Source: an optimization exercise on an open RTL-to-GDS flow (aim: small area and a short achievable clock period). Production flows keep margins and buffers that such runs may drop.
At most, simulation tests tie the RTL to the original design; equivalence was not proved.
The series may have gaps, and a smaller design here may also do less where the tests do not look.
For runs 4 and 6, only the layout was checked, not whether the RTL still works.
Power is estimated from default activity; no workload was simulated.

==> flow/design.v <==
module ChecksumRTL_noparam
(
  input  logic [0:0] clk ,
  input  logic [0:0] reset ,
  input  logic [0:0] recv__en  ,
  input  logic [127:0] recv__msg  ,
  output logic [0:0] recv__rdy  ,
  output logic [0:0] send__en  ,
  output logic [31:0] send__msg  ,
  input  logic [0:0] send__rdy
);
  logic [0:0]  full;
  logic [15:0] sum1_q, sum2_q;
  wire s1, c2;
  csa_fa u_s1 (.a(recv__msg[0]), .b(recv__msg[16]), .c(recv__msg[32]), .s(s1), .co(c2));
  wire s3, c4;
  csa_fa u_s3 (.a(recv__msg[1]), .b(recv__msg[17]), .c(recv__msg[33]), .s(s3), .co(c4));
  wire s5, c6;
  csa_fa u_s5 (.a(recv__msg[2]), .b(recv__msg[18]), .c(recv__msg[34]), .s(s5), .co(c6));
  wire s7, c8;
  csa_fa u_s7 (.a(recv__msg[3]), .b(recv__msg[19]), .c(recv__msg[35]), .s(s7), .co(c8));
  wire s9, c10;
  csa_fa u_s9 (.a(recv__msg[4]), .b(recv__msg[20]), .c(recv__msg[36]), .s(s9), .co(c10));
  wire s11, c12;
  csa_fa u_s11 (.a(recv__msg[5]), .b(recv__msg[21]), .c(recv__msg[37]), .s(s11), .co(c12));
  wire s13, c14;
  csa_fa u_s13 (.a(recv__msg[6]), .b(recv__msg[22]), .c(recv__msg[38]), .s(s13), .co(c14));
  wire s15, c16;
  csa_fa u_s15 (.a(recv__msg[7]), .b(recv__msg[23]), .c(recv__msg[39]), .s(s15), .co(c16));
  wire s17, c18;
  csa_fa u_s17 (.a(recv__msg[8]), .b(recv__msg[24]), .c(recv__msg[40]), .s(s17), .co(c18));
  wire s19, c20;
  csa_fa u_s19 (.a(recv__msg[9]), .b(recv__msg[25]), .c(recv__msg[41]), .s(s19), .co(c20));
  wire s21, c22;
  csa_fa u_s21 (.a(recv__msg[10]), .b(recv__msg[26]), .c(recv__msg[42]), .s(s21), .co(c22));
  wire s23, c24;
  csa_fa u_s23 (.a(recv__msg[11]), .b(recv__msg[27]), .c(recv__msg[43]), .s(s23), .co(c24));
  wire s25, c26;
  csa_fa u_s25 (.a(recv__msg[12]), .b(recv__msg[28]), .c(recv__msg[44]), .s(s25), .co(c26));
  wire s27, c28;
  csa_fa u_s27 (.a(recv__msg[13]), .b(recv__msg[29]), .c(recv__msg[45]), .s(s27), .co(c28));
  wire s29, c30;
  csa_fa u_s29 (.a(recv__msg[14]), .b(recv__msg[30]), .c(recv__msg[46]), .s(s29), .co(c30));
  wire s31;
  assign s31 = recv__msg[15] ^ recv__msg[31] ^ recv__msg[47];
  wire s32, c33;
  csa_fa u_s32 (.a(recv__msg[48]), .b(recv__msg[80]), .c(recv__msg[112]), .s(s32), .co(c33));
  wire s34, c35;
  csa_fa u_s34 (.a(recv__msg[49]), .b(recv__msg[81]), .c(recv__msg[113]), .s(s34), .co(c35));
  wire s36, c37;
  csa_fa u_s36 (.a(recv__msg[50]), .b(recv__msg[82]), .c(recv__msg[114]), .s(s36), .co(c37));
  wire s38, c39;
  csa_fa u_s38 (.a(recv__msg[51]), .b(recv__msg[83]), .c(recv__msg[115]), .s(s38), .co(c39));
  wire s40, c41;
  csa_fa u_s40 (.a(recv__msg[52]), .b(recv__msg[84]), .c(recv__msg[116]), .s(s40), .co(c41));
  wire s42, c43;
  csa_fa u_s42 (.a(recv__msg[53]), .b(recv__msg[85]), .c(recv__msg[117]), .s(s42), .co(c43));
  wire s44, c45;
  csa_fa u_s44 (.a(recv__msg[54]), .b(recv__msg[86]), .c(recv__msg[118]), .s(s44), .co(c45));
  wire s46, c47;
  csa_fa u_s46 (.a(recv__msg[55]), .b(recv__msg[87]), .c(recv__msg[119]), .s(s46), .co(c47));
  wire s48, c49;
  csa_fa u_s48 (.a(recv__msg[56]), .b(recv__msg[88]), .c(recv__msg[120]), .s(s48), .co(c49));
  wire s50, c51;
  csa_fa u_s50 (.a(recv__msg[57]), .b(recv__msg[89]), .c(recv__msg[121]), .s(s50), .co(c51));
  wire s52, c53;
  csa_fa u_s52 (.a(recv__msg[58]), .b(recv__msg[90]), .c(recv__msg[122]), .s(s52), .co(c53));
  wire s54, c55;
  csa_fa u_s54 (.a(recv__msg[59]), .b(recv__msg[91]), .c(recv__msg[123]), .s(s54), .co(c55));
  wire s56, c57;
  csa_fa u_s56 (.a(recv__msg[60]), .b(recv__msg[92]), .c(recv__msg[124]), .s(s56), .co(c57));
  wire s58, c59;
  csa_fa u_s58 (.a(recv__msg[61]), .b(recv__msg[93]), .c(recv__msg[125]), .s(s58), .co(c59));
  wire s60, c61;
  csa_fa u_s60 (.a(recv__msg[62]), .b(recv__msg[94]), .c(recv__msg[126]), .s(s60), .co(c61));
  wire s62;
  assign s62 = recv__msg[63] ^ recv__msg[95] ^ recv__msg[127];
  wire ni63;
  assign ni63 = ~recv__msg[16];
  wire ni64;
  assign ni64 = ~recv__msg[17];
  wire ni65;
  assign ni65 = ~recv__msg[18];
  wire ni66;
  assign ni66 = ~recv__msg[19];
  wire ni67;
  assign ni67 = ~recv__msg[20];
  wire ni68;
  assign ni68 = ~recv__msg[21];
  wire ni69;
  assign ni69 = ~recv__msg[22];
  wire ni70;
  assign ni70 = ~recv__msg[23];
  wire ni71;
  assign ni71 = ~recv__msg[24];
  wire ni72;
  assign ni72 = ~recv__msg[25];
  wire ni73;
  assign ni73 = ~recv__msg[26];
  wire ni74;
  assign ni74 = ~recv__msg[27];
  wire ni75;
  assign ni75 = ~recv__msg[28];
  wire ni76;
  assign ni76 = ~recv__msg[29];
  wire ni77;
  assign ni77 = ~recv__msg[30];
  wire ni78;
  assign ni78 = ~recv__msg[31];
  wire ni79;
  assign ni79 = ~recv__msg[32];
  wire ni80;
  assign ni80 = ~recv__msg[33];
  wire ni81;
  assign ni81 = ~recv__msg[34];
  wire ni82;
  assign ni82 = ~recv__msg[35];
  wire ni83;
  assign ni83 = ~recv__msg[36];
  wire ni84;
  assign ni84 = ~recv__msg[37];
  wire ni85;
  assign ni85 = ~recv__msg[38];
  wire ni86;
  assign ni86 = ~recv__msg[39];
  wire ni87;
  assign ni87 = ~recv__msg[40];
  wire ni88;
  assign ni88 = ~recv__msg[41];
  wire ni89;
  assign ni89 = ~recv__msg[42];
  wire ni90;
  assign ni90 = ~recv__msg[43];
  wire ni91;
  assign ni91 = ~recv__msg[44];
  wire ni92;
  assign ni92 = ~recv__msg[45];
  wire ni93;
  assign ni93 = ~recv__msg[46];
  wire ni94;
  assign ni94 = ~recv__msg[47];
  wire s95, c96;
  csa_fa u_s95 (.a(recv__msg[64]), .b(recv__msg[96]), .c(s1), .s(s95), .co(c96));
  wire s97, c98;
  csa_fa u_s97 (.a(recv__msg[65]), .b(recv__msg[97]), .c(c2), .s(s97), .co(c98));
  wire s99, c100;
  csa_fa u_s99 (.a(c33), .b(s3), .c(s34), .s(s99), .co(c100));
  wire s101, c102;
  csa_fa u_s101 (.a(c96), .b(s97), .c(s99), .s(s101), .co(c102));
  wire s103, c104;
  csa_fa u_s103 (.a(recv__msg[66]), .b(recv__msg[98]), .c(c4), .s(s103), .co(c104));
  wire s105, c106;
  csa_fa u_s105 (.a(c35), .b(s5), .c(s36), .s(s105), .co(c106));
  wire s107, c108;
  csa_fa u_s107 (.a(c98), .b(c100), .c(s103), .s(s107), .co(c108));
  wire s109, c110;
  csa_fa u_s109 (.a(s105), .b(c102), .c(s107), .s(s109), .co(c110));
  wire s111, c112;
  csa_fa u_s111 (.a(recv__msg[67]), .b(recv__msg[99]), .c(c6), .s(s111), .co(c112));
  wire s113, c114;
  csa_fa u_s113 (.a(c37), .b(s7), .c(s38), .s(s113), .co(c114));
  wire s115, c116;
  csa_fa u_s115 (.a(c104), .b(c106), .c(s111), .s(s115), .co(c116));
  wire s117, c118;
  csa_fa u_s117 (.a(s113), .b(c108), .c(s115), .s(s117), .co(c118));
  wire s119, c120;
  csa_fa u_s119 (.a(recv__msg[68]), .b(recv__msg[100]), .c(c8), .s(s119), .co(c120));
  wire s121, c122;
  csa_fa u_s121 (.a(c39), .b(s9), .c(s40), .s(s121), .co(c122));
  wire s123, c124;
  csa_fa u_s123 (.a(c112), .b(c114), .c(s119), .s(s123), .co(c124));
  wire s125, c126;
  csa_fa u_s125 (.a(s121), .b(c116), .c(s123), .s(s125), .co(c126));
  wire s127, c128;
  csa_fa u_s127 (.a(recv__msg[69]), .b(recv__msg[101]), .c(c10), .s(s127), .co(c128));
  wire s129, c130;
  csa_fa u_s129 (.a(c41), .b(s11), .c(s42), .s(s129), .co(c130));
  wire s131, c132;
  csa_fa u_s131 (.a(c120), .b(c122), .c(s127), .s(s131), .co(c132));
  wire s133, c134;
  csa_fa u_s133 (.a(s129), .b(c124), .c(s131), .s(s133), .co(c134));
  wire s135, c136;
  csa_fa u_s135 (.a(recv__msg[70]), .b(recv__msg[102]), .c(c12), .s(s135), .co(c136));
  wire s137, c138;
  csa_fa u_s137 (.a(c43), .b(s13), .c(s44), .s(s137), .co(c138));
  wire s139, c140;
  csa_fa u_s139 (.a(c128), .b(c130), .c(s135), .s(s139), .co(c140));
  wire s141, c142;
  csa_fa u_s141 (.a(s137), .b(c132), .c(s139), .s(s141), .co(c142));
  wire s143, c144;
  csa_fa u_s143 (.a(recv__msg[71]), .b(recv__msg[103]), .c(c14), .s(s143), .co(c144));
  wire s145, c146;
  csa_fa u_s145 (.a(c45), .b(s15), .c(s46), .s(s145), .co(c146));
  wire s147, c148;
  csa_fa u_s147 (.a(c136), .b(c138), .c(s143), .s(s147), .co(c148));
  wire s149, c150;
  csa_fa u_s149 (.a(s145), .b(c140), .c(s147), .s(s149), .co(c150));
  wire s151, c152;
  csa_fa u_s151 (.a(recv__msg[72]), .b(recv__msg[104]), .c(c16), .s(s151), .co(c152));
  wire s153, c154;
  csa_fa u_s153 (.a(c47), .b(s17), .c(s48), .s(s153), .co(c154));
  wire s155, c156;
  csa_fa u_s155 (.a(c144), .b(c146), .c(s151), .s(s155), .co(c156));
  wire s157, c158;
  csa_fa u_s157 (.a(s153), .b(c148), .c(s155), .s(s157), .co(c158));
  wire s159, c160;
  csa_fa u_s159 (.a(recv__msg[73]), .b(recv__msg[105]), .c(c18), .s(s159), .co(c160));
  wire s161, c162;
  csa_fa u_s161 (.a(c49), .b(s19), .c(s50), .s(s161), .co(c162));
  wire s163, c164;
  csa_fa u_s163 (.a(c152), .b(c154), .c(s159), .s(s163), .co(c164));
  wire s165, c166;
  csa_fa u_s165 (.a(s161), .b(c156), .c(s163), .s(s165), .co(c166));
  wire s167, c168;
  csa_fa u_s167 (.a(recv__msg[74]), .b(recv__msg[106]), .c(c20), .s(s167), .co(c168));
  wire s169, c170;
  csa_fa u_s169 (.a(c51), .b(s21), .c(s52), .s(s169), .co(c170));
  wire s171, c172;
  csa_fa u_s171 (.a(c160), .b(c162), .c(s167), .s(s171), .co(c172));
  wire s173, c174;
  csa_fa u_s173 (.a(s169), .b(c164), .c(s171), .s(s173), .co(c174));
  wire s175, c176;
  csa_fa u_s175 (.a(recv__msg[75]), .b(recv__msg[107]), .c(c22), .s(s175), .co(c176));
  wire s177, c178;
  csa_fa u_s177 (.a(c53), .b(s23), .c(s54), .s(s177), .co(c178));
  wire s179, c180;
  csa_fa u_s179 (.a(c168), .b(c170), .c(s175), .s(s179), .co(c180));
  wire s181, c182;
  csa_fa u_s181 (.a(s177), .b(c172), .c(s179), .s(s181), .co(c182));
  wire s183, c184;
  csa_fa u_s183 (.a(recv__msg[76]), .b(recv__msg[108]), .c(c24), .s(s183), .co(c184));
  wire s185, c186;
  csa_fa u_s185 (.a(c55), .b(s25), .c(s56), .s(s185), .co(c186));
  wire s187, c188;
  csa_fa u_s187 (.a(c176), .b(c178), .c(s183), .s(s187), .co(c188));
  wire s189, c190;
  csa_fa u_s189 (.a(s185), .b(c180), .c(s187), .s(s189), .co(c190));
  wire s191, c192;
  csa_fa u_s191 (.a(recv__msg[77]), .b(recv__msg[109]), .c(c26), .s(s191), .co(c192));
  wire s193, c194;
  csa_fa u_s193 (.a(c57), .b(s27), .c(s58), .s(s193), .co(c194));
  wire s195, c196;
  csa_fa u_s195 (.a(c184), .b(c186), .c(s191), .s(s195), .co(c196));
  wire s197, c198;
  csa_fa u_s197 (.a(s193), .b(c188), .c(s195), .s(s197), .co(c198));
  wire s199, c200;
  csa_fa u_s199 (.a(recv__msg[78]), .b(recv__msg[110]), .c(c28), .s(s199), .co(c200));
  wire s201, c202;
  csa_fa u_s201 (.a(c59), .b(s29), .c(s60), .s(s201), .co(c202));
  wire s203, c204;
  csa_fa u_s203 (.a(c192), .b(c194), .c(s199), .s(s203), .co(c204));
  wire s205, c206;
  csa_fa u_s205 (.a(s201), .b(c196), .c(s203), .s(s205), .co(c206));
  wire s207;
  assign s207 = recv__msg[79] ^ recv__msg[111] ^ c30;
  wire s208;
  assign s208 = c61 ^ s31 ^ s62;
  wire s209;
  assign s209 = c200 ^ c202 ^ s207;
  wire s210;
  assign s210 = s208 ^ c204 ^ s209;
  wire g211, p212;
  assign g211 = s32 & s95;
  assign p212 = s32 ^ s95;
  wire g213, p214;
  assign g213 = c110 & s117;
  assign p214 = c110 ^ s117;
  wire g215, p216;
  assign g215 = c118 & s125;
  assign p216 = c118 ^ s125;
  wire g217, p218;
  assign g217 = c126 & s133;
  assign p218 = c126 ^ s133;
  wire g219, p220;
  assign g219 = c134 & s141;
  assign p220 = c134 ^ s141;
  wire g221, p222;
  assign g221 = c142 & s149;
  assign p222 = c142 ^ s149;
  wire g223, p224;
  assign g223 = c150 & s157;
  assign p224 = c150 ^ s157;
  wire g225, p226;
  assign g225 = c158 & s165;
  assign p226 = c158 ^ s165;
  wire g227, p228;
  assign g227 = c166 & s173;
  assign p228 = c166 ^ s173;
  wire g229, p230;
  assign g229 = c174 & s181;
  assign p230 = c174 ^ s181;
  wire g231, p232;
  assign g231 = c182 & s189;
  assign p232 = c182 ^ s189;
  wire g233, p234;
  assign g233 = c190 & s197;
  assign p234 = c190 ^ s197;
  wire g235, p236;
  assign g235 = c198 & s205;
  assign p236 = c198 ^ s205;
  wire g237, p238;
  assign g237 = c206 & s210;
  assign p238 = c206 ^ s210;
  wire [15:0] s1_p = {p238, p236, p234, p232, p230, p228, p226, p224, p222, p220, p218, p216, p214, s109, s101, p212};
  wire s1_G1_1 = 1'b0 | (s1_p[1] & g211);
  wire s1_G1_3 = g213 | (s1_p[3] & 1'b0);
  wire s1_P1_3 = s1_p[3] & s1_p[2];
  wire s1_G1_5 = g217 | (s1_p[5] & g215);
  wire s1_P1_5 = s1_p[5] & s1_p[4];
  wire s1_G1_7 = g221 | (s1_p[7] & g219);
  wire s1_P1_7 = s1_p[7] & s1_p[6];
  wire s1_G1_9 = g225 | (s1_p[9] & g223);
  wire s1_P1_9 = s1_p[9] & s1_p[8];
  wire s1_G1_11 = g229 | (s1_p[11] & g227);
  wire s1_P1_11 = s1_p[11] & s1_p[10];
  wire s1_G1_13 = g233 | (s1_p[13] & g231);
  wire s1_P1_13 = s1_p[13] & s1_p[12];
  wire s1_G1_15 = g237 | (s1_p[15] & g235);
  wire s1_P1_15 = s1_p[15] & s1_p[14];
  wire s1_G2_2 = 1'b0 | (s1_p[2] & s1_G1_1);
  wire s1_G2_3 = s1_G1_3 | (s1_P1_3 & s1_G1_1);
  wire s1_G2_6 = g219 | (s1_p[6] & s1_G1_5);
  wire s1_P2_6 = s1_p[6] & s1_P1_5;
  wire s1_G2_7 = s1_G1_7 | (s1_P1_7 & s1_G1_5);
  wire s1_P2_7 = s1_P1_7 & s1_P1_5;
  wire s1_G2_10 = g227 | (s1_p[10] & s1_G1_9);
  wire s1_P2_10 = s1_p[10] & s1_P1_9;
  wire s1_G2_11 = s1_G1_11 | (s1_P1_11 & s1_G1_9);
  wire s1_P2_11 = s1_P1_11 & s1_P1_9;
  wire s1_G2_14 = g235 | (s1_p[14] & s1_G1_13);
  wire s1_P2_14 = s1_p[14] & s1_P1_13;
  wire s1_G2_15 = s1_G1_15 | (s1_P1_15 & s1_G1_13);
  wire s1_P2_15 = s1_P1_15 & s1_P1_13;
  wire s1_G3_4 = g215 | (s1_p[4] & s1_G2_3);
  wire s1_G3_5 = s1_G1_5 | (s1_P1_5 & s1_G2_3);
  wire s1_G3_6 = s1_G2_6 | (s1_P2_6 & s1_G2_3);
  wire s1_G3_7 = s1_G2_7 | (s1_P2_7 & s1_G2_3);
  wire s1_G3_12 = g231 | (s1_p[12] & s1_G2_11);
  wire s1_P3_12 = s1_p[12] & s1_P2_11;
  wire s1_G3_13 = s1_G1_13 | (s1_P1_13 & s1_G2_11);
  wire s1_P3_13 = s1_P1_13 & s1_P2_11;
  wire s1_G3_14 = s1_G2_14 | (s1_P2_14 & s1_G2_11);
  wire s1_P3_14 = s1_P2_14 & s1_P2_11;
  wire s1_G3_15 = s1_G2_15 | (s1_P2_15 & s1_G2_11);
  wire s1_P3_15 = s1_P2_15 & s1_P2_11;
  wire s1_G4_8 = g223 | (s1_p[8] & s1_G3_7);
  wire s1_G4_9 = s1_G1_9 | (s1_P1_9 & s1_G3_7);
  wire s1_G4_10 = s1_G2_10 | (s1_P2_10 & s1_G3_7);
  wire s1_G4_11 = s1_G2_11 | (s1_P2_11 & s1_G3_7);
  wire s1_G4_12 = s1_G3_12 | (s1_P3_12 & s1_G3_7);
  wire s1_G4_13 = s1_G3_13 | (s1_P3_13 & s1_G3_7);
  wire s1_G4_14 = s1_G3_14 | (s1_P3_14 & s1_G3_7);
  wire s1_G4_15 = s1_G3_15 | (s1_P3_15 & s1_G3_7);
  wire [15:0] s1_r;
  assign s1_r[0] = s1_p[0];
  assign s1_r[1] = s1_p[1] ^ g211;
  assign s1_r[2] = s1_p[2] ^ s1_G1_1;
  assign s1_r[3] = s1_p[3] ^ s1_G2_2;
  assign s1_r[4] = s1_p[4] ^ s1_G2_3;
  assign s1_r[5] = s1_p[5] ^ s1_G3_4;
  assign s1_r[6] = s1_p[6] ^ s1_G3_5;
  assign s1_r[7] = s1_p[7] ^ s1_G3_6;
  assign s1_r[8] = s1_p[8] ^ s1_G3_7;
  assign s1_r[9] = s1_p[9] ^ s1_G4_8;
  assign s1_r[10] = s1_p[10] ^ s1_G4_9;
  assign s1_r[11] = s1_p[11] ^ s1_G4_10;
  assign s1_r[12] = s1_p[12] ^ s1_G4_11;
  assign s1_r[13] = s1_p[13] ^ s1_G4_12;
  assign s1_r[14] = s1_p[14] ^ s1_G4_13;
  assign s1_r[15] = s1_p[15] ^ s1_G4_14;
  wire s239;
  assign s239 = ni63 ^ s32;
  wire c240;
  assign c240 = ni63 | s32;
  wire s241, c242;
  csa_fa u_s241 (.a(recv__msg[80]), .b(recv__msg[96]), .c(ni64), .s(s241), .co(c242));
  wire s243, c244;
  csa_fa u_s243 (.a(ni79), .b(c33), .c(s34), .s(s243), .co(c244));
  wire s245, c246;
  csa_fa u_s245 (.a(s241), .b(c240), .c(s243), .s(s245), .co(c246));
  wire s247, c248;
  csa_fa u_s247 (.a(recv__msg[48]), .b(recv__msg[64]), .c(recv__msg[81]), .s(s247), .co(c248));
  wire s249, c250;
  csa_fa u_s249 (.a(recv__msg[97]), .b(ni65), .c(ni80), .s(s249), .co(c250));
  wire s251, c252;
  csa_fa u_s251 (.a(c35), .b(s36), .c(s247), .s(s251), .co(c252));
  wire s253, c254;
  csa_fa u_s253 (.a(c242), .b(s249), .c(c244), .s(s253), .co(c254));
  wire s255, c256;
  csa_fa u_s255 (.a(s251), .b(c246), .c(s253), .s(s255), .co(c256));
  wire s257, c258;
  csa_fa u_s257 (.a(recv__msg[49]), .b(recv__msg[65]), .c(recv__msg[82]), .s(s257), .co(c258));
  wire s259, c260;
  csa_fa u_s259 (.a(recv__msg[98]), .b(ni66), .c(ni81), .s(s259), .co(c260));
  wire s261, c262;
  csa_fa u_s261 (.a(c37), .b(c248), .c(s1), .s(s261), .co(c262));
  wire s263, c264;
  csa_fa u_s263 (.a(s38), .b(s257), .c(c250), .s(s263), .co(c264));
  wire s265, c266;
  csa_fa u_s265 (.a(s259), .b(c252), .c(s261), .s(s265), .co(c266));
  wire s267, c268;
  csa_fa u_s267 (.a(s263), .b(c254), .c(s265), .s(s267), .co(c268));
  wire s269, c270;
  csa_fa u_s269 (.a(recv__msg[50]), .b(recv__msg[66]), .c(recv__msg[83]), .s(s269), .co(c270));
  wire s271, c272;
  csa_fa u_s271 (.a(recv__msg[99]), .b(ni67), .c(ni82), .s(s271), .co(c272));
  wire s273, c274;
  csa_fa u_s273 (.a(c2), .b(c39), .c(c258), .s(s273), .co(c274));
  wire s275, c276;
  csa_fa u_s275 (.a(s3), .b(s40), .c(s269), .s(s275), .co(c276));
  wire s277, c278;
  csa_fa u_s277 (.a(c260), .b(s271), .c(c262), .s(s277), .co(c278));
  wire s279, c280;
  csa_fa u_s279 (.a(s273), .b(c264), .c(s275), .s(s279), .co(c280));
  wire s281, c282;
  csa_fa u_s281 (.a(c266), .b(s277), .c(s279), .s(s281), .co(c282));
  wire s283, c284;
  csa_fa u_s283 (.a(recv__msg[51]), .b(recv__msg[67]), .c(recv__msg[84]), .s(s283), .co(c284));
  wire s285, c286;
  csa_fa u_s285 (.a(recv__msg[100]), .b(ni68), .c(ni83), .s(s285), .co(c286));
  wire s287, c288;
  csa_fa u_s287 (.a(c4), .b(c41), .c(c270), .s(s287), .co(c288));
  wire s289, c290;
  csa_fa u_s289 (.a(s5), .b(s42), .c(s283), .s(s289), .co(c290));
  wire s291, c292;
  csa_fa u_s291 (.a(c272), .b(s285), .c(c274), .s(s291), .co(c292));
  wire s293, c294;
  csa_fa u_s293 (.a(c276), .b(s287), .c(s289), .s(s293), .co(c294));
  wire s295, c296;
  csa_fa u_s295 (.a(c278), .b(s291), .c(c280), .s(s295), .co(c296));
  wire s297, c298;
  csa_fa u_s297 (.a(s293), .b(c282), .c(s295), .s(s297), .co(c298));
  wire s299, c300;
  csa_fa u_s299 (.a(recv__msg[52]), .b(recv__msg[68]), .c(recv__msg[85]), .s(s299), .co(c300));
  wire s301, c302;
  csa_fa u_s301 (.a(recv__msg[101]), .b(ni69), .c(ni84), .s(s301), .co(c302));
  wire s303, c304;
  csa_fa u_s303 (.a(c6), .b(c43), .c(c284), .s(s303), .co(c304));
  wire s305, c306;
  csa_fa u_s305 (.a(s7), .b(s44), .c(s299), .s(s305), .co(c306));
  wire s307, c308;
  csa_fa u_s307 (.a(c286), .b(s301), .c(c288), .s(s307), .co(c308));
  wire s309, c310;
  csa_fa u_s309 (.a(c290), .b(s303), .c(s305), .s(s309), .co(c310));
  wire s311, c312;
  csa_fa u_s311 (.a(c292), .b(s307), .c(c294), .s(s311), .co(c312));
  wire s313, c314;
  csa_fa u_s313 (.a(s309), .b(c296), .c(s311), .s(s313), .co(c314));
  wire s315, c316;
  csa_fa u_s315 (.a(recv__msg[53]), .b(recv__msg[69]), .c(recv__msg[86]), .s(s315), .co(c316));
  wire s317, c318;
  csa_fa u_s317 (.a(recv__msg[102]), .b(ni70), .c(ni85), .s(s317), .co(c318));
  wire s319, c320;
  csa_fa u_s319 (.a(c8), .b(c45), .c(c300), .s(s319), .co(c320));
  wire s321, c322;
  csa_fa u_s321 (.a(s9), .b(s46), .c(s315), .s(s321), .co(c322));
  wire s323, c324;
  csa_fa u_s323 (.a(c302), .b(s317), .c(c304), .s(s323), .co(c324));
  wire s325, c326;
  csa_fa u_s325 (.a(c306), .b(s319), .c(s321), .s(s325), .co(c326));
  wire s327, c328;
  csa_fa u_s327 (.a(c308), .b(s323), .c(c310), .s(s327), .co(c328));
  wire s329, c330;
  csa_fa u_s329 (.a(s325), .b(c312), .c(s327), .s(s329), .co(c330));
  wire s331, c332;
  csa_fa u_s331 (.a(recv__msg[54]), .b(recv__msg[70]), .c(recv__msg[87]), .s(s331), .co(c332));
  wire s333, c334;
  csa_fa u_s333 (.a(recv__msg[103]), .b(ni71), .c(ni86), .s(s333), .co(c334));
  wire s335, c336;
  csa_fa u_s335 (.a(c10), .b(c47), .c(c316), .s(s335), .co(c336));
  wire s337, c338;
  csa_fa u_s337 (.a(s11), .b(s48), .c(s331), .s(s337), .co(c338));
  wire s339, c340;
  csa_fa u_s339 (.a(c318), .b(s333), .c(c320), .s(s339), .co(c340));
  wire s341, c342;
  csa_fa u_s341 (.a(c322), .b(s335), .c(s337), .s(s341), .co(c342));
  wire s343, c344;
  csa_fa u_s343 (.a(c324), .b(s339), .c(c326), .s(s343), .co(c344));
  wire s345, c346;
  csa_fa u_s345 (.a(s341), .b(c328), .c(s343), .s(s345), .co(c346));
  wire s347, c348;
  csa_fa u_s347 (.a(recv__msg[55]), .b(recv__msg[71]), .c(recv__msg[88]), .s(s347), .co(c348));
  wire s349, c350;
  csa_fa u_s349 (.a(recv__msg[104]), .b(ni72), .c(ni87), .s(s349), .co(c350));
  wire s351, c352;
  csa_fa u_s351 (.a(c12), .b(c49), .c(c332), .s(s351), .co(c352));
  wire s353, c354;
  csa_fa u_s353 (.a(s13), .b(s50), .c(s347), .s(s353), .co(c354));
  wire s355, c356;
  csa_fa u_s355 (.a(c334), .b(s349), .c(c336), .s(s355), .co(c356));
  wire s357, c358;
  csa_fa u_s357 (.a(c338), .b(s351), .c(s353), .s(s357), .co(c358));
  wire s359, c360;
  csa_fa u_s359 (.a(c340), .b(s355), .c(c342), .s(s359), .co(c360));
  wire s361, c362;
  csa_fa u_s361 (.a(s357), .b(c344), .c(s359), .s(s361), .co(c362));
  wire s363, c364;
  csa_fa u_s363 (.a(recv__msg[56]), .b(recv__msg[72]), .c(recv__msg[89]), .s(s363), .co(c364));
  wire s365, c366;
  csa_fa u_s365 (.a(recv__msg[105]), .b(ni73), .c(ni88), .s(s365), .co(c366));
  wire s367, c368;
  csa_fa u_s367 (.a(c14), .b(c51), .c(c348), .s(s367), .co(c368));
  wire s369, c370;
  csa_fa u_s369 (.a(s15), .b(s52), .c(s363), .s(s369), .co(c370));
  wire s371, c372;
  csa_fa u_s371 (.a(c350), .b(s365), .c(c352), .s(s371), .co(c372));
  wire s373, c374;
  csa_fa u_s373 (.a(c354), .b(s367), .c(s369), .s(s373), .co(c374));
  wire s375, c376;
  csa_fa u_s375 (.a(c356), .b(s371), .c(c358), .s(s375), .co(c376));
  wire s377, c378;
  csa_fa u_s377 (.a(s373), .b(c360), .c(s375), .s(s377), .co(c378));
  wire s379, c380;
  csa_fa u_s379 (.a(recv__msg[57]), .b(recv__msg[73]), .c(recv__msg[90]), .s(s379), .co(c380));
  wire s381, c382;
  csa_fa u_s381 (.a(recv__msg[106]), .b(ni74), .c(ni89), .s(s381), .co(c382));
  wire s383, c384;
  csa_fa u_s383 (.a(c16), .b(c53), .c(c364), .s(s383), .co(c384));
  wire s385, c386;
  csa_fa u_s385 (.a(s17), .b(s54), .c(s379), .s(s385), .co(c386));
  wire s387, c388;
  csa_fa u_s387 (.a(c366), .b(s381), .c(c368), .s(s387), .co(c388));
  wire s389, c390;
  csa_fa u_s389 (.a(c370), .b(s383), .c(s385), .s(s389), .co(c390));
  wire s391, c392;
  csa_fa u_s391 (.a(c372), .b(s387), .c(c374), .s(s391), .co(c392));
  wire s393, c394;
  csa_fa u_s393 (.a(s389), .b(c376), .c(s391), .s(s393), .co(c394));
  wire s395, c396;
  csa_fa u_s395 (.a(recv__msg[58]), .b(recv__msg[74]), .c(recv__msg[91]), .s(s395), .co(c396));
  wire s397, c398;
  csa_fa u_s397 (.a(recv__msg[107]), .b(ni75), .c(ni90), .s(s397), .co(c398));
  wire s399, c400;
  csa_fa u_s399 (.a(c18), .b(c55), .c(c380), .s(s399), .co(c400));
  wire s401, c402;
  csa_fa u_s401 (.a(s19), .b(s56), .c(s395), .s(s401), .co(c402));
  wire s403, c404;
  csa_fa u_s403 (.a(c382), .b(s397), .c(c384), .s(s403), .co(c404));
  wire s405, c406;
  csa_fa u_s405 (.a(c386), .b(s399), .c(s401), .s(s405), .co(c406));
  wire s407, c408;
  csa_fa u_s407 (.a(c388), .b(s403), .c(c390), .s(s407), .co(c408));
  wire s409, c410;
  csa_fa u_s409 (.a(s405), .b(c392), .c(s407), .s(s409), .co(c410));
  wire s411, c412;
  csa_fa u_s411 (.a(recv__msg[59]), .b(recv__msg[75]), .c(recv__msg[92]), .s(s411), .co(c412));
  wire s413, c414;
  csa_fa u_s413 (.a(recv__msg[108]), .b(ni76), .c(ni91), .s(s413), .co(c414));
  wire s415, c416;
  csa_fa u_s415 (.a(c20), .b(c57), .c(c396), .s(s415), .co(c416));
  wire s417, c418;
  csa_fa u_s417 (.a(s21), .b(s58), .c(s411), .s(s417), .co(c418));
  wire s419, c420;
  csa_fa u_s419 (.a(c398), .b(s413), .c(c400), .s(s419), .co(c420));
  wire s421, c422;
  csa_fa u_s421 (.a(c402), .b(s415), .c(s417), .s(s421), .co(c422));
  wire s423, c424;
  csa_fa u_s423 (.a(c404), .b(s419), .c(c406), .s(s423), .co(c424));
  wire s425, c426;
  csa_fa u_s425 (.a(s421), .b(c408), .c(s423), .s(s425), .co(c426));
  wire s427, c428;
  csa_fa u_s427 (.a(recv__msg[60]), .b(recv__msg[76]), .c(recv__msg[93]), .s(s427), .co(c428));
  wire s429, c430;
  csa_fa u_s429 (.a(recv__msg[109]), .b(ni77), .c(ni92), .s(s429), .co(c430));
  wire s431, c432;
  csa_fa u_s431 (.a(c22), .b(c59), .c(c412), .s(s431), .co(c432));
  wire s433, c434;
  csa_fa u_s433 (.a(s23), .b(s60), .c(s427), .s(s433), .co(c434));
  wire s435, c436;
  csa_fa u_s435 (.a(c414), .b(s429), .c(c416), .s(s435), .co(c436));
  wire s437, c438;
  csa_fa u_s437 (.a(c418), .b(s431), .c(s433), .s(s437), .co(c438));
  wire s439, c440;
  csa_fa u_s439 (.a(c420), .b(s435), .c(c422), .s(s439), .co(c440));
  wire s441, c442;
  csa_fa u_s441 (.a(s437), .b(c424), .c(s439), .s(s441), .co(c442));
  wire s443;
  assign s443 = recv__msg[61] ^ recv__msg[77] ^ recv__msg[94];
  wire s444;
  assign s444 = recv__msg[110] ^ ni78 ^ ni93;
  wire s445;
  assign s445 = c24 ^ c61 ^ c428;
  wire s446;
  assign s446 = s25 ^ s62 ^ s443;
  wire s447;
  assign s447 = c430 ^ s444 ^ c432;
  wire s448;
  assign s448 = c434 ^ s445 ^ s446;
  wire s449;
  assign s449 = c436 ^ s447 ^ c438;
  wire s450;
  assign s450 = s448 ^ c440 ^ s449;
  wire g451, p452;
  assign g451 = c256 & s267;
  assign p452 = c256 ^ s267;
  wire g453, p454;
  assign g453 = c268 & s281;
  assign p454 = c268 ^ s281;
  wire g455, p456;
  assign g455 = c298 & s313;
  assign p456 = c298 ^ s313;
  wire g457, p458;
  assign g457 = c314 & s329;
  assign p458 = c314 ^ s329;
  wire g459, p460;
  assign g459 = c330 & s345;
  assign p460 = c330 ^ s345;
  wire g461, p462;
  assign g461 = c346 & s361;
  assign p462 = c346 ^ s361;
  wire g463, p464;
  assign g463 = c362 & s377;
  assign p464 = c362 ^ s377;
  wire g465, p466;
  assign g465 = c378 & s393;
  assign p466 = c378 ^ s393;
  wire g467, p468;
  assign g467 = c394 & s409;
  assign p468 = c394 ^ s409;
  wire g469, p470;
  assign g469 = c410 & s425;
  assign p470 = c410 ^ s425;
  wire g471, p472;
  assign g471 = c426 & s441;
  assign p472 = c426 ^ s441;
  wire g473, p474;
  assign g473 = c442 & s450;
  assign p474 = c442 ^ s450;
  wire [15:0] s2_p = {p474, p472, p470, p468, p466, p464, p462, p460, p458, p456, s297, p454, p452, s255, ~(s245), ~s239};
  wire s2_G1_1 = s245 | (s2_p[1] & 1'b0);
  wire s2_G1_3 = g451 | (s2_p[3] & 1'b0);
  wire s2_P1_3 = s2_p[3] & s2_p[2];
  wire s2_G1_5 = 1'b0 | (s2_p[5] & g453);
  wire s2_P1_5 = s2_p[5] & s2_p[4];
  wire s2_G1_7 = g457 | (s2_p[7] & g455);
  wire s2_P1_7 = s2_p[7] & s2_p[6];
  wire s2_G1_9 = g461 | (s2_p[9] & g459);
  wire s2_P1_9 = s2_p[9] & s2_p[8];
  wire s2_G1_11 = g465 | (s2_p[11] & g463);
  wire s2_P1_11 = s2_p[11] & s2_p[10];
  wire s2_G1_13 = g469 | (s2_p[13] & g467);
  wire s2_P1_13 = s2_p[13] & s2_p[12];
  wire s2_G1_15 = g473 | (s2_p[15] & g471);
  wire s2_P1_15 = s2_p[15] & s2_p[14];
  wire s2_G2_2 = 1'b0 | (s2_p[2] & s2_G1_1);
  wire s2_G2_3 = s2_G1_3 | (s2_P1_3 & s2_G1_1);
  wire s2_G2_6 = g455 | (s2_p[6] & s2_G1_5);
  wire s2_P2_6 = s2_p[6] & s2_P1_5;
  wire s2_G2_7 = s2_G1_7 | (s2_P1_7 & s2_G1_5);
  wire s2_P2_7 = s2_P1_7 & s2_P1_5;
  wire s2_G2_10 = g463 | (s2_p[10] & s2_G1_9);
  wire s2_P2_10 = s2_p[10] & s2_P1_9;
  wire s2_G2_11 = s2_G1_11 | (s2_P1_11 & s2_G1_9);
  wire s2_P2_11 = s2_P1_11 & s2_P1_9;
  wire s2_G2_14 = g471 | (s2_p[14] & s2_G1_13);
  wire s2_P2_14 = s2_p[14] & s2_P1_13;
  wire s2_G2_15 = s2_G1_15 | (s2_P1_15 & s2_G1_13);
  wire s2_P2_15 = s2_P1_15 & s2_P1_13;
  wire s2_G3_4 = g453 | (s2_p[4] & s2_G2_3);
  wire s2_G3_5 = s2_G1_5 | (s2_P1_5 & s2_G2_3);
  wire s2_G3_6 = s2_G2_6 | (s2_P2_6 & s2_G2_3);
  wire s2_G3_7 = s2_G2_7 | (s2_P2_7 & s2_G2_3);
  wire s2_G3_12 = g467 | (s2_p[12] & s2_G2_11);
  wire s2_P3_12 = s2_p[12] & s2_P2_11;
  wire s2_G3_13 = s2_G1_13 | (s2_P1_13 & s2_G2_11);
  wire s2_P3_13 = s2_P1_13 & s2_P2_11;
  wire s2_G3_14 = s2_G2_14 | (s2_P2_14 & s2_G2_11);
  wire s2_P3_14 = s2_P2_14 & s2_P2_11;
  wire s2_G3_15 = s2_G2_15 | (s2_P2_15 & s2_G2_11);
  wire s2_P3_15 = s2_P2_15 & s2_P2_11;
  wire s2_G4_8 = g459 | (s2_p[8] & s2_G3_7);
  wire s2_G4_9 = s2_G1_9 | (s2_P1_9 & s2_G3_7);
  wire s2_G4_10 = s2_G2_10 | (s2_P2_10 & s2_G3_7);
  wire s2_G4_11 = s2_G2_11 | (s2_P2_11 & s2_G3_7);
  wire s2_G4_12 = s2_G3_12 | (s2_P3_12 & s2_G3_7);
  wire s2_G4_13 = s2_G3_13 | (s2_P3_13 & s2_G3_7);
  wire s2_G4_14 = s2_G3_14 | (s2_P3_14 & s2_G3_7);
  wire s2_G4_15 = s2_G3_15 | (s2_P3_15 & s2_G3_7);
  wire [15:0] s2_r;
  assign s2_r[0] = s2_p[0];
  assign s2_r[1] = s2_p[1] ^ 1'b0;
  assign s2_r[2] = s2_p[2] ^ s2_G1_1;
  assign s2_r[3] = s2_p[3] ^ s2_G2_2;
  assign s2_r[4] = s2_p[4] ^ s2_G2_3;
  assign s2_r[5] = s2_p[5] ^ s2_G3_4;
  assign s2_r[6] = s2_p[6] ^ s2_G3_5;
  assign s2_r[7] = s2_p[7] ^ s2_G3_6;
  assign s2_r[8] = s2_p[8] ^ s2_G3_7;
  assign s2_r[9] = s2_p[9] ^ s2_G4_8;
  assign s2_r[10] = s2_p[10] ^ s2_G4_9;
  assign s2_r[11] = s2_p[11] ^ s2_G4_10;
  assign s2_r[12] = s2_p[12] ^ s2_G4_11;
  assign s2_r[13] = s2_p[13] ^ s2_G4_12;
  assign s2_r[14] = s2_p[14] ^ s2_G4_13;
  assign s2_r[15] = s2_p[15] ^ s2_G4_14;
  assign send__en  = full & ~reset & send__rdy;
  assign recv__rdy = ~reset & (~full | send__en);
  always_ff @(posedge clk) begin
    full <= ~reset & (recv__en | (full & ~send__en));
    if (recv__en) begin
      sum1_q <= s1_r;
      sum2_q <= s2_r;
    end
  end
  assign send__msg = {sum2_q, sum1_q};
endmodule
module csa_fa (input logic a, input logic b, input logic c, output logic s, output logic co);
  assign s  = a ^ b ^ c;
  assign co = (a & b) | (a & c) | (b & c);
endmodule
==> flow/run.sh <==
#!/bin/bash
# synth_recipe.tcl (not shown) runs the flow's synth.tcl, then flattens the netlist and writes it again
# the make line also repeats each setting of config.mk as NAME=value (left out here)
make -C /OpenROAD-flow-scripts/flow DESIGN_CONFIG=/design/flow/config.mk WORK_HOME=/design/flow/orfs CLKGATE_MAP_FILE= SYNTH_SCRIPT=/design/flow/synth_recipe.tcl finish
==> flow/config.mk <==
export PLATFORM = sky130hd
export DESIGN_NAME = ChecksumRTL_noparam
export DESIGN_NICKNAME = ChecksumRTL_noparam
export VERILOG_FILES = /design/flow/design.v
export SDC_FILE = /design/flow/constraint.sdc
export NUM_CORES = 4
export LEC_CHECK = 0
export CAP_MARGIN = 20
export CORE_MARGIN = 2
export CORE_UTILIZATION = 60
export CTS_BUF_LIST = sky130_fd_sc_hd__clkbuf_4
export SLEW_MARGIN = 20
export SYNTH_HIERARCHICAL = 1
==> flow/constraint.sdc <==
create_clock -name core_clock -period 16.0 [get_ports {clk}]
set_input_delay 3.2000 -clock core_clock [delete_from_list [all_inputs] [get_ports {clk}]]
set_output_delay 3.2000 -clock core_clock [all_outputs]
set_load 0.01 [all_outputs]
==> impl_metrics.py, run 1 <==
metrics = {
    "global_route": {
        "grt_pass1_wl_um": 23200,
        "grt_usage": 0.278,
        "grt_pass1_vias": 4701,
        "grt_max_degree": 34,
        "overflow": 0,
        "antenna_found_initial": 0,
    },
    "clock_tree": {
        "htree_levels": 2,
        "clk_pin_slew_ps": 100,
        "cts_resized": 0,
        "cts.hold.buffers_added": 0,
        "cts_setup_buffers": 0,
        "numCtsBuffers": 5,
        "clock_sink_count": 33,
        "cts.path.max_buffers": 2,
        "cts_root_buf": "clkbuf_4",
        "cts_tree": "done",
        "insertion_delay_ps": 320,
    },
    "critical_path": {
        "worstPathCellList": "clkdlybuf4s50_1 > nor2b_1 > nor2_1 > clkdlybuf4s50_1",
        "crit_required_ps": 12800,
        "start_kind": "input port",
        "critical_path.top_delay_family": "buffers and inverters",
        "slowest_stage": "clkdlybuf4s50_1",
        "r2r-end": "full",
        "worstSetupPathType": "in -> out",
        "worst-path-buf-inv": 2,
        "crit_path_end": "recv__rdy[0]",
        "path_common_cell": "clkdlybuf4s50_1",
        "cp.depth": 4,
        "rr_worst_depth": 3,
        "rr_startpoint": "full",
        "slowest_delay_ps": 540,
        "crit_start": "send__rdy[0]",
        "path_max_fanout": 2,
        "cp.arrival_ps": 4370,
        "worst_setup_path_end_kind": "output pin",
        "r2r_slack_ps": 15290,
    },
    "die": {
        "dieArea_mm2": 0.0110,
        "core_mm2": 0.00982,
        "ios": 166,
        "die_y_um": 105,
        "start_util": 0.624,
        "dieWidth_um": 105,
        "core.rowCount": 36,
    },
    "power": {
        "power_frac_clock": 0.026,
        "p_comb_frac": 0.832,
        "intPower_mw": 1.01,
        "ir_drop_mv": 0.181,
        "cellPowerDensity_mw_per_mm2": 228,
        "switching_power_mw": 0.817,
        "power_mw": 1.82,
        "sw_frac_of_total": 0.448,
        "power.leakage_nw": 3.15,
        "p_seq_frac": 0.142,
    },
    "cells_and_area": {
        "design_area_mm2": 0.00800,
        "fill_cells": 604,
        "utilization": 0.815,
        "fin_cells": 713,
        "area_growth_pct": 30.7,
        "diodes": 0,
        "fin_nets": 930,
        "drive_gt1_frac": 0.0276,
    },
    "sta": {
        "min_period_ps": 7570,
        "relSlewSlack": 0.683,
        "fmax_mhz": 132,
        "setup_viol": 0,
        "skew_ps": 0,
        "hold_viol_final": 0,
        "rsz0062_at_grt": "false",
        "tns_ps": 0,
        "maxSlewViolCount": 0,
        "tightest_slew_ps": 473,
        "fin_crit_sh": 0.473,
        "setup_slack_ps": 8430,
        "worst_hold_slack_ps": 615,
    },
    "logic_synthesis": {
        "synth_top_cells_by_count": "191 x fa_1, 45 x inv_1, 38 x xnor2_1, 32 x edfxtp_1, 28 x ha_1",
        "yosysMostFrequentCell": "fa_1",
        "synth-edff-count": 32,
        "ys_seq_elements": 33,
        "mappedNetlistNets": 757,
        "ys_warn_count": 7,
        "seq_area_frac_synth": 0.160,
        "async_flop_share": 0,
        "syn_area_per_cell_um2": 15.1,
        "synthCells": 406,
        "syn_area_mm2": 0.00612,
        "synth_top_area_frac": 0.624,
        "synth_area_leader_cell": "fa_1",
        "synth_area_leaders": "fa_1 62%, edfxtp_1 16%, ha_1 5.7%",
        "synth_ff_type": "edfxtp_1",
        "synth.distinct_cells": 30,
    },
    "drt": {
        "via_per_inst": 5.29,
        "wl_um": 13900,
        "ant_nets": 0,
        "drc": 0,
        "firstDrtPassIters": 4,
        "vias": 3775,
        "dr.first_iter.drc_count": 128,
        "wl_per_cell_um": 19.5,
    },
    "placed_design": {
        "placed_area_mm2": 0.00795,
        "dp_hpwl_um": 13300,
        "place_ws_ps": 8120,
        "dp.cells": 705,
        "portBuffers": 165,
        "globalplace.congestion": 0.903,
    },
    "min_path": {
        "worstHoldPathType": "reg -> reg",
        "min_delay_path_depth": 3,
        "holdCritStartpoint": "full",
        "holdPathEnd": "full",
    },
    "run_status": {
        "outcome": "finished clean",
    },
    "flow_run": {
        "maxCapViolCount": 0,
    },
}
-- run 1: cell type report --
| class | count | area, um^2 | area share |
|---|---|---|---|
| tap | 133 | 166 | 0.0208 |
| timing repair buffer | 166 | 1660 | 0.207 |
| multi-input combinational | 328 | 4970 | 0.621 |
| inverter | 45 | 169 | 0.0211 |
| clock inverter | 2 | 10.0 | 0.00125 |
| clock buffer | 6 | 45.0 | 0.00563 |
| sequential | 33 | 981 | 0.123 |
-- run 1: layer usage --
| layer | vias to the layer above | track usage | wire length [um] |
|---|---|---|---|
| met4 | 0 | 0.0733 | 352 |
| met1 | 1977 | 0.323 | 5040 |
| met2 | 140 | 0.533 | 7840 |
| met5 | - | 0 | 0 |
| met3 | 23 | 0.0430 | 713 |
| li1 | 1635 | - | - |
-- run 1: power by group through the flow --
stage          sequential [mW]  combinational (mW)  clock [mW]
3_5_place_dp             0.262                1.52           0
6_report                 0.259                1.52      0.0474
2_1_floorplan            0.282                1.08           0
4_1_cts                  0.260                1.52      0.0486
5_1_grt                  0.263                1.71      0.0512
3_3_place_gp             0.261                1.46           0
-- run 1: Yosys stat by module (local to each module, per instance) --
module / copies in the design / flip-flops and latches / cell area [um^2]
csa_fa: 187 / 0 / 20.0
ChecksumRTL_noparam: 1 / 33 / 2380
-- run 1: cell usage in the layout, fill, tap and decap left out, types with 2 or more instances in the layout --
| cell | n |
|---|---|
| o21ai_0 | 2 |
| a31oi_1 | 3 |
| clkinv_2 | 2 |
| a21o_1 | 6 |
| fa_1 | 191 |
| ha_1 | 28 |
| nand4_1 | 3 |
| xor2_1 | 12 |
| and3_1 | 2 |
| inv_1 | 45 |
| clkdlybuf4s50_1 | 165 |
| o21bai_1 | 2 |
| clkbuf_4 | 6 |
| edfxtp_1 | 32 |
| nand2_1 | 3 |
| nor2b_1 | 3 |
| a21oi_1 | 10 |
| nor2_1 | 12 |
| xnor2_1 | 38 |
-- run 1: flip-flops by register name, indices dropped and copies added (netlist names) --
register,cells
sum2_q,16
full,1
sum1_q,16
-- run 1: cell families (layout without fill, tap and decap cells) --
family,Yosys count,in the layout,share of synthesized area
and+or+nand+nor,29,29,0.0247
buffers and inverters,45,219,0.0276
AOI/OAI and AO/OA,30,30,0.0343
adders and majority gates,219,219,0.682
xor gates and xnor gates,50,50,0.0715
DFF,33,33,0.160
**Run 1: sizing map**

Bar = 20 um.
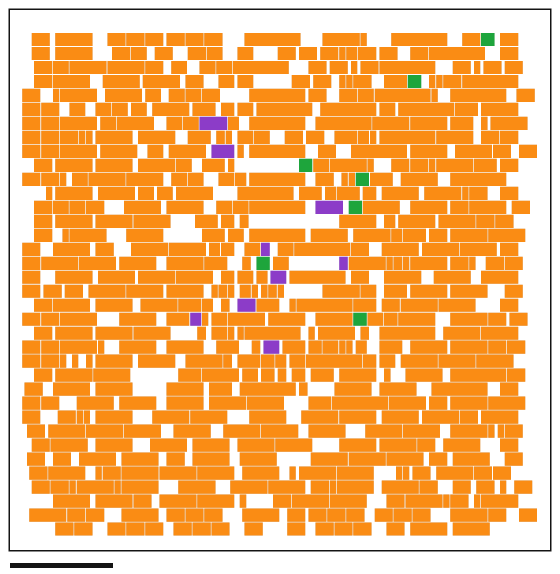
- _3 and _4 cells: green (cells 7; most used clkbuf_4)
- _0 and _1 cells: orange (cells 564; most used fa_1)
- _2 cells: purple (cells 9; most used clkinv_2)

**Run 1: routed metal, one colour a layer**

Bar = 20 um.
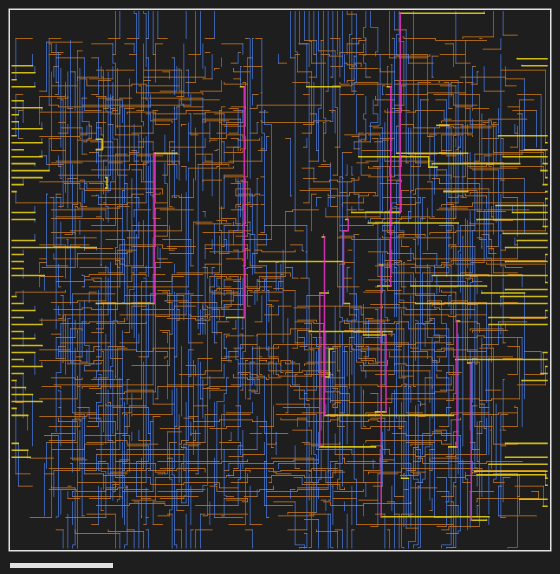
- metal 2: blue (wire length 7,840 um)
- metal 3: yellow (wire length 713 um)
- metal 4: magenta (wire length 353 um)
- metal 1: orange (wire length 5,040 um)

**Run 1: placement by cell class**

Bar = 20 um. Fill, decap, tap and diode cells in grey.
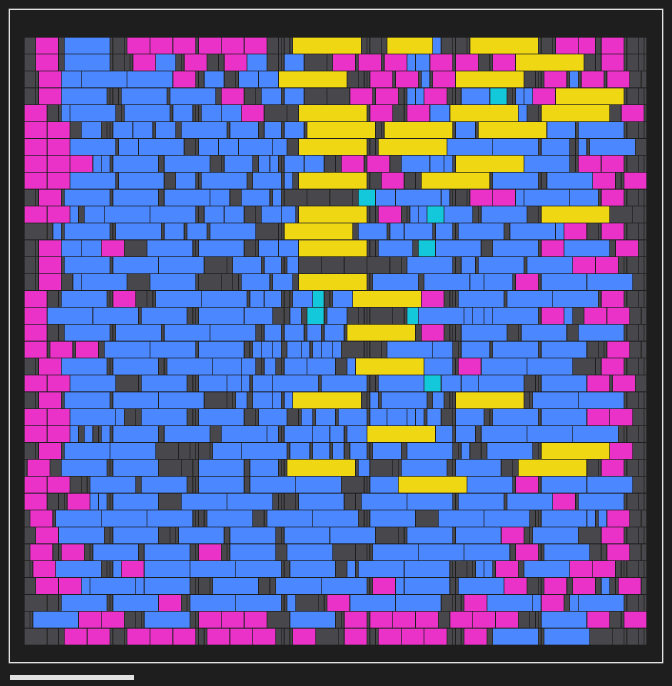
- clock drivers and dummy loads: cyan (cells 8; share of their area 0.70%)
- sequential cells: yellow (cells 33; share of their area 13%)
- combinational and other logic: blue (cells 373; share of their area 66%)
- remaining buffers and delay cells: magenta (cells 166; share of their area 21%)

**Run 1: metal 3**

Bar = 20 um.
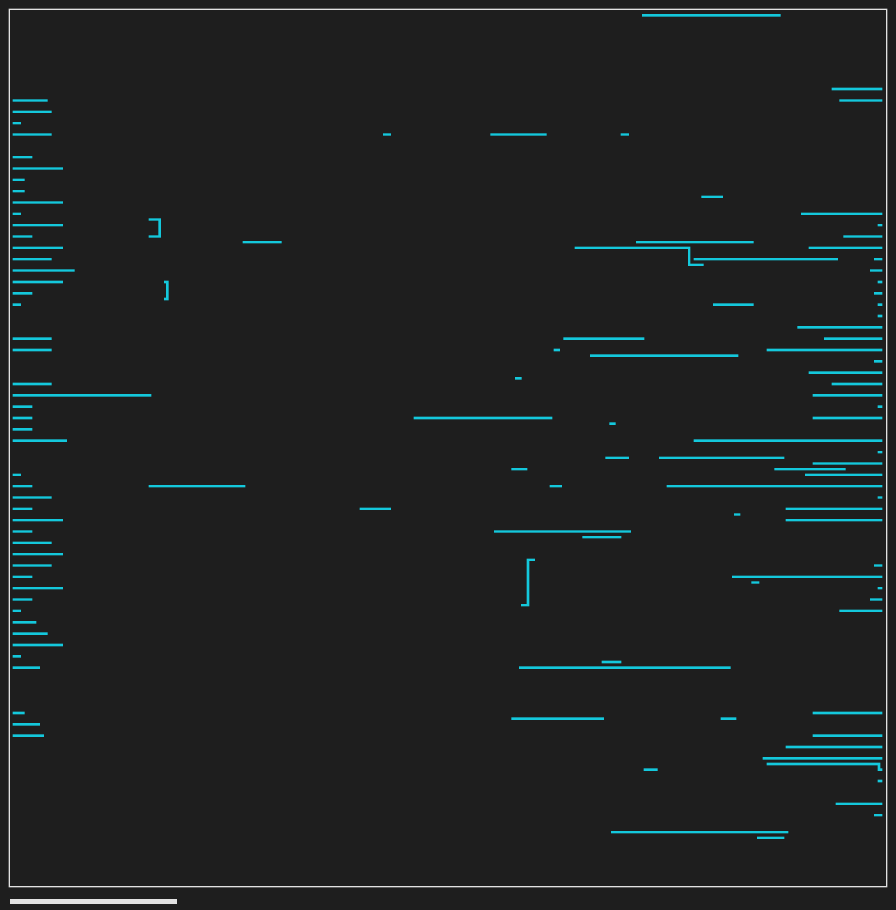
- wire length on this layer: 713 um
- nets with wire on the layer: 113

==> inputs of run 2 (changes only) <==
--- a/flow/config.mk
+++ b/flow/config.mk
@@ -8,5 +8,5 @@
 export CAP_MARGIN = 20
 export CORE_MARGIN = 2
-export CORE_UTILIZATION = 60
+export CORE_UTILIZATION = 75
 export CTS_BUF_LIST = sky130_fd_sc_hd__clkbuf_4
 export SLEW_MARGIN = 20
==> impl_metrics.py, run 2 <==
metrics = {
    "logic_synthesis": {
        "syn_area_mm2": 0.00612,
        "synth-edff-count": 32,
        "synth_area_leader_cell": "fa_1",
        "yosysMostFrequentCell": "fa_1",
        "synth_top_cells_by_count": "191 x fa_1, 45 x inv_1, 38 x xnor2_1, 32 x edfxtp_1, 28 x ha_1",
        "mappedNetlistNets": 757,
        "synthCells": 406,
        "syn_area_per_cell_um2": 15.1,
        "seq_area_frac_synth": 0.160,
        "ys_warn_count": 7,
        "synth_top_area_frac": 0.624,
        "ys_seq_elements": 33,
        "async_flop_share": 0,
        "synth_area_leaders": "fa_1 62%, edfxtp_1 16%, ha_1 5.7%",
        "synth_ff_type": "edfxtp_1",
        "synth.distinct_cells": 30,
    },
    "run_status": {
        "stop_error": "[ERROR GPL-0301] Utilization 103.736 % exceeds 100%.",
        "stop_stage": "global placement",
        "outcome": "did not finish",
    },
    "die": {
        "core.rowCount": 32,
        "start_util": 0.784,
        "dieWidth_um": 94.4,
        "ios": 166,
        "die_y_um": 94.4,
    },
    "placed_design": {
        "portBuffers": 165,
    },
}
-- run 2: cell counts after synthesis --
Identical to the previous run, type by type.
-- run 2: Yosys stat by module (local to each module, per instance) --
module | cells inside | area [um^2] | times used
ChecksumRTL_noparam | 219 | 2380 | 1
csa_fa | 1 | 20.0 | 187
-- run 2: logic make-up after synthesis --
group           share of synthesized area
compound gates                     0.0343
fa+ha+maj                           0.682
buf+inv                            0.0276
simple gates                       0.0247
flops                               0.160
xor+xnor                           0.0715
==> inputs of run 3 (changes only) <==
--- a/flow/config.mk
+++ b/flow/config.mk
@@ -8,5 +8,5 @@
 export CAP_MARGIN = 20
 export CORE_MARGIN = 2
-export CORE_UTILIZATION = 75
+export CORE_UTILIZATION = 40
 export CTS_BUF_LIST = sky130_fd_sc_hd__clkbuf_4
 export SLEW_MARGIN = 20
**Run 3: placement by cell class**

Bar = 50 um. Fill, decap, tap and diode cells in grey.
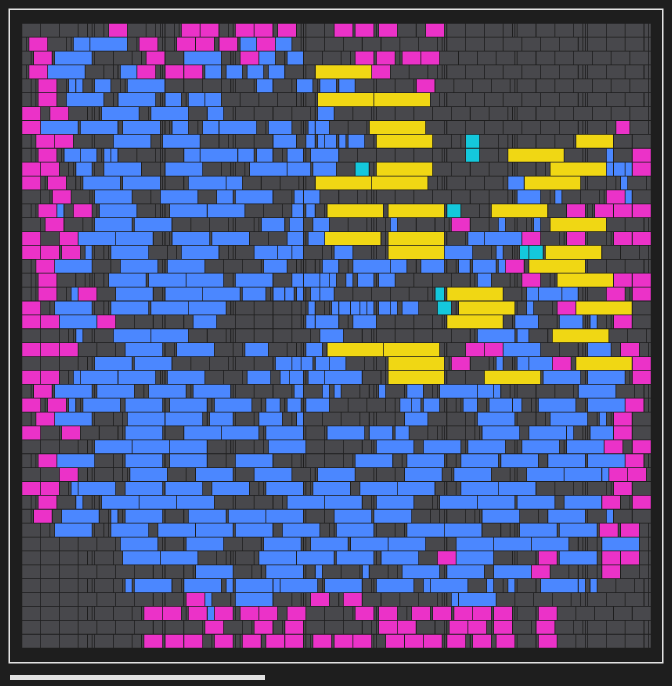
Core Box Area: 0.0151 mm^2
Seq area share: 0.122

**Run 3: routed metal, one colour a layer**

Bar = 50 um.
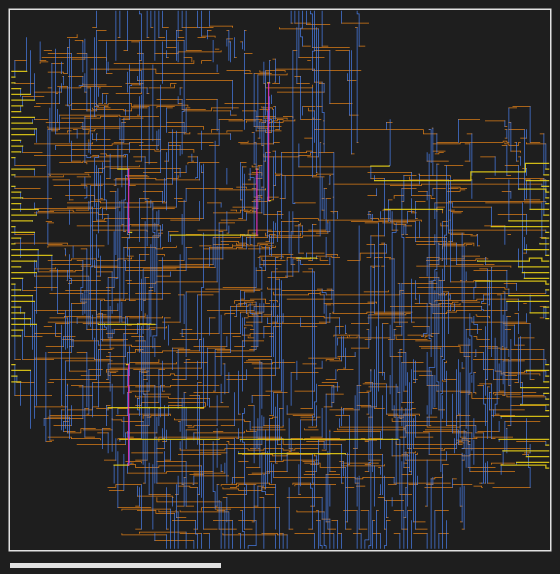
detailed-route via count: 3,627
drt wl/cell: 17.7 um

==> impl_metrics.py, run 3 <==
metrics = {
    "logic_synthesis": {
        "synth-edff-count": 32,
        "mappedNetlistNets": 757,
        "muxShareOfSynthArea": 0,
        "synth_top_area_frac": 0.624,
        "synth_top_cells_by_count": "191 x fa_1, 45 x inv_1, 38 x xnor2_1, 32 x edfxtp_1, 28 x ha_1",
        "yosysMostFrequentCell": "fa_1",
        "syn_area_mm2": 0.00612,
        "seq_area_frac_synth": 0.160,
        "syn_area_per_cell_um2": 15.1,
        "synthSimpleGateAreaFrac": 0.0247,
        "synth.distinct_cells": 30,
        "synth_fa_ha_area_frac": 0.682,
        "synth_area_leaders": "fa_1 62%, edfxtp_1 16%, ha_1 5.7%",
        "async_flop_share": 0,
        "ys_seq_elements": 33,
        "synth_area_leader_cell": "fa_1",
        "synthCells": 406,
        "synth_xor_area_frac": 0.0715,
        "synth_ff_type": "edfxtp_1",
        "ys_warn_count": 7,
        "synth_top_family_by_area": "adder cells",
        "synth-compound-area-share": 0.0343,
    },
    "clock_tree": {
        "cts.path.max_buffers": 2,
        "cts.hold.buffers_added": 0,
        "insertion_delay_ps": 320,
        "clock_sink_count": 33,
        "numCtsBuffers": 5,
        "cts_tree": "done",
        "cts_resized": 0,
        "clk_pin_slew_ps": 100,
        "htree_levels": 2,
        "cts_root_buf": "clkbuf_4",
        "cts_setup_buffers": 0,
    },
    "sta": {
        "hold_viol_final": 0,
        "relSlewSlack": 0.681,
        "maxSlewViolCount": 0,
        "worst_hold_slack_ps": 611,
        "fmax_mhz": 132,
        "fin_crit_sh": 0.472,
        "setup_viol": 0,
        "skew_ps": 0,
        "tightest_slew_ps": 477,
        "rsz0062_at_grt": "false",
    },
    "critical_path": {
        "slowest_delay_ps": 540,
        "crit_required_ps": 12800,
        "cp.arrival_ps": 4350,
        "worst_setup_path_end_kind": "output pin",
        "slowest_stage": "clkdlybuf4s50_1",
        "start_kind": "input port",
        "path_max_fanout": 2,
        "path_common_cell": "clkdlybuf4s50_1",
        "worstPathCellList": "clkdlybuf4s50_1 > nor2b_1 > nor2_1 > clkdlybuf4s50_1",
        "worstSetupPathType": "in -> out",
    },
    "die": {
        "core.rowCount": 45,
        "dieWidth_um": 128,
        "dieArea_mm2": 0.0163,
        "ios": 166,
        "start_util": 0.406,
        "die_y_um": 128,
    },
    "global_route": {
        "grt_max_degree": 34,
        "antenna_found_initial": 0,
        "grt_usage": 0.184,
        "grt_pass1_vias": 4591,
        "grt_pass1_wl_um": 23100,
        "overflow": 0,
    },
    "drt": {
        "via_per_inst": 4.72,
        "firstDrtPassIters": 4,
        "drc": 0,
        "dr.first_iter.drc_count": 84,
        "wl_um": 13600,
        "ant_nets": 0,
    },
    "cells_and_area": {
        "diodes": 0,
        "largestRegisters": "sum1_q (16), sum2_q (16), full (1)",
        "final_common_cell": "fa_1",
        "drive_gt1_frac": 0.0276,
        "mostFrequentLayoutCells": "191 x fa_1, 165 x clkdlybuf4s50_1, 45 x inv_1",
        "fin_nets": 930,
    },
    "placed_design": {
        "portBuffers": 165,
        "dp_hpwl_um": 13200,
        "placed_area_mm2": 0.00802,
        "globalplace.congestion": 0.839,
        "dp.cells": 760,
    },
    "min_path": {
        "worstHoldPathType": "reg -> reg",
    },
    "power": {
        "cellPowerDensity_mw_per_mm2": 224,
        "ir_drop_mv": 0.0997,
        "power.leakage_nw": 3.14,
    },
    "run_status": {
        "outcome": "finished clean",
    },
    "flow_run": {
        "maxCapViolCount": 0,
    },
}
**Run 3: sizing map**

Bar = 50 um.
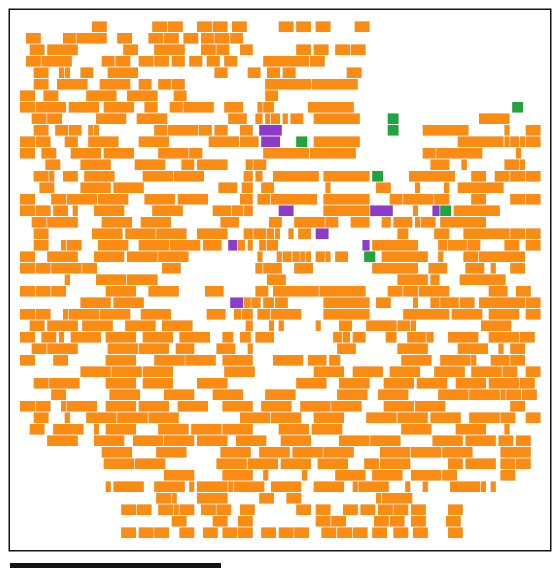
Design Area, Final: 0.00807 mm^2
number of non-clock buffers: 166
Setup WS post-layout: 8450 ps
Area Overhead vs Synth: 31.8%

**Run 3: path with the least slack**

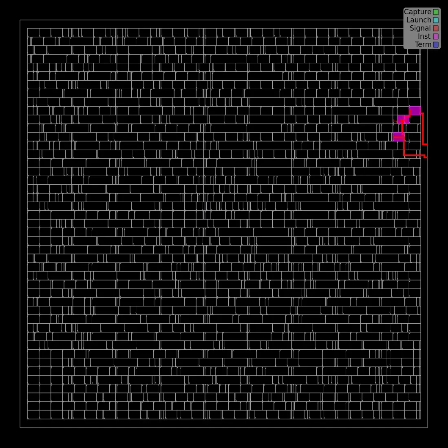
Core Util, Final: 0.535
setup_tns: 0 ps
min cycle time layout: 7550 ps
Layout Cells excl Fill: 768

## run 3: cell counts after synthesis
No cell type changed its count.
## run 3: final timing paths
path / start / to / slack [ps] / cells after the start
worst min register to register: full / full / 610 / 3
worst max-delay path: send__rdy[0] / recv__rdy[0] / 8450 / 4
worst max register to register: full / full / 15300 / 3
worst min-delay path: full / full / 610 / 3
## run 3: power breakdown
part | switching (mW) | internal, mW | total (mW)
clock | 0.0281 | 0.0166 | 0.0446
sequential | 0.0140 | 0.246 | 0.260
combinational | 0.762 | 0.740 | 1.50
total | 0.804 | 1.00 | 1.81
## run 3: worst max-delay path: cells and delay by family
kind                   cells  cell delay (ps)
buffers and inverters      2             1010
and+or+nand+nor            2              140
## run 3: logic make-up (layout without fill, tap and decap cells)
kind of cell             Yosys count  after routing
flip-flops                        33             33
buffers and inverters             45            219
XOR/XNOR                          50             50
AND/OR/NAND/NOR                   29             29
adder cells (fa/ha/maj)          219            219
AO/OA/AOI/OAI                     30             30
## run 3: through the flow
stage	setup slack (ps)	utilization	total power, mW
floorplan	8930	-	1.36
global placement	8190	0.531	1.76
detailed placement	8120	0.531	1.79
CTS	8440	0.535	1.84
global route	8260	0.535	2.04
finish	8450	0.535	1.81
## run 3: modules after synthesis, one instance, submodules excluded
module	flops+latches	cells	copies in the design	cell area, um^2
ChecksumRTL_noparam	33	219	1	2380
csa_fa	0	1	187	20.0
## run 3: area by class of cell
class / instances / area [um^2]
well taps: 188 / 235
inverters: 45 / 169
multi-input cells: 328 / 4970
clock inverters: 3 / 17.5
flip-flops and latches: 33 / 981
fillers: 1282 / 7020
repair buffers: 166 / 1660
clock buffers: 5 / 37.5
## run 3: metal layers
metal  track usage  part of all wire  up-vias  wire length, um
met5             0                 0        -                0
li1              -                 -     1635                -
met3        0.0238             0.044        8              600
met2         0.339              0.53      117             7240
met4        0.0220            0.0060        0               82
met1         0.240              0.42     1867             5680
**Run 3: metal 3**

Bar = 50 um.
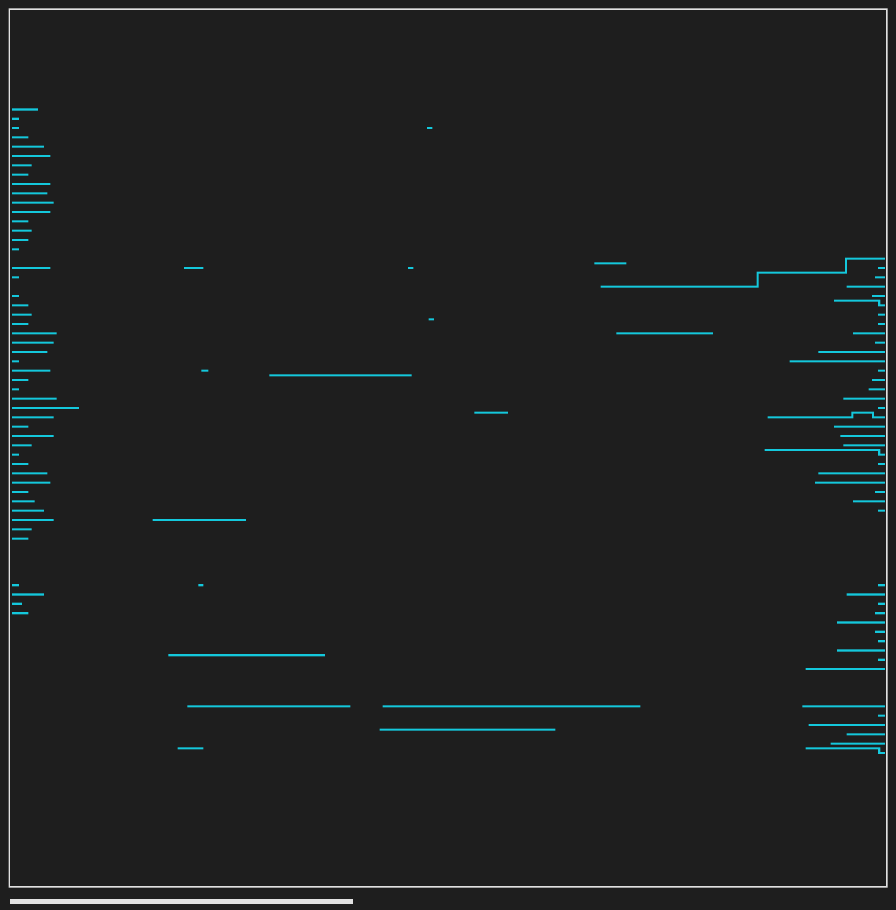

==> inputs of run 4 (changes only) <==
--- a/flow/design.v
+++ b/flow/design.v
@@ -261,45 +261,31 @@
   assign s210 = s208 ^ c204 ^ s209;
   wire g211, p212;
-  assign g211 = s32 & s95;
-  assign p212 = s32 ^ s95;
+  csa_ha u_g211 (.a(s32), .b(s95), .g(g211), .p(p212));
   wire g213, p214;
-  assign g213 = c110 & s117;
-  assign p214 = c110 ^ s117;
+  csa_ha u_g213 (.a(c110), .b(s117), .g(g213), .p(p214));
   wire g215, p216;
-  assign g215 = c118 & s125;
-  assign p216 = c118 ^ s125;
+  csa_ha u_g215 (.a(c118), .b(s125), .g(g215), .p(p216));
   wire g217, p218;
-  assign g217 = c126 & s133;
-  assign p218 = c126 ^ s133;
+  csa_ha u_g217 (.a(c126), .b(s133), .g(g217), .p(p218));
   wire g219, p220;
-  assign g219 = c134 & s141;
-  assign p220 = c134 ^ s141;
+  csa_ha u_g219 (.a(c134), .b(s141), .g(g219), .p(p220));
   wire g221, p222;
-  assign g221 = c142 & s149;
-  assign p222 = c142 ^ s149;
+  csa_ha u_g221 (.a(c142), .b(s149), .g(g221), .p(p222));
   wire g223, p224;
-  assign g223 = c150 & s157;
-  assign p224 = c150 ^ s157;
+  csa_ha u_g223 (.a(c150), .b(s157), .g(g223), .p(p224));
   wire g225, p226;
-  assign g225 = c158 & s165;
-  assign p226 = c158 ^ s165;
+  csa_ha u_g225 (.a(c158), .b(s165), .g(g225), .p(p226));
   wire g227, p228;
-  assign g227 = c166 & s173;
-  assign p228 = c166 ^ s173;
+  csa_ha u_g227 (.a(c166), .b(s173), .g(g227), .p(p228));
   wire g229, p230;
-  assign g229 = c174 & s181;
-  assign p230 = c174 ^ s181;
+  csa_ha u_g229 (.a(c174), .b(s181), .g(g229), .p(p230));
   wire g231, p232;
-  assign g231 = c182 & s189;
-  assign p232 = c182 ^ s189;
+  csa_ha u_g231 (.a(c182), .b(s189), .g(g231), .p(p232));
   wire g233, p234;
-  assign g233 = c190 & s197;
-  assign p234 = c190 ^ s197;
+  csa_ha u_g233 (.a(c190), .b(s197), .g(g233), .p(p234));
   wire g235, p236;
-  assign g235 = c198 & s205;
-  assign p236 = c198 ^ s205;
+  csa_ha u_g235 (.a(c198), .b(s205), .g(g235), .p(p236));
   wire g237, p238;
-  assign g237 = c206 & s210;
-  assign p238 = c206 ^ s210;
+  csa_ha u_g237 (.a(c206), .b(s210), .g(g237), .p(p238));
   wire [15:0] s1_p = {p238, p236, p234, p232, p230, p228, p226, p224, p222, p220, p218, p216, p214, s109, s101, p212};
   wire s1_G1_1 = 1'b0 | (s1_p[1] & g211);
@@ -592,39 +578,27 @@
   assign s450 = s448 ^ c440 ^ s449;
   wire g451, p452;
-  assign g451 = c256 & s267;
-  assign p452 = c256 ^ s267;
+  csa_ha u_g451 (.a(c256), .b(s267), .g(g451), .p(p452));
   wire g453, p454;
-  assign g453 = c268 & s281;
-  assign p454 = c268 ^ s281;
+  csa_ha u_g453 (.a(c268), .b(s281), .g(g453), .p(p454));
   wire g455, p456;
-  assign g455 = c298 & s313;
-  assign p456 = c298 ^ s313;
+  csa_ha u_g455 (.a(c298), .b(s313), .g(g455), .p(p456));
   wire g457, p458;
-  assign g457 = c314 & s329;
-  assign p458 = c314 ^ s329;
+  csa_ha u_g457 (.a(c314), .b(s329), .g(g457), .p(p458));
   wire g459, p460;
-  assign g459 = c330 & s345;
-  assign p460 = c330 ^ s345;
+  csa_ha u_g459 (.a(c330), .b(s345), .g(g459), .p(p460));
   wire g461, p462;
-  assign g461 = c346 & s361;
-  assign p462 = c346 ^ s361;
+  csa_ha u_g461 (.a(c346), .b(s361), .g(g461), .p(p462));
   wire g463, p464;
-  assign g463 = c362 & s377;
-  assign p464 = c362 ^ s377;
+  csa_ha u_g463 (.a(c362), .b(s377), .g(g463), .p(p464));
   wire g465, p466;
-  assign g465 = c378 & s393;
-  assign p466 = c378 ^ s393;
+  csa_ha u_g465 (.a(c378), .b(s393), .g(g465), .p(p466));
   wire g467, p468;
-  assign g467 = c394 & s409;
-  assign p468 = c394 ^ s409;
+  csa_ha u_g467 (.a(c394), .b(s409), .g(g467), .p(p468));
   wire g469, p470;
-  assign g469 = c410 & s425;
-  assign p470 = c410 ^ s425;
+  csa_ha u_g469 (.a(c410), .b(s425), .g(g469), .p(p470));
   wire g471, p472;
-  assign g471 = c426 & s441;
-  assign p472 = c426 ^ s441;
+  csa_ha u_g471 (.a(c426), .b(s441), .g(g471), .p(p472));
   wire g473, p474;
-  assign g473 = c442 & s450;
-  assign p474 = c442 ^ s450;
+  csa_ha u_g473 (.a(c442), .b(s450), .g(g473), .p(p474));
   wire [15:0] s2_p = {p474, p472, p470, p468, p466, p464, p462, p460, p458, p456, s297, p454, p452, s255, ~(s245), ~s239};
   wire s2_G1_1 = s245 | (s2_p[1] & 1'b0);
@@ -709,2 +683,6 @@
   assign co = (a & b) | (a & c) | (b & c);
 endmodule
+module csa_ha (input logic a, input logic b, output logic g, output logic p);
+  assign g = a & b;
+  assign p = a ^ b;
+endmodule
**Run 4: metal 3**

Bar = 50 um.
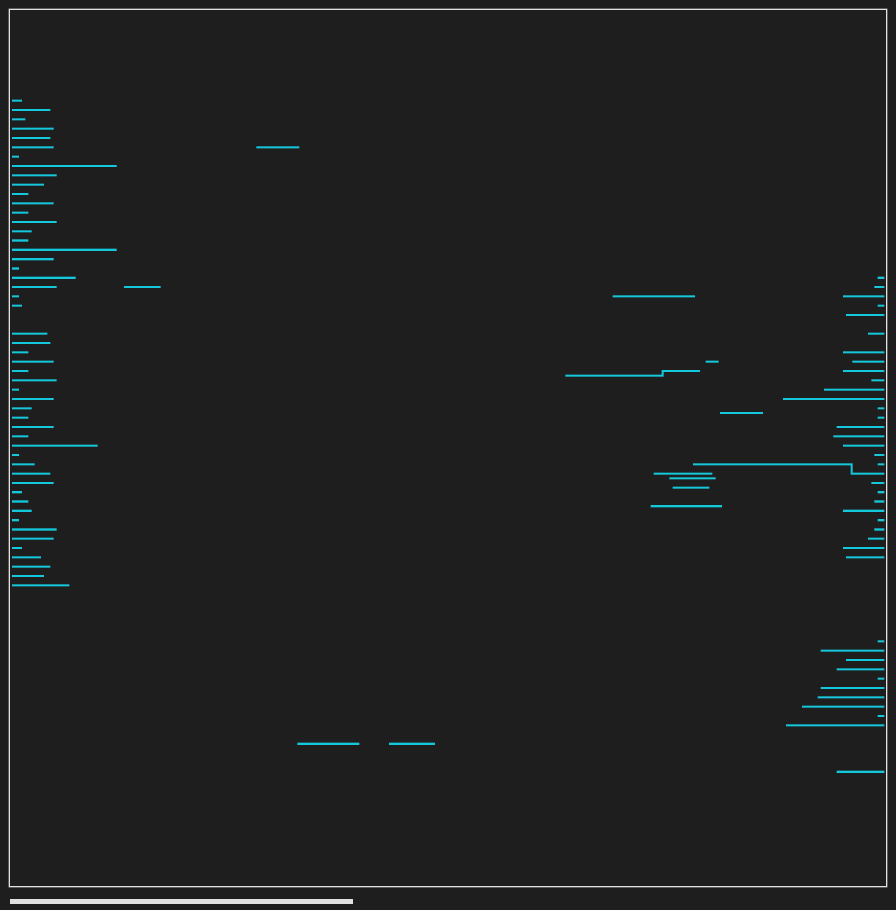
- longest straight run: 23.0 um
- wire length on this layer: 525 um
- main direction: horizontal
- share of all routed wire: 3.8%
- nets with wire on the layer: 101
met3 usage in global routing: 0.0171
detailed-route via count: 3,681

**Run 4: placement by cell class**

Bar = 50 um. Fill, decap, tap and diode cells in grey.
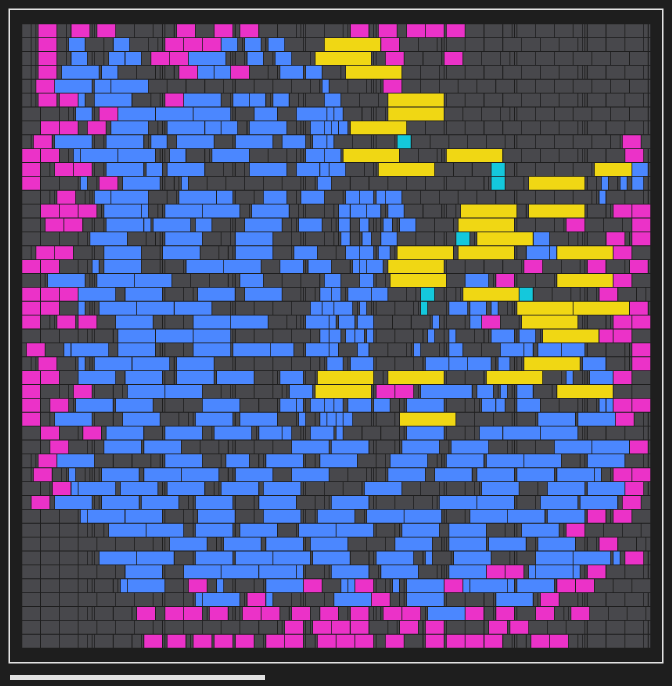
- sequential cells: yellow (cells 33; share of their area 13%)
- remaining buffers and delay cells: magenta (cells 166; share of their area 21%)
- clock drivers and dummy loads: cyan (cells 7; share of their area 0.62%)
- combinational and other logic: blue (cells 375; share of their area 66%)
num rows: 45
Seq area share: 0.121
Design Area, Final: 0.00808 mm^2
Core Util, Final: 0.535

**Run 4: sizing map**

Bar = 50 um.
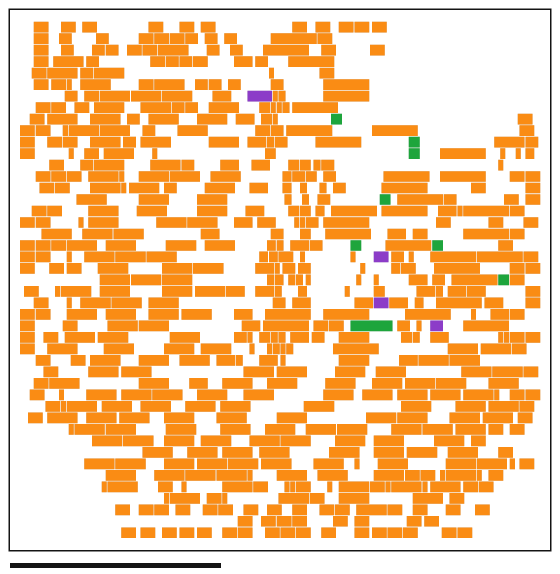
- _3 and _4 cells: green (cells 8; most used clkbuf_4)
- _0 and _1 cells: orange (cells 569; most used fa_1)
- _2 cells: purple (cells 4; most used nor3_2)

**Run 4: path with the least slack**

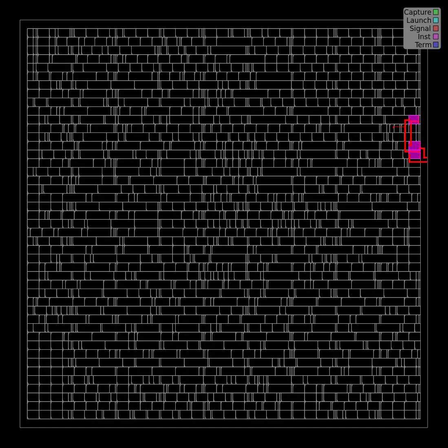
Setup WS post-layout: 8400 ps
min cycle time layout: 7600 ps

==> impl_metrics.py, run 4 <==
metrics = {
    "clock_tree": {
        "clock_sink_count": 33,
        "cts_tree": "done",
        "cts.hold.buffers_added": 0,
        "insertion_delay_ps": 310,
        "clk_pin_slew_ps": 80,
        "cts_resized": 0,
        "numCtsBuffers": 5,
        "cts_setup_buffers": 0,
    },
    "logic_synthesis": {
        "mappedNetlistNets": 761,
        "synthSimpleGateAreaFrac": 0.0302,
        "synth_top_area_frac": 0.610,
        "ys_warn_count": 7,
        "synth_top_cells_by_count": "187 x fa_1, 36 x inv_1, 35 x xnor2_1, 34 x ha_1, 32 x edfxtp_1",
        "synth-compound-area-share": 0.0439,
        "yosysMostFrequentCell": "fa_1",
        "muxShareOfSynthArea": 0,
        "synth-edff-count": 32,
        "synth_area_leaders": "fa_1 61%, edfxtp_1 16%, ha_1 6.9%",
        "synth_xor_area_frac": 0.0628,
        "syn_area_mm2": 0.00613,
        "synth_ff_type": "edfxtp_1",
        "seq_area_frac_synth": 0.160,
        "synth_area_leader_cell": "fa_1",
        "syn_area_per_cell_um2": 15.0,
        "synthCells": 408,
        "async_flop_share": 0,
    },
    "drt": {
        "dr.first_iter.drc_count": 108,
        "ant_nets": 0,
        "via_per_inst": 4.79,
        "wl_um": 13800,
        "drc": 0,
        "firstDrtPassIters": 4,
    },
    "global_route": {
        "overflow": 0,
        "antenna_found_initial": 0,
        "grt_pass1_vias": 4712,
        "grt_pass1_wl_um": 23700,
    },
    "sta": {
        "fin_crit_sh": 0.475,
        "fmax_mhz": 132,
        "setup_viol": 0,
        "maxSlewViolCount": 0,
        "relSlewSlack": 0.696,
    },
    "flow_run": {
        "maxCapViolCount": 0,
    },
    "critical_path": {
        "worstPathCellList": "clkdlybuf4s50_1 > and3b_1 > clkdlybuf4s50_1",
        "path_max_fanout": 3,
        "worst-path-buf-inv": 2,
        "slowest_stage": "clkdlybuf4s50_1",
        "worstSetupPathType": "in -> out",
        "crit_required_ps": 12800,
        "critical_path.top_delay_family": "buffers and inverters",
        "start_kind": "input port",
        "r2r_slack_ps": 15320,
        "worst_setup_path_end_kind": "output pin",
        "slowest_delay_ps": 530,
    },
    "power": {
        "ir_drop_mv": 0.142,
        "cellPowerDensity_mw_per_mm2": 229,
    },
    "min_path": {
        "worstHoldPathType": "reg -> reg",
    },
    "cells_and_area": {
        "area_growth_pct": 31.7,
        "fill_cells": 1279,
        "mostFrequentLayoutCells": "187 x fa_1, 165 x clkdlybuf4s50_1, 36 x inv_1",
    },
    "die": {
        "ios": 166,
        "start_util": 0.406,
        "core_mm2": 0.0151,
    },
    "placed_design": {
        "place_ws_ps": 8150,
    },
    "run_status": {
        "outcome": "finished clean",
    },
}
==> run 4: modules after synthesis (local to each module, per instance) <==
module	area, um^2	flops+latches	cells	times used
ChecksumRTL_noparam	2060	33	195	1
csa_ha	12.5	0	1	26
csa_fa	20.0	0	1	187
==> run 4: final timing paths <==
check | from | end | cells past startpoint
setup / recovery | reset[0] | send__en[0] | 3
hold / removal | full | full | 3
setup reg to reg | full | full | 3
hold reg to reg | full | full | 3
==> run 4: logic make-up after synthesis <==
logic type                 Yosys count
adders and majority gates          221
xor gates and xnor gates            44
buffers and inverters               38
AOI/OAI and AO/OA                   36
and+or+nand+nor                     36
DFF                                 33
==> run 4: metal layers <==
layer | vias up | share of wire | track usage
met5 | - | 0 | 0
met4 | 0 | 0.0030 | 0.0175
li1 | 1669 | - | -
met3 | 4 | 0.038 | 0.0171
met1 | 1895 | 0.44 | 0.254
met2 | 113 | 0.52 | 0.342
==> run 4: layout make-up <==
type	instances	area, um^2	area share
Sequential cell	33	981	0.121
Inverter	38	143	0.0177
Clock buffer	5	37.5	0.00465
Clock inverter	2	11.3	0.00139
Tap cell	188	235	0.0291
Timing Repair Buffer	166	1660	0.205
Multi-Input combinational cell	337	5010	0.620
==> run 4: per-stage QoR <==
step	util	power [mW]	hold WS [ps]	cells	area (um^2)
global placement	0.532	1.79	580	762	8030
global route	0.535	2.07	639	769	8080
detailed placement	0.532	1.82	591	762	8030
floorplan	-	1.36	563	408	6130
CTS	0.535	1.88	606	769	8080
finish	0.535	1.85	597	769	8080
==> run 4: power breakdown <==
group / internal [mW] / total [mW] / switching, mW
clock: 0.0158 / 0.0429 / 0.0271
sequential: 0.243 / 0.257 / 0.0139
combinational: 0.743 / 1.55 / 0.807
total: 1.00 / 1.85 / 0.848
==> run 4: worst register-to-register path, stage by stage, from the launching register on <==
cell and delay, ps:
dfxtp_1 320, nor2b_1 170, nor2_1 50, nor2_1 80
**Run 4: routed metal, one colour a layer**

Bar = 50 um.
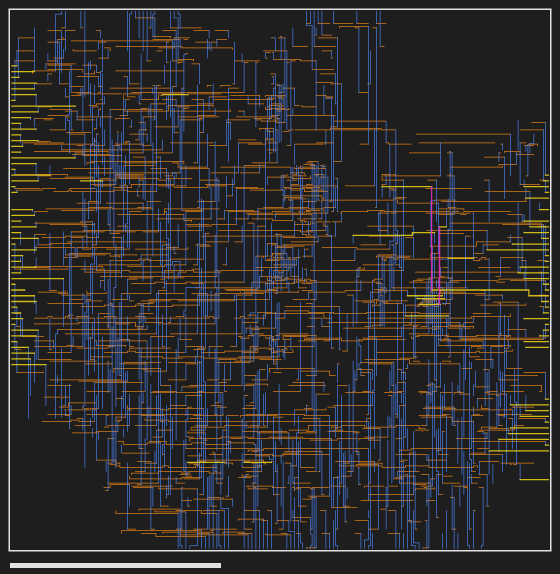

==> inputs of run 5 (changes only) <==
--- a/flow/design.v
+++ b/flow/design.v
@@ -261,31 +261,45 @@
   assign s210 = s208 ^ c204 ^ s209;
   wire g211, p212;
-  csa_ha u_g211 (.a(s32), .b(s95), .g(g211), .p(p212));
+  assign g211 = s32 & s95;
+  assign p212 = s32 ^ s95;
   wire g213, p214;
-  csa_ha u_g213 (.a(c110), .b(s117), .g(g213), .p(p214));
+  assign g213 = c110 & s117;
+  assign p214 = c110 ^ s117;
   wire g215, p216;
-  csa_ha u_g215 (.a(c118), .b(s125), .g(g215), .p(p216));
+  assign g215 = c118 & s125;
+  assign p216 = c118 ^ s125;
   wire g217, p218;
-  csa_ha u_g217 (.a(c126), .b(s133), .g(g217), .p(p218));
+  assign g217 = c126 & s133;
+  assign p218 = c126 ^ s133;
   wire g219, p220;
-  csa_ha u_g219 (.a(c134), .b(s141), .g(g219), .p(p220));
+  assign g219 = c134 & s141;
+  assign p220 = c134 ^ s141;
   wire g221, p222;
-  csa_ha u_g221 (.a(c142), .b(s149), .g(g221), .p(p222));
+  assign g221 = c142 & s149;
+  assign p222 = c142 ^ s149;
   wire g223, p224;
-  csa_ha u_g223 (.a(c150), .b(s157), .g(g223), .p(p224));
+  assign g223 = c150 & s157;
+  assign p224 = c150 ^ s157;
   wire g225, p226;
-  csa_ha u_g225 (.a(c158), .b(s165), .g(g225), .p(p226));
+  assign g225 = c158 & s165;
+  assign p226 = c158 ^ s165;
   wire g227, p228;
-  csa_ha u_g227 (.a(c166), .b(s173), .g(g227), .p(p228));
+  assign g227 = c166 & s173;
+  assign p228 = c166 ^ s173;
   wire g229, p230;
-  csa_ha u_g229 (.a(c174), .b(s181), .g(g229), .p(p230));
+  assign g229 = c174 & s181;
+  assign p230 = c174 ^ s181;
   wire g231, p232;
-  csa_ha u_g231 (.a(c182), .b(s189), .g(g231), .p(p232));
+  assign g231 = c182 & s189;
+  assign p232 = c182 ^ s189;
   wire g233, p234;
-  csa_ha u_g233 (.a(c190), .b(s197), .g(g233), .p(p234));
+  assign g233 = c190 & s197;
+  assign p234 = c190 ^ s197;
   wire g235, p236;
-  csa_ha u_g235 (.a(c198), .b(s205), .g(g235), .p(p236));
+  assign g235 = c198 & s205;
+  assign p236 = c198 ^ s205;
   wire g237, p238;
-  csa_ha u_g237 (.a(c206), .b(s210), .g(g237), .p(p238));
+  assign g237 = c206 & s210;
+  assign p238 = c206 ^ s210;
   wire [15:0] s1_p = {p238, p236, p234, p232, p230, p228, p226, p224, p222, p220, p218, p216, p214, s109, s101, p212};
   wire s1_G1_1 = 1'b0 | (s1_p[1] & g211);
@@ -577,95 +591,183 @@
   wire s450;
   assign s450 = s448 ^ c440 ^ s449;
-  wire g451, p452;
-  csa_ha u_g451 (.a(c256), .b(s267), .g(g451), .p(p452));
-  wire g453, p454;
-  csa_ha u_g453 (.a(c268), .b(s281), .g(g453), .p(p454));
-  wire g455, p456;
-  csa_ha u_g455 (.a(c298), .b(s313), .g(g455), .p(p456));
-  wire g457, p458;
-  csa_ha u_g457 (.a(c314), .b(s329), .g(g457), .p(p458));
-  wire g459, p460;
-  csa_ha u_g459 (.a(c330), .b(s345), .g(g459), .p(p460));
-  wire g461, p462;
-  csa_ha u_g461 (.a(c346), .b(s361), .g(g461), .p(p462));
-  wire g463, p464;
-  csa_ha u_g463 (.a(c362), .b(s377), .g(g463), .p(p464));
-  wire g465, p466;
-  csa_ha u_g465 (.a(c378), .b(s393), .g(g465), .p(p466));
-  wire g467, p468;
-  csa_ha u_g467 (.a(c394), .b(s409), .g(g467), .p(p468));
-  wire g469, p470;
-  csa_ha u_g469 (.a(c410), .b(s425), .g(g469), .p(p470));
-  wire g471, p472;
-  csa_ha u_g471 (.a(c426), .b(s441), .g(g471), .p(p472));
-  wire g473, p474;
-  csa_ha u_g473 (.a(c442), .b(s450), .g(g473), .p(p474));
-  wire [15:0] s2_p = {p474, p472, p470, p468, p466, p464, p462, p460, p458, p456, s297, p454, p452, s255, ~(s245), ~s239};
-  wire s2_G1_1 = s245 | (s2_p[1] & 1'b0);
-  wire s2_G1_3 = g451 | (s2_p[3] & 1'b0);
-  wire s2_P1_3 = s2_p[3] & s2_p[2];
-  wire s2_G1_5 = 1'b0 | (s2_p[5] & g453);
-  wire s2_P1_5 = s2_p[5] & s2_p[4];
-  wire s2_G1_7 = g457 | (s2_p[7] & g455);
-  wire s2_P1_7 = s2_p[7] & s2_p[6];
-  wire s2_G1_9 = g461 | (s2_p[9] & g459);
-  wire s2_P1_9 = s2_p[9] & s2_p[8];
-  wire s2_G1_11 = g465 | (s2_p[11] & g463);
-  wire s2_P1_11 = s2_p[11] & s2_p[10];
-  wire s2_G1_13 = g469 | (s2_p[13] & g467);
-  wire s2_P1_13 = s2_p[13] & s2_p[12];
-  wire s2_G1_15 = g473 | (s2_p[15] & g471);
-  wire s2_P1_15 = s2_p[15] & s2_p[14];
-  wire s2_G2_2 = 1'b0 | (s2_p[2] & s2_G1_1);
-  wire s2_G2_3 = s2_G1_3 | (s2_P1_3 & s2_G1_1);
-  wire s2_G2_6 = g455 | (s2_p[6] & s2_G1_5);
-  wire s2_P2_6 = s2_p[6] & s2_P1_5;
-  wire s2_G2_7 = s2_G1_7 | (s2_P1_7 & s2_G1_5);
-  wire s2_P2_7 = s2_P1_7 & s2_P1_5;
-  wire s2_G2_10 = g463 | (s2_p[10] & s2_G1_9);
-  wire s2_P2_10 = s2_p[10] & s2_P1_9;
-  wire s2_G2_11 = s2_G1_11 | (s2_P1_11 & s2_G1_9);
-  wire s2_P2_11 = s2_P1_11 & s2_P1_9;
-  wire s2_G2_14 = g471 | (s2_p[14] & s2_G1_13);
-  wire s2_P2_14 = s2_p[14] & s2_P1_13;
-  wire s2_G2_15 = s2_G1_15 | (s2_P1_15 & s2_G1_13);
-  wire s2_P2_15 = s2_P1_15 & s2_P1_13;
-  wire s2_G3_4 = g453 | (s2_p[4] & s2_G2_3);
-  wire s2_G3_5 = s2_G1_5 | (s2_P1_5 & s2_G2_3);
-  wire s2_G3_6 = s2_G2_6 | (s2_P2_6 & s2_G2_3);
-  wire s2_G3_7 = s2_G2_7 | (s2_P2_7 & s2_G2_3);
-  wire s2_G3_12 = g467 | (s2_p[12] & s2_G2_11);
-  wire s2_P3_12 = s2_p[12] & s2_P2_11;
-  wire s2_G3_13 = s2_G1_13 | (s2_P1_13 & s2_G2_11);
-  wire s2_P3_13 = s2_P1_13 & s2_P2_11;
-  wire s2_G3_14 = s2_G2_14 | (s2_P2_14 & s2_G2_11);
-  wire s2_P3_14 = s2_P2_14 & s2_P2_11;
-  wire s2_G3_15 = s2_G2_15 | (s2_P2_15 & s2_G2_11);
-  wire s2_P3_15 = s2_P2_15 & s2_P2_11;
-  wire s2_G4_8 = g459 | (s2_p[8] & s2_G3_7);
-  wire s2_G4_9 = s2_G1_9 | (s2_P1_9 & s2_G3_7);
-  wire s2_G4_10 = s2_G2_10 | (s2_P2_10 & s2_G3_7);
-  wire s2_G4_11 = s2_G2_11 | (s2_P2_11 & s2_G3_7);
-  wire s2_G4_12 = s2_G3_12 | (s2_P3_12 & s2_G3_7);
-  wire s2_G4_13 = s2_G3_13 | (s2_P3_13 & s2_G3_7);
-  wire s2_G4_14 = s2_G3_14 | (s2_P3_14 & s2_G3_7);
-  wire s2_G4_15 = s2_G3_15 | (s2_P3_15 & s2_G3_7);
+  wire x451, x452;
+  assign x451 = (c256) & (s267); assign x452 = (c256) ^ (s267);
+  wire x453, x454;
+  assign x453 = (c268) & (s281); assign x454 = (c268) ^ (s281);
+  wire x455, x456;
+  assign x455 = (c298) & (s313); assign x456 = (c298) ^ (s313);
+  wire x457, x458;
+  assign x457 = (c314) & (s329); assign x458 = (c314) ^ (s329);
+  wire x459, x460;
+  assign x459 = (c330) & (s345); assign x460 = (c330) ^ (s345);
+  wire x461, x462;
+  assign x461 = (c346) & (s361); assign x462 = (c346) ^ (s361);
+  wire x463, x464;
+  assign x463 = (c362) & (s377); assign x464 = (c362) ^ (s377);
+  wire x465, x466;
+  assign x465 = (c378) & (s393); assign x466 = (c378) ^ (s393);
+  wire x467, x468;
+  assign x467 = (c394) & (s409); assign x468 = (c394) ^ (s409);
+  wire x469, x470;
+  assign x469 = (c410) & (s425); assign x470 = (c410) ^ (s425);
+  wire x471, x472;
+  assign x471 = (c426) & (s441); assign x472 = (c426) ^ (s441);
+  wire x473;
+  assign x473 = (c442) ^ (s450);
+  wire x474;
+  assign x474 = ~((x452) & (s255));
+  wire x475;
+  assign x475 = ~((s297) & (x453));
+  wire x476;
+  assign x476 = ~((s297) & (x454));
+  wire x477;
+  assign x477 = ~(((x458) & (x455)) | (x457));
+  wire x478;
+  assign x478 = ~((x458) & (x456));
+  wire x479;
+  assign x479 = ~(((x462) & (x459)) | (x461));
+  wire x480;
+  assign x480 = ~((x462) & (x460));
+  wire x481;
+  assign x481 = ~(((x466) & (x463)) | (x465));
+  wire x482;
+  assign x482 = ~((x466) & (x464));
+  wire x483;
+  assign x483 = ~(((x470) & (x467)) | (x469));
+  wire x484;
+  assign x484 = ~((x470) & (x468));
+  wire x485;
+  assign x485 = ~((s255) & (s245));
+  wire x486;
+  assign x486 = ~(x474);
+  wire x487;
+  assign x487 = ~(((x486) & (s245)) | (x451));
+  wire x488;
+  assign x488 = ~(x475);
+  wire x489;
+  assign x489 = ~(((x456) & (x488)) | (x455));
+  wire x490;
+  assign x490 = (x456) & ~(x476);
+  wire x491;
+  assign x491 = ~(((x478) | (x475)) & (x477));
+  wire x492;
+  assign x492 = ~((x478) | (x476));
+  wire x493;
+  assign x493 = ~(x479);
+  wire x494;
+  assign x494 = ~(((x464) & (x493)) | (x463));
+  wire x495;
+  assign x495 = (x464) & ~(x480);
+  wire x496;
+  assign x496 = ~(((x482) | (x479)) & (x481));
+  wire x497;
+  assign x497 = ~((x482) | (x480));
+  wire x498;
+  assign x498 = ~(x483);
+  wire x499;
+  assign x499 = ~(((x472) & (x498)) | (x471));
+  wire x500;
+  assign x500 = (x472) & ~(x484);
+  wire x501;
+  assign x501 = ~(x487);
+  wire x502;
+  assign x502 = ~(((x454) & (x501)) | (x453));
+  wire x503;
+  assign x503 = ~(((x476) | (x487)) & (x475));
+  wire x504;
+  assign x504 = ~(x490);
+  wire x505;
+  assign x505 = ~(((x504) | (x487)) & (x489));
+  wire x506;
+  assign x506 = ~(x487);
+  wire x507;
+  assign x507 = ~(((x492) & (x506)) | (x491));
+  wire x508;
+  assign x508 = ~(((x468) & (x496)) | (x467));
+  wire x509;
+  assign x509 = ~((x468) & (x497));
+  wire x510;
+  assign x510 = ~(x496);
+  wire x511;
+  assign x511 = ~(((x484) | (x510)) & (x483));
+  wire x512;
+  assign x512 = (x497) & ~(x484);
+  wire x513;
+  assign x513 = ~(x499);
+  wire x514;
+  assign x514 = ~(((x500) & (x496)) | (x513));
+  wire x515;
+  assign x515 = ~((x500) & (x497));
+  wire x516;
+  assign x516 = ~(x507);
+  wire x517;
+  assign x517 = ~(((x460) & (x516)) | (x459));
+  wire x518;
+  assign x518 = ~(((x480) | (x507)) & (x479));
+  wire x519;
+  assign x519 = ~(x495);
+  wire x520;
+  assign x520 = ~(((x519) | (x507)) & (x494));
+  wire x521;
+  assign x521 = ~(x507);
+  wire x522;
+  assign x522 = ~(((x497) & (x521)) | (x496));
+  wire x523;
+  assign x523 = ~(((x509) | (x507)) & (x508));
+  wire x524;
+  assign x524 = ~(x507);
+  wire x525;
+  assign x525 = ~(((x512) & (x524)) | (x511));
+  wire x526;
+  assign x526 = ~(((x515) | (x507)) & (x514));
+  wire x527;
+  assign x527 = ~(s239);
+  wire x528;
+  assign x528 = ~(s245);
+  wire x529;
+  assign x529 = (s255) ^ (s245);
+  wire x530;
+  assign x530 = ~((x452) ^ (x485));
+  wire x531;
+  assign x531 = ~((x454) ^ (x487));
+  wire x532;
+  assign x532 = ~((s297) ^ (x502));
+  wire x533;
+  assign x533 = (x456) ^ (x503);
+  wire x534;
+  assign x534 = (x458) ^ (x505);
+  wire x535;
+  assign x535 = ~((x460) ^ (x507));
+  wire x536;
+  assign x536 = ~((x462) ^ (x517));
+  wire x537;
+  assign x537 = (x464) ^ (x518);
+  wire x538;
+  assign x538 = (x466) ^ (x520);
+  wire x539;
+  assign x539 = ~((x468) ^ (x522));
+  wire x540;
+  assign x540 = (x470) ^ (x523);
+  wire x541;
+  assign x541 = ~((x472) ^ (x525));
+  wire x542;
+  assign x542 = (x473) ^ (x526);
   wire [15:0] s2_r;
-  assign s2_r[0] = s2_p[0];
-  assign s2_r[1] = s2_p[1] ^ 1'b0;
-  assign s2_r[2] = s2_p[2] ^ s2_G1_1;
-  assign s2_r[3] = s2_p[3] ^ s2_G2_2;
-  assign s2_r[4] = s2_p[4] ^ s2_G2_3;
-  assign s2_r[5] = s2_p[5] ^ s2_G3_4;
-  assign s2_r[6] = s2_p[6] ^ s2_G3_5;
-  assign s2_r[7] = s2_p[7] ^ s2_G3_6;
-  assign s2_r[8] = s2_p[8] ^ s2_G3_7;
-  assign s2_r[9] = s2_p[9] ^ s2_G4_8;
-  assign s2_r[10] = s2_p[10] ^ s2_G4_9;
-  assign s2_r[11] = s2_p[11] ^ s2_G4_10;
-  assign s2_r[12] = s2_p[12] ^ s2_G4_11;
-  assign s2_r[13] = s2_p[13] ^ s2_G4_12;
-  assign s2_r[14] = s2_p[14] ^ s2_G4_13;
-  assign s2_r[15] = s2_p[15] ^ s2_G4_14;
+  assign s2_r[0] = x527;
+  assign s2_r[1] = x528;
+  assign s2_r[2] = x529;
+  assign s2_r[3] = x530;
+  assign s2_r[4] = x531;
+  assign s2_r[5] = x532;
+  assign s2_r[6] = x533;
+  assign s2_r[7] = x534;
+  assign s2_r[8] = x535;
+  assign s2_r[9] = x536;
+  assign s2_r[10] = x537;
+  assign s2_r[11] = x538;
+  assign s2_r[12] = x539;
+  assign s2_r[13] = x540;
+  assign s2_r[14] = x541;
+  assign s2_r[15] = x542;
   assign send__en  = full & ~reset & send__rdy;
   assign recv__rdy = ~reset & (~full | send__en);
@@ -683,6 +785,2 @@
   assign co = (a & b) | (a & c) | (b & c);
 endmodule
-module csa_ha (input logic a, input logic b, output logic g, output logic p);
-  assign g = a & b;
-  assign p = a ^ b;
-endmodule
**Run 5: routed metal, one colour a layer**

Bar = 50 um.
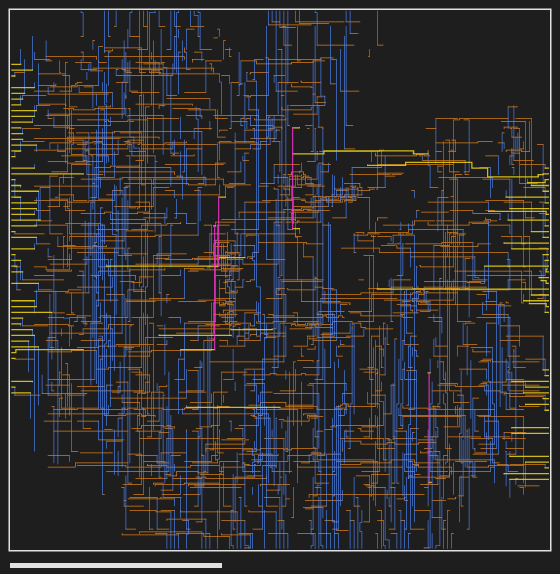
- metal 1: orange (wire length 5,390 um)
- metal 2: blue (wire length 7,720 um)
- metal 3: yellow (wire length 628 um)
- metal 4: magenta (wire length 95.2 um)

**Run 5: placement by cell class**

Bar = 50 um. Fill, decap, tap and diode cells in grey.
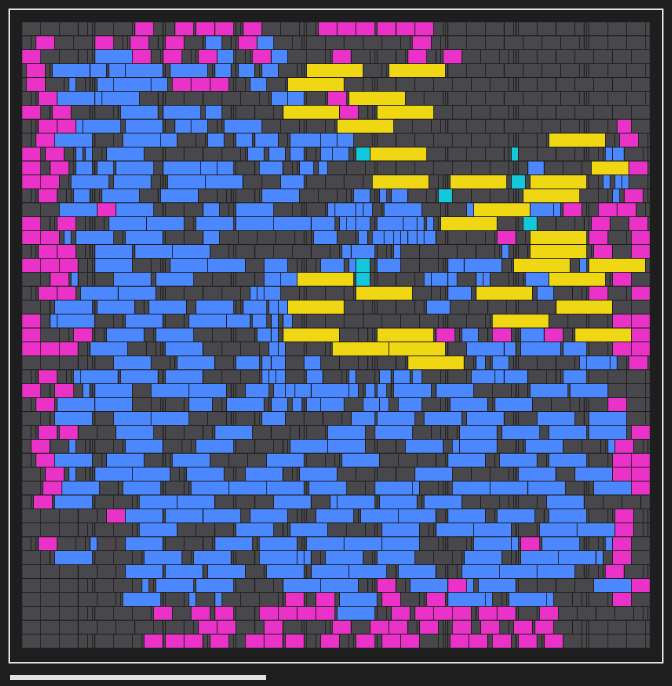
Seq area share: 0.122
Design Area, Final: 0.00804 mm^2
Core Box Area: 0.0150 mm^2
Core Util, Final: 0.535

==> impl_metrics.py, run 5 <==
metrics = {
    "run_status": {
        "outcome": "finished clean",
    },
    "global_route": {
        "antenna_found_initial": 0,
        "grt_pass1_wl_um": 23300,
        "grt_pass1_vias": 4641,
        "grt_usage": 0.187,
        "overflow": 0,
        "grt_max_degree": 34,
    },
    "cells_and_area": {
        "fin_nets": 928,
        "mostFrequentLayoutCells": "191 x fa_1, 165 x clkdlybuf4s50_1, 39 x inv_1",
        "largestRegisters": "sum1_q (16), sum2_q (16), full (1)",
        "diodes": 0,
        "fill_cells": 1270,
        "final_common_cell": "fa_1",
        "area_growth_pct": 31.9,
        "drive_gt1_frac": 0.0191,
    },
    "drt": {
        "via_per_inst": 4.81,
        "dr.first_iter.drc_count": 85,
        "ant_nets": 0,
        "drc": 0,
        "wl_per_cell_um": 18.1,
        "firstDrtPassIters": 4,
    },
    "logic_synthesis": {
        "yosysMostFrequentCell": "fa_1",
        "synth-edff-count": 32,
        "mappedNetlistNets": 755,
        "syn_area_per_cell_um2": 15.1,
        "synth_area_leaders": "fa_1 63%, edfxtp_1 16%, ha_1 5.7%",
        "ys_seq_elements": 33,
        "seq_area_frac_synth": 0.161,
        "synth_top_area_frac": 0.627,
        "synth.distinct_cells": 29,
        "synth_ff_type": "edfxtp_1",
        "synthCells": 404,
        "ys_warn_count": 7,
        "synth_top_cells_by_count": "191 x fa_1, 39 x inv_1, 35 x xnor2_1, 32 x edfxtp_1, 28 x ha_1",
        "synth_area_leader_cell": "fa_1",
        "async_flop_share": 0,
        "syn_area_mm2": 0.00609,
    },
    "clock_tree": {
        "clock_sink_count": 33,
        "cts_setup_buffers": 0,
        "cts.hold.buffers_added": 0,
        "clk_pin_slew_ps": 80,
        "insertion_delay_ps": 310,
        "cts.path.max_buffers": 2,
        "htree_levels": 2,
        "cts_root_buf": "clkbuf_4",
        "cts_tree": "done",
        "numCtsBuffers": 5,
        "cts_resized": 0,
    },
    "critical_path": {
        "worstSetupPathType": "in -> out",
        "cp.arrival_ps": 4380,
        "rr_worst_depth": 3,
        "crit_required_ps": 12800,
        "worst_setup_path_end_kind": "output pin",
        "start_kind": "input port",
        "path_max_fanout": 2,
    },
    "min_path": {
        "worstHoldPathType": "reg -> reg",
        "min_delay_path_depth": 3,
    },
    "sta": {
        "tightest_slew_ps": 424,
        "setup_viol": 0,
        "maxSlewViolCount": 0,
        "relSlewSlack": 0.717,
        "fin_crit_sh": 0.473,
        "tns_ps": 0,
        "skew_ps": 0,
        "rsz0062_at_grt": "false",
        "hold_viol_final": 0,
        "fmax_mhz": 132,
    },
    "placed_design": {
        "globalplace.congestion": 0.858,
        "placed_area_mm2": 0.00799,
        "place_ws_ps": 8280,
        "dp_hpwl_um": 13500,
        "portBuffers": 165,
    },
    "flow_run": {
        "maxCapViolCount": 0,
    },
    "die": {
        "dieWidth_um": 127,
        "ios": 166,
        "die_y_um": 127,
        "start_util": 0.405,
        "dieArea_mm2": 0.0162,
        "core.rowCount": 45,
    },
    "power": {
        "cellPowerDensity_mw_per_mm2": 222,
        "power.leakage_nw": 3.08,
        "ir_drop_mv": 0.123,
        "power_mw": 1.78,
    },
}
**Run 5: path with the least slack**

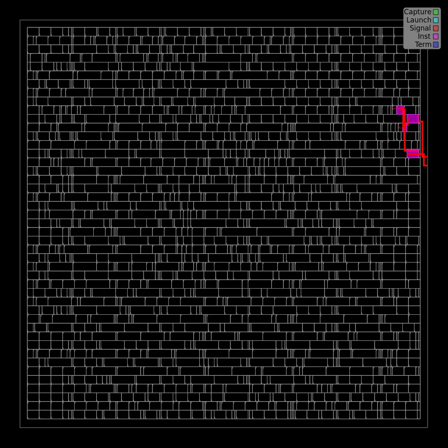
min cycle time layout: 7580 ps
Layout Cells excl Fill: 765
Setup WS post-layout: 8420 ps

**Run 5: metal 3**

Bar = 50 um.
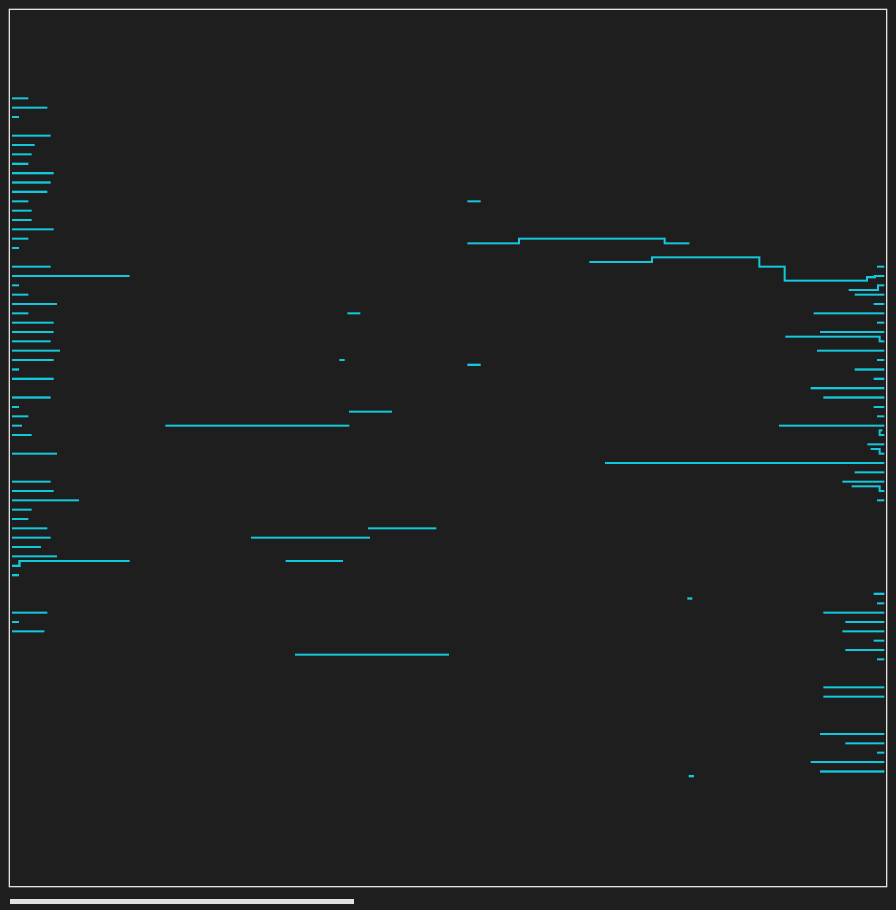
- longest straight run: 40.3 um
- nets with wire on the layer: 98
- wire length on this layer: 628 um
- main direction: horizontal
- share of all routed wire: 4.5%
detailed-route via count: 3,676
aggregate routed wire length: 13,800 um
met3 usage in global routing: 0.0226

run 5: cell count changes after synthesis, moves of 3 or more:
cell,delta
nand3_1,-3
inv_1,+3
nor3_1,+3
o21bai_1,-3
nand2_1,+3
ha_1,-6
fa_1,+4
run 5: final timing paths:
path,start,to,slack [ps]
max,send__rdy[0],recv__rdy[0],8420
min,full,full,610
max reg2reg,full,full,15300
min reg2reg,full,full,610
run 5: through the flow:
step | hold WS, ps | instances
after floorplan | 568 | 404
after global placement | 588 | 758
after detailed placement | 610 | 758
after CTS | 624 | 765
after global routing | 664 | 765
final | 613 | 765
run 5: critical path, stage by stage:
cell and delay [ps]:
clkdlybuf4s50_1 490, nor2b_1 60, nor2_1 80, clkdlybuf4s50_1 540
run 5: cell families (layout without fill, tap and decap cells):
logic type                 Yosys count  after routing  synth area share
xor gates and xnor gates            45             45            0.0647
adders and majority gates          219            219             0.685
AOI/OAI and AO/OA                   34             34            0.0394
and+or+nand+nor                     34             34            0.0261
DFF                                 33             33             0.161
buffers and inverters               39            212            0.0240
run 5: power by group:
part           switching [mW]  total [mW]  leakage [nW]  internal [mW]
clock                  0.0251      0.0427        0.0292         0.0176
sequential             0.0155       0.257         0.322          0.241
combinational           0.769        1.48          2.73          0.715
run 5: area by class of cell:
cell class	instances	area [um^2]	area share
repair buffers	166	1660	0.206
flip-flops and latches	33	981	0.122
clock inverters	1	3.75	0.000467
inverters	39	146	0.0182
multi-input cells	332	4970	0.618
clock buffers	6	45.0	0.00560
well taps	188	235	0.0293
run 5: routing by layer:
metal,share of wire,vias up,GRT usage
li1,-,1642,-
met1,0.39,1917,0.229
met2,0.56,108,0.366
met3,0.045,9,0.0226
met4,0.0069,0,0.0207
met5,0,-,0
run 5: per-module statistics from Yosys, one instance, submodules excluded:
| module | cell area, um^2 | times used | cells inside | flip-flops and latches |
|---|---|---|---|---|
| ChecksumRTL_noparam | 2350 | 1 | 217 | 33 |
| csa_fa | 20.0 | 187 | 1 | 0 |
**Run 5: sizing map**

Bar = 50 um.
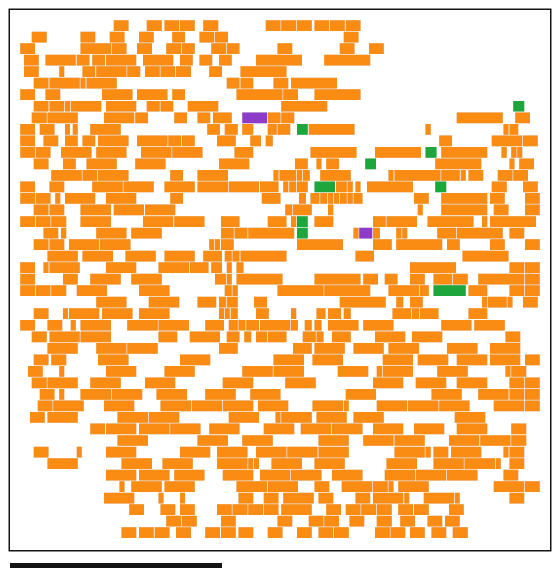

--- run 6: outline of the changes from run 5 ---
flow/design.v: 786 -> 504 lines; modules unchanged: 1
  ChecksumRTL_noparam: edited, 782 -> 500 lines
**Run 6: sizing map**

Bar = 50 um.
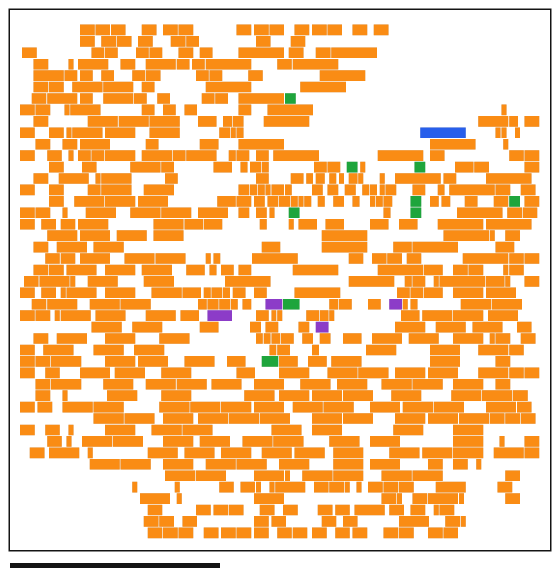
Area Overhead vs Synth: 31.8%
Design Area, Final: 0.00817 mm^2

**Run 6: path with the least slack**

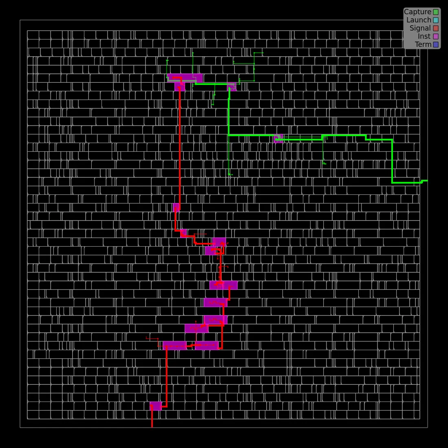
Layout Cells excl Fill: 786
min cycle time layout: 7590 ps
Setup WS post-layout: 8410 ps
Core Util, Final: 0.540

==> impl_metrics.py, run 6 <==
metrics = {
    "sta": {
        "skew_ps": 0,
        "tightest_slew_ps": 634,
        "worst_hold_slack_ps": 604,
        "fmax_mhz": 132,
        "relSlewSlack": 0.566,
        "setup_viol": 0,
        "rsz0062_at_grt": "false",
        "hold_viol_final": 0,
        "maxSlewViolCount": 0,
        "fin_crit_sh": 0.474,
        "tns_ps": 0,
    },
    "logic_synthesis": {
        "synth_ff_type": "edfxtp_1",
        "ys_warn_count": 7,
        "mappedNetlistNets": 770,
        "syn_area_mm2": 0.00620,
        "ys_seq_elements": 33,
        "async_flop_share": 0,
        "synth.distinct_cells": 36,
        "synth_top_cells_by_count": "187 x fa_1, 40 x xnor2_1, 35 x inv_1, 32 x edfxtp_1, 27 x ha_1",
        "synth_area_leaders": "fa_1 60%, edfxtp_1 15%, xnor2_1 5.7%",
        "synth_area_leader_cell": "fa_1",
        "seq_area_frac_synth": 0.158,
        "synthCells": 424,
        "syn_area_per_cell_um2": 14.6,
        "yosysMostFrequentCell": "fa_1",
        "synth_top_area_frac": 0.604,
        "synth-edff-count": 32,
    },
    "clock_tree": {
        "clk_pin_slew_ps": 100,
        "numCtsBuffers": 5,
        "insertion_delay_ps": 320,
        "cts_tree": "done",
        "cts_setup_buffers": 0,
        "cts_resized": 0,
        "clock_sink_count": 33,
        "cts.hold.buffers_added": 0,
        "htree_levels": 2,
        "cts.path.max_buffers": 2,
        "cts_root_buf": "clkbuf_4",
    },
    "cells_and_area": {
        "fill_cells": 1279,
        "fin_nets": 943,
        "diodes": 0,
        "mostFrequentLayoutCells": "187 x fa_1, 165 x clkdlybuf4s50_1, 40 x xnor2_1",
        "largestRegisters": "sum1_q (16), sum2_q (16), full (1)",
        "seqCellArea_um2": 981,
        "drive_gt1_frac": 0.0234,
        "final_common_cell": "fa_1",
        "multi_input_area_mm2": 0.00509,
    },
    "run_status": {
        "outcome": "finished clean",
    },
    "die": {
        "core_mm2": 0.0151,
        "ios": 166,
        "dieArea_mm2": 0.0165,
        "dieWidth_um": 128,
        "core.rowCount": 45,
        "die_y_um": 128,
        "start_util": 0.409,
    },
    "placed_design": {
        "portBuffers": 165,
        "dp.cells": 778,
        "placed_area_mm2": 0.00809,
        "dp_hpwl_um": 13400,
        "globalplace.congestion": 0.858,
    },
    "global_route": {
        "overflow": 0,
        "grt_pass1_wl_um": 23900,
        "grt_max_degree": 34,
        "antenna_found_initial": 0,
        "grt_pass1_vias": 4748,
    },
    "min_path": {
        "worstHoldPathType": "reg -> reg",
    },
    "power": {
        "power_frac_clock": 0.031,
        "ir_drop_mv": 0.161,
        "power_mw": 2.00,
        "p_seq_frac": 0.130,
        "switching_power_mw": 0.896,
        "p_comb_frac": 0.839,
        "intPower_mw": 1.10,
        "cellPowerDensity_mw_per_mm2": 244,
        "power.leakage_nw": 3.15,
        "sw_frac_of_total": 0.449,
    },
    "critical_path": {
        "crit_required_ps": 16080,
        "path_max_fanout": 4,
        "worstSetupPathType": "in -> reg",
        "cp.arrival_ps": 7660,
        "worst_setup_path_end_kind": "flip-flop",
        "start_kind": "input port",
    },
    "drt": {
        "ant_nets": 0,
        "drc": 0,
        "via_per_inst": 4.89,
        "dr.first_iter.drc_count": 161,
        "firstDrtPassIters": 4,
        "wl_per_cell_um": 17.8,
    },
    "flow_run": {
        "maxCapViolCount": 0,
    },
}
**Run 6: routed metal, one colour a layer**

Bar = 50 um.
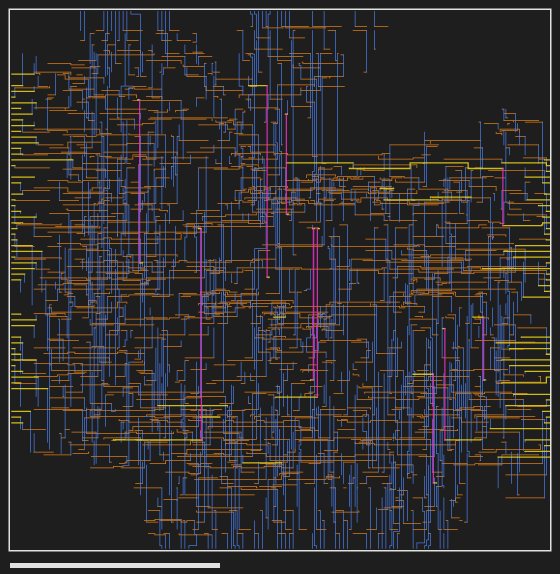
- metal 2: blue (wire length 7,350 um)
- metal 3: yellow (wire length 579 um)
- metal 4: magenta (wire length 316 um)
- metal 1: orange (wire length 5,740 um)
detailed-route via count: 3,845
aggregate routed wire length: 14,000 um
Global Route Usage Sum: 0.187

**Run 6: placement by cell class**

Bar = 50 um. Fill, decap, tap and diode cells in grey.
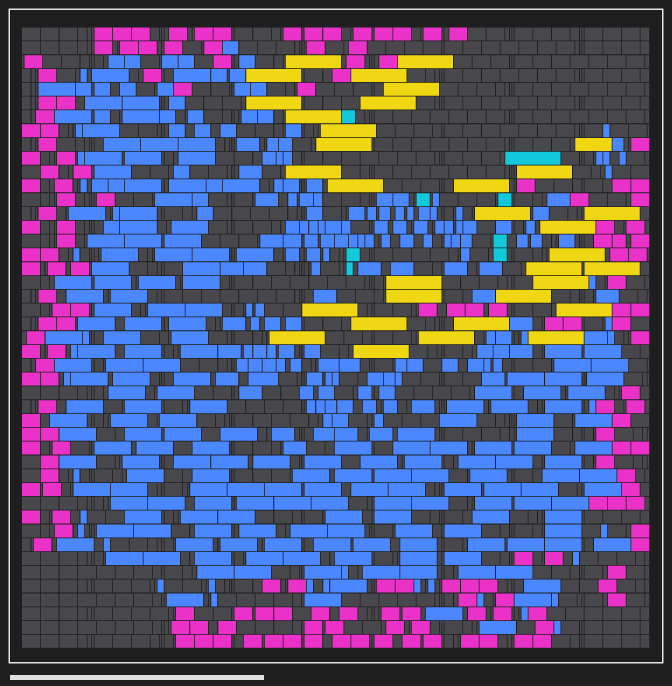
- sequential cells: yellow (cells 33; share of their area 12%)
- clock drivers and dummy loads: cyan (cells 8; share of their area 0.99%)
- combinational and other logic: blue (cells 391; share of their area 66%)
- remaining buffers and delay cells: magenta (cells 166; share of their area 21%)

-- run 6: changes by cell type after synthesis, sizes merged, moves of 2 or more --
cell	previous run	this run
nor2	17	11
a21o	5	10
nand2b	0	5
o21ai	6	11
xnor2	35	40
a211oi	1	5
fa	191	187
inv	39	35
nand3	1	5
nor2b	4	1
o21bai	0	3
a21oi	13	11
and3	0	2
xor2	10	12
-- run 6: metal layers --
metal	wire length, um	track usage
met5	0	0
met4	315	0.0416
met3	578	0.0225
met2	7350	0.341
met1	5740	0.240
-- run 6: metrics by stage --
stage / util / worst slack (ps)
2_1_floorplan: - / 8760
3_3_place_gp: 0.534 / 8060
3_5_place_dp: 0.534 / 8010
4_1_cts: 0.540 / 8380
5_1_grt: 0.540 / 8250
6_report: 0.540 / 8410
-- run 6: power groups by stage --
stage	clock, mW	sequential, mW	combinational, mW
floorplan	0	0.281	1.21
global placement	0	0.262	1.67
detailed placement	0	0.262	1.69
CTS	0.0639	0.260	1.70
global route	0.0686	0.263	1.90
finish	0.0627	0.259	1.68
-- run 6: worst max-delay path: stages --
cell and delay [ps]:
clkdlybuf4s50_1 490, fa_1 630, fa_1 450, fa_1 390
fa_1 510, fa_1 420, ha_1 340, and3_4 210
a22o_1 250, a311o_2 390, nand3_1 90, o21ai_0 130
xnor2_1 160
-- run 6: final cells by class --
| class | count | area share |
|---|---|---|
| Clock buffer | 6 | 0.00551 |
| Clock inverter | 2 | 0.00413 |
| Inverter | 35 | 0.0161 |
| Multi-Input combinational cell | 356 | 0.622 |
| Sequential cell | 33 | 0.120 |
| Tap cell | 188 | 0.0288 |
| Timing Repair Buffer | 166 | 0.203 |
-- run 6: cell families (layout without fill, tap and decap cells) --
family                     Yosys count  after routing  share of synthesized area
adders and majority gates          214            214                      0.658
AOI/OAI and AO/OA                   53             53                     0.0585
xor gates and xnor gates            52             52                     0.0735
and+or+nand+nor                     37             37                     0.0303
buffers and inverters               35            209                     0.0212
DFF                                 33             33                      0.158
-- run 6: final timing paths --
| path | slack (ps) | start | cells after the start | end |
|---|---|---|---|---|
| hold reg to reg | 600 | full | 3 | full |
| setup / recovery | 8410 | recv__msg[55] | 13 | sum2_q[15] |
| setup reg to reg | 15310 | full | 3 | full |
| hold / removal | 600 | full | 3 | full |
-- run 6: Yosys stat by module (local to each module, per instance) --
module	flip-flops and latches	cells inside	times used
csa_fa	0	1	187
ChecksumRTL_noparam	33	237	1
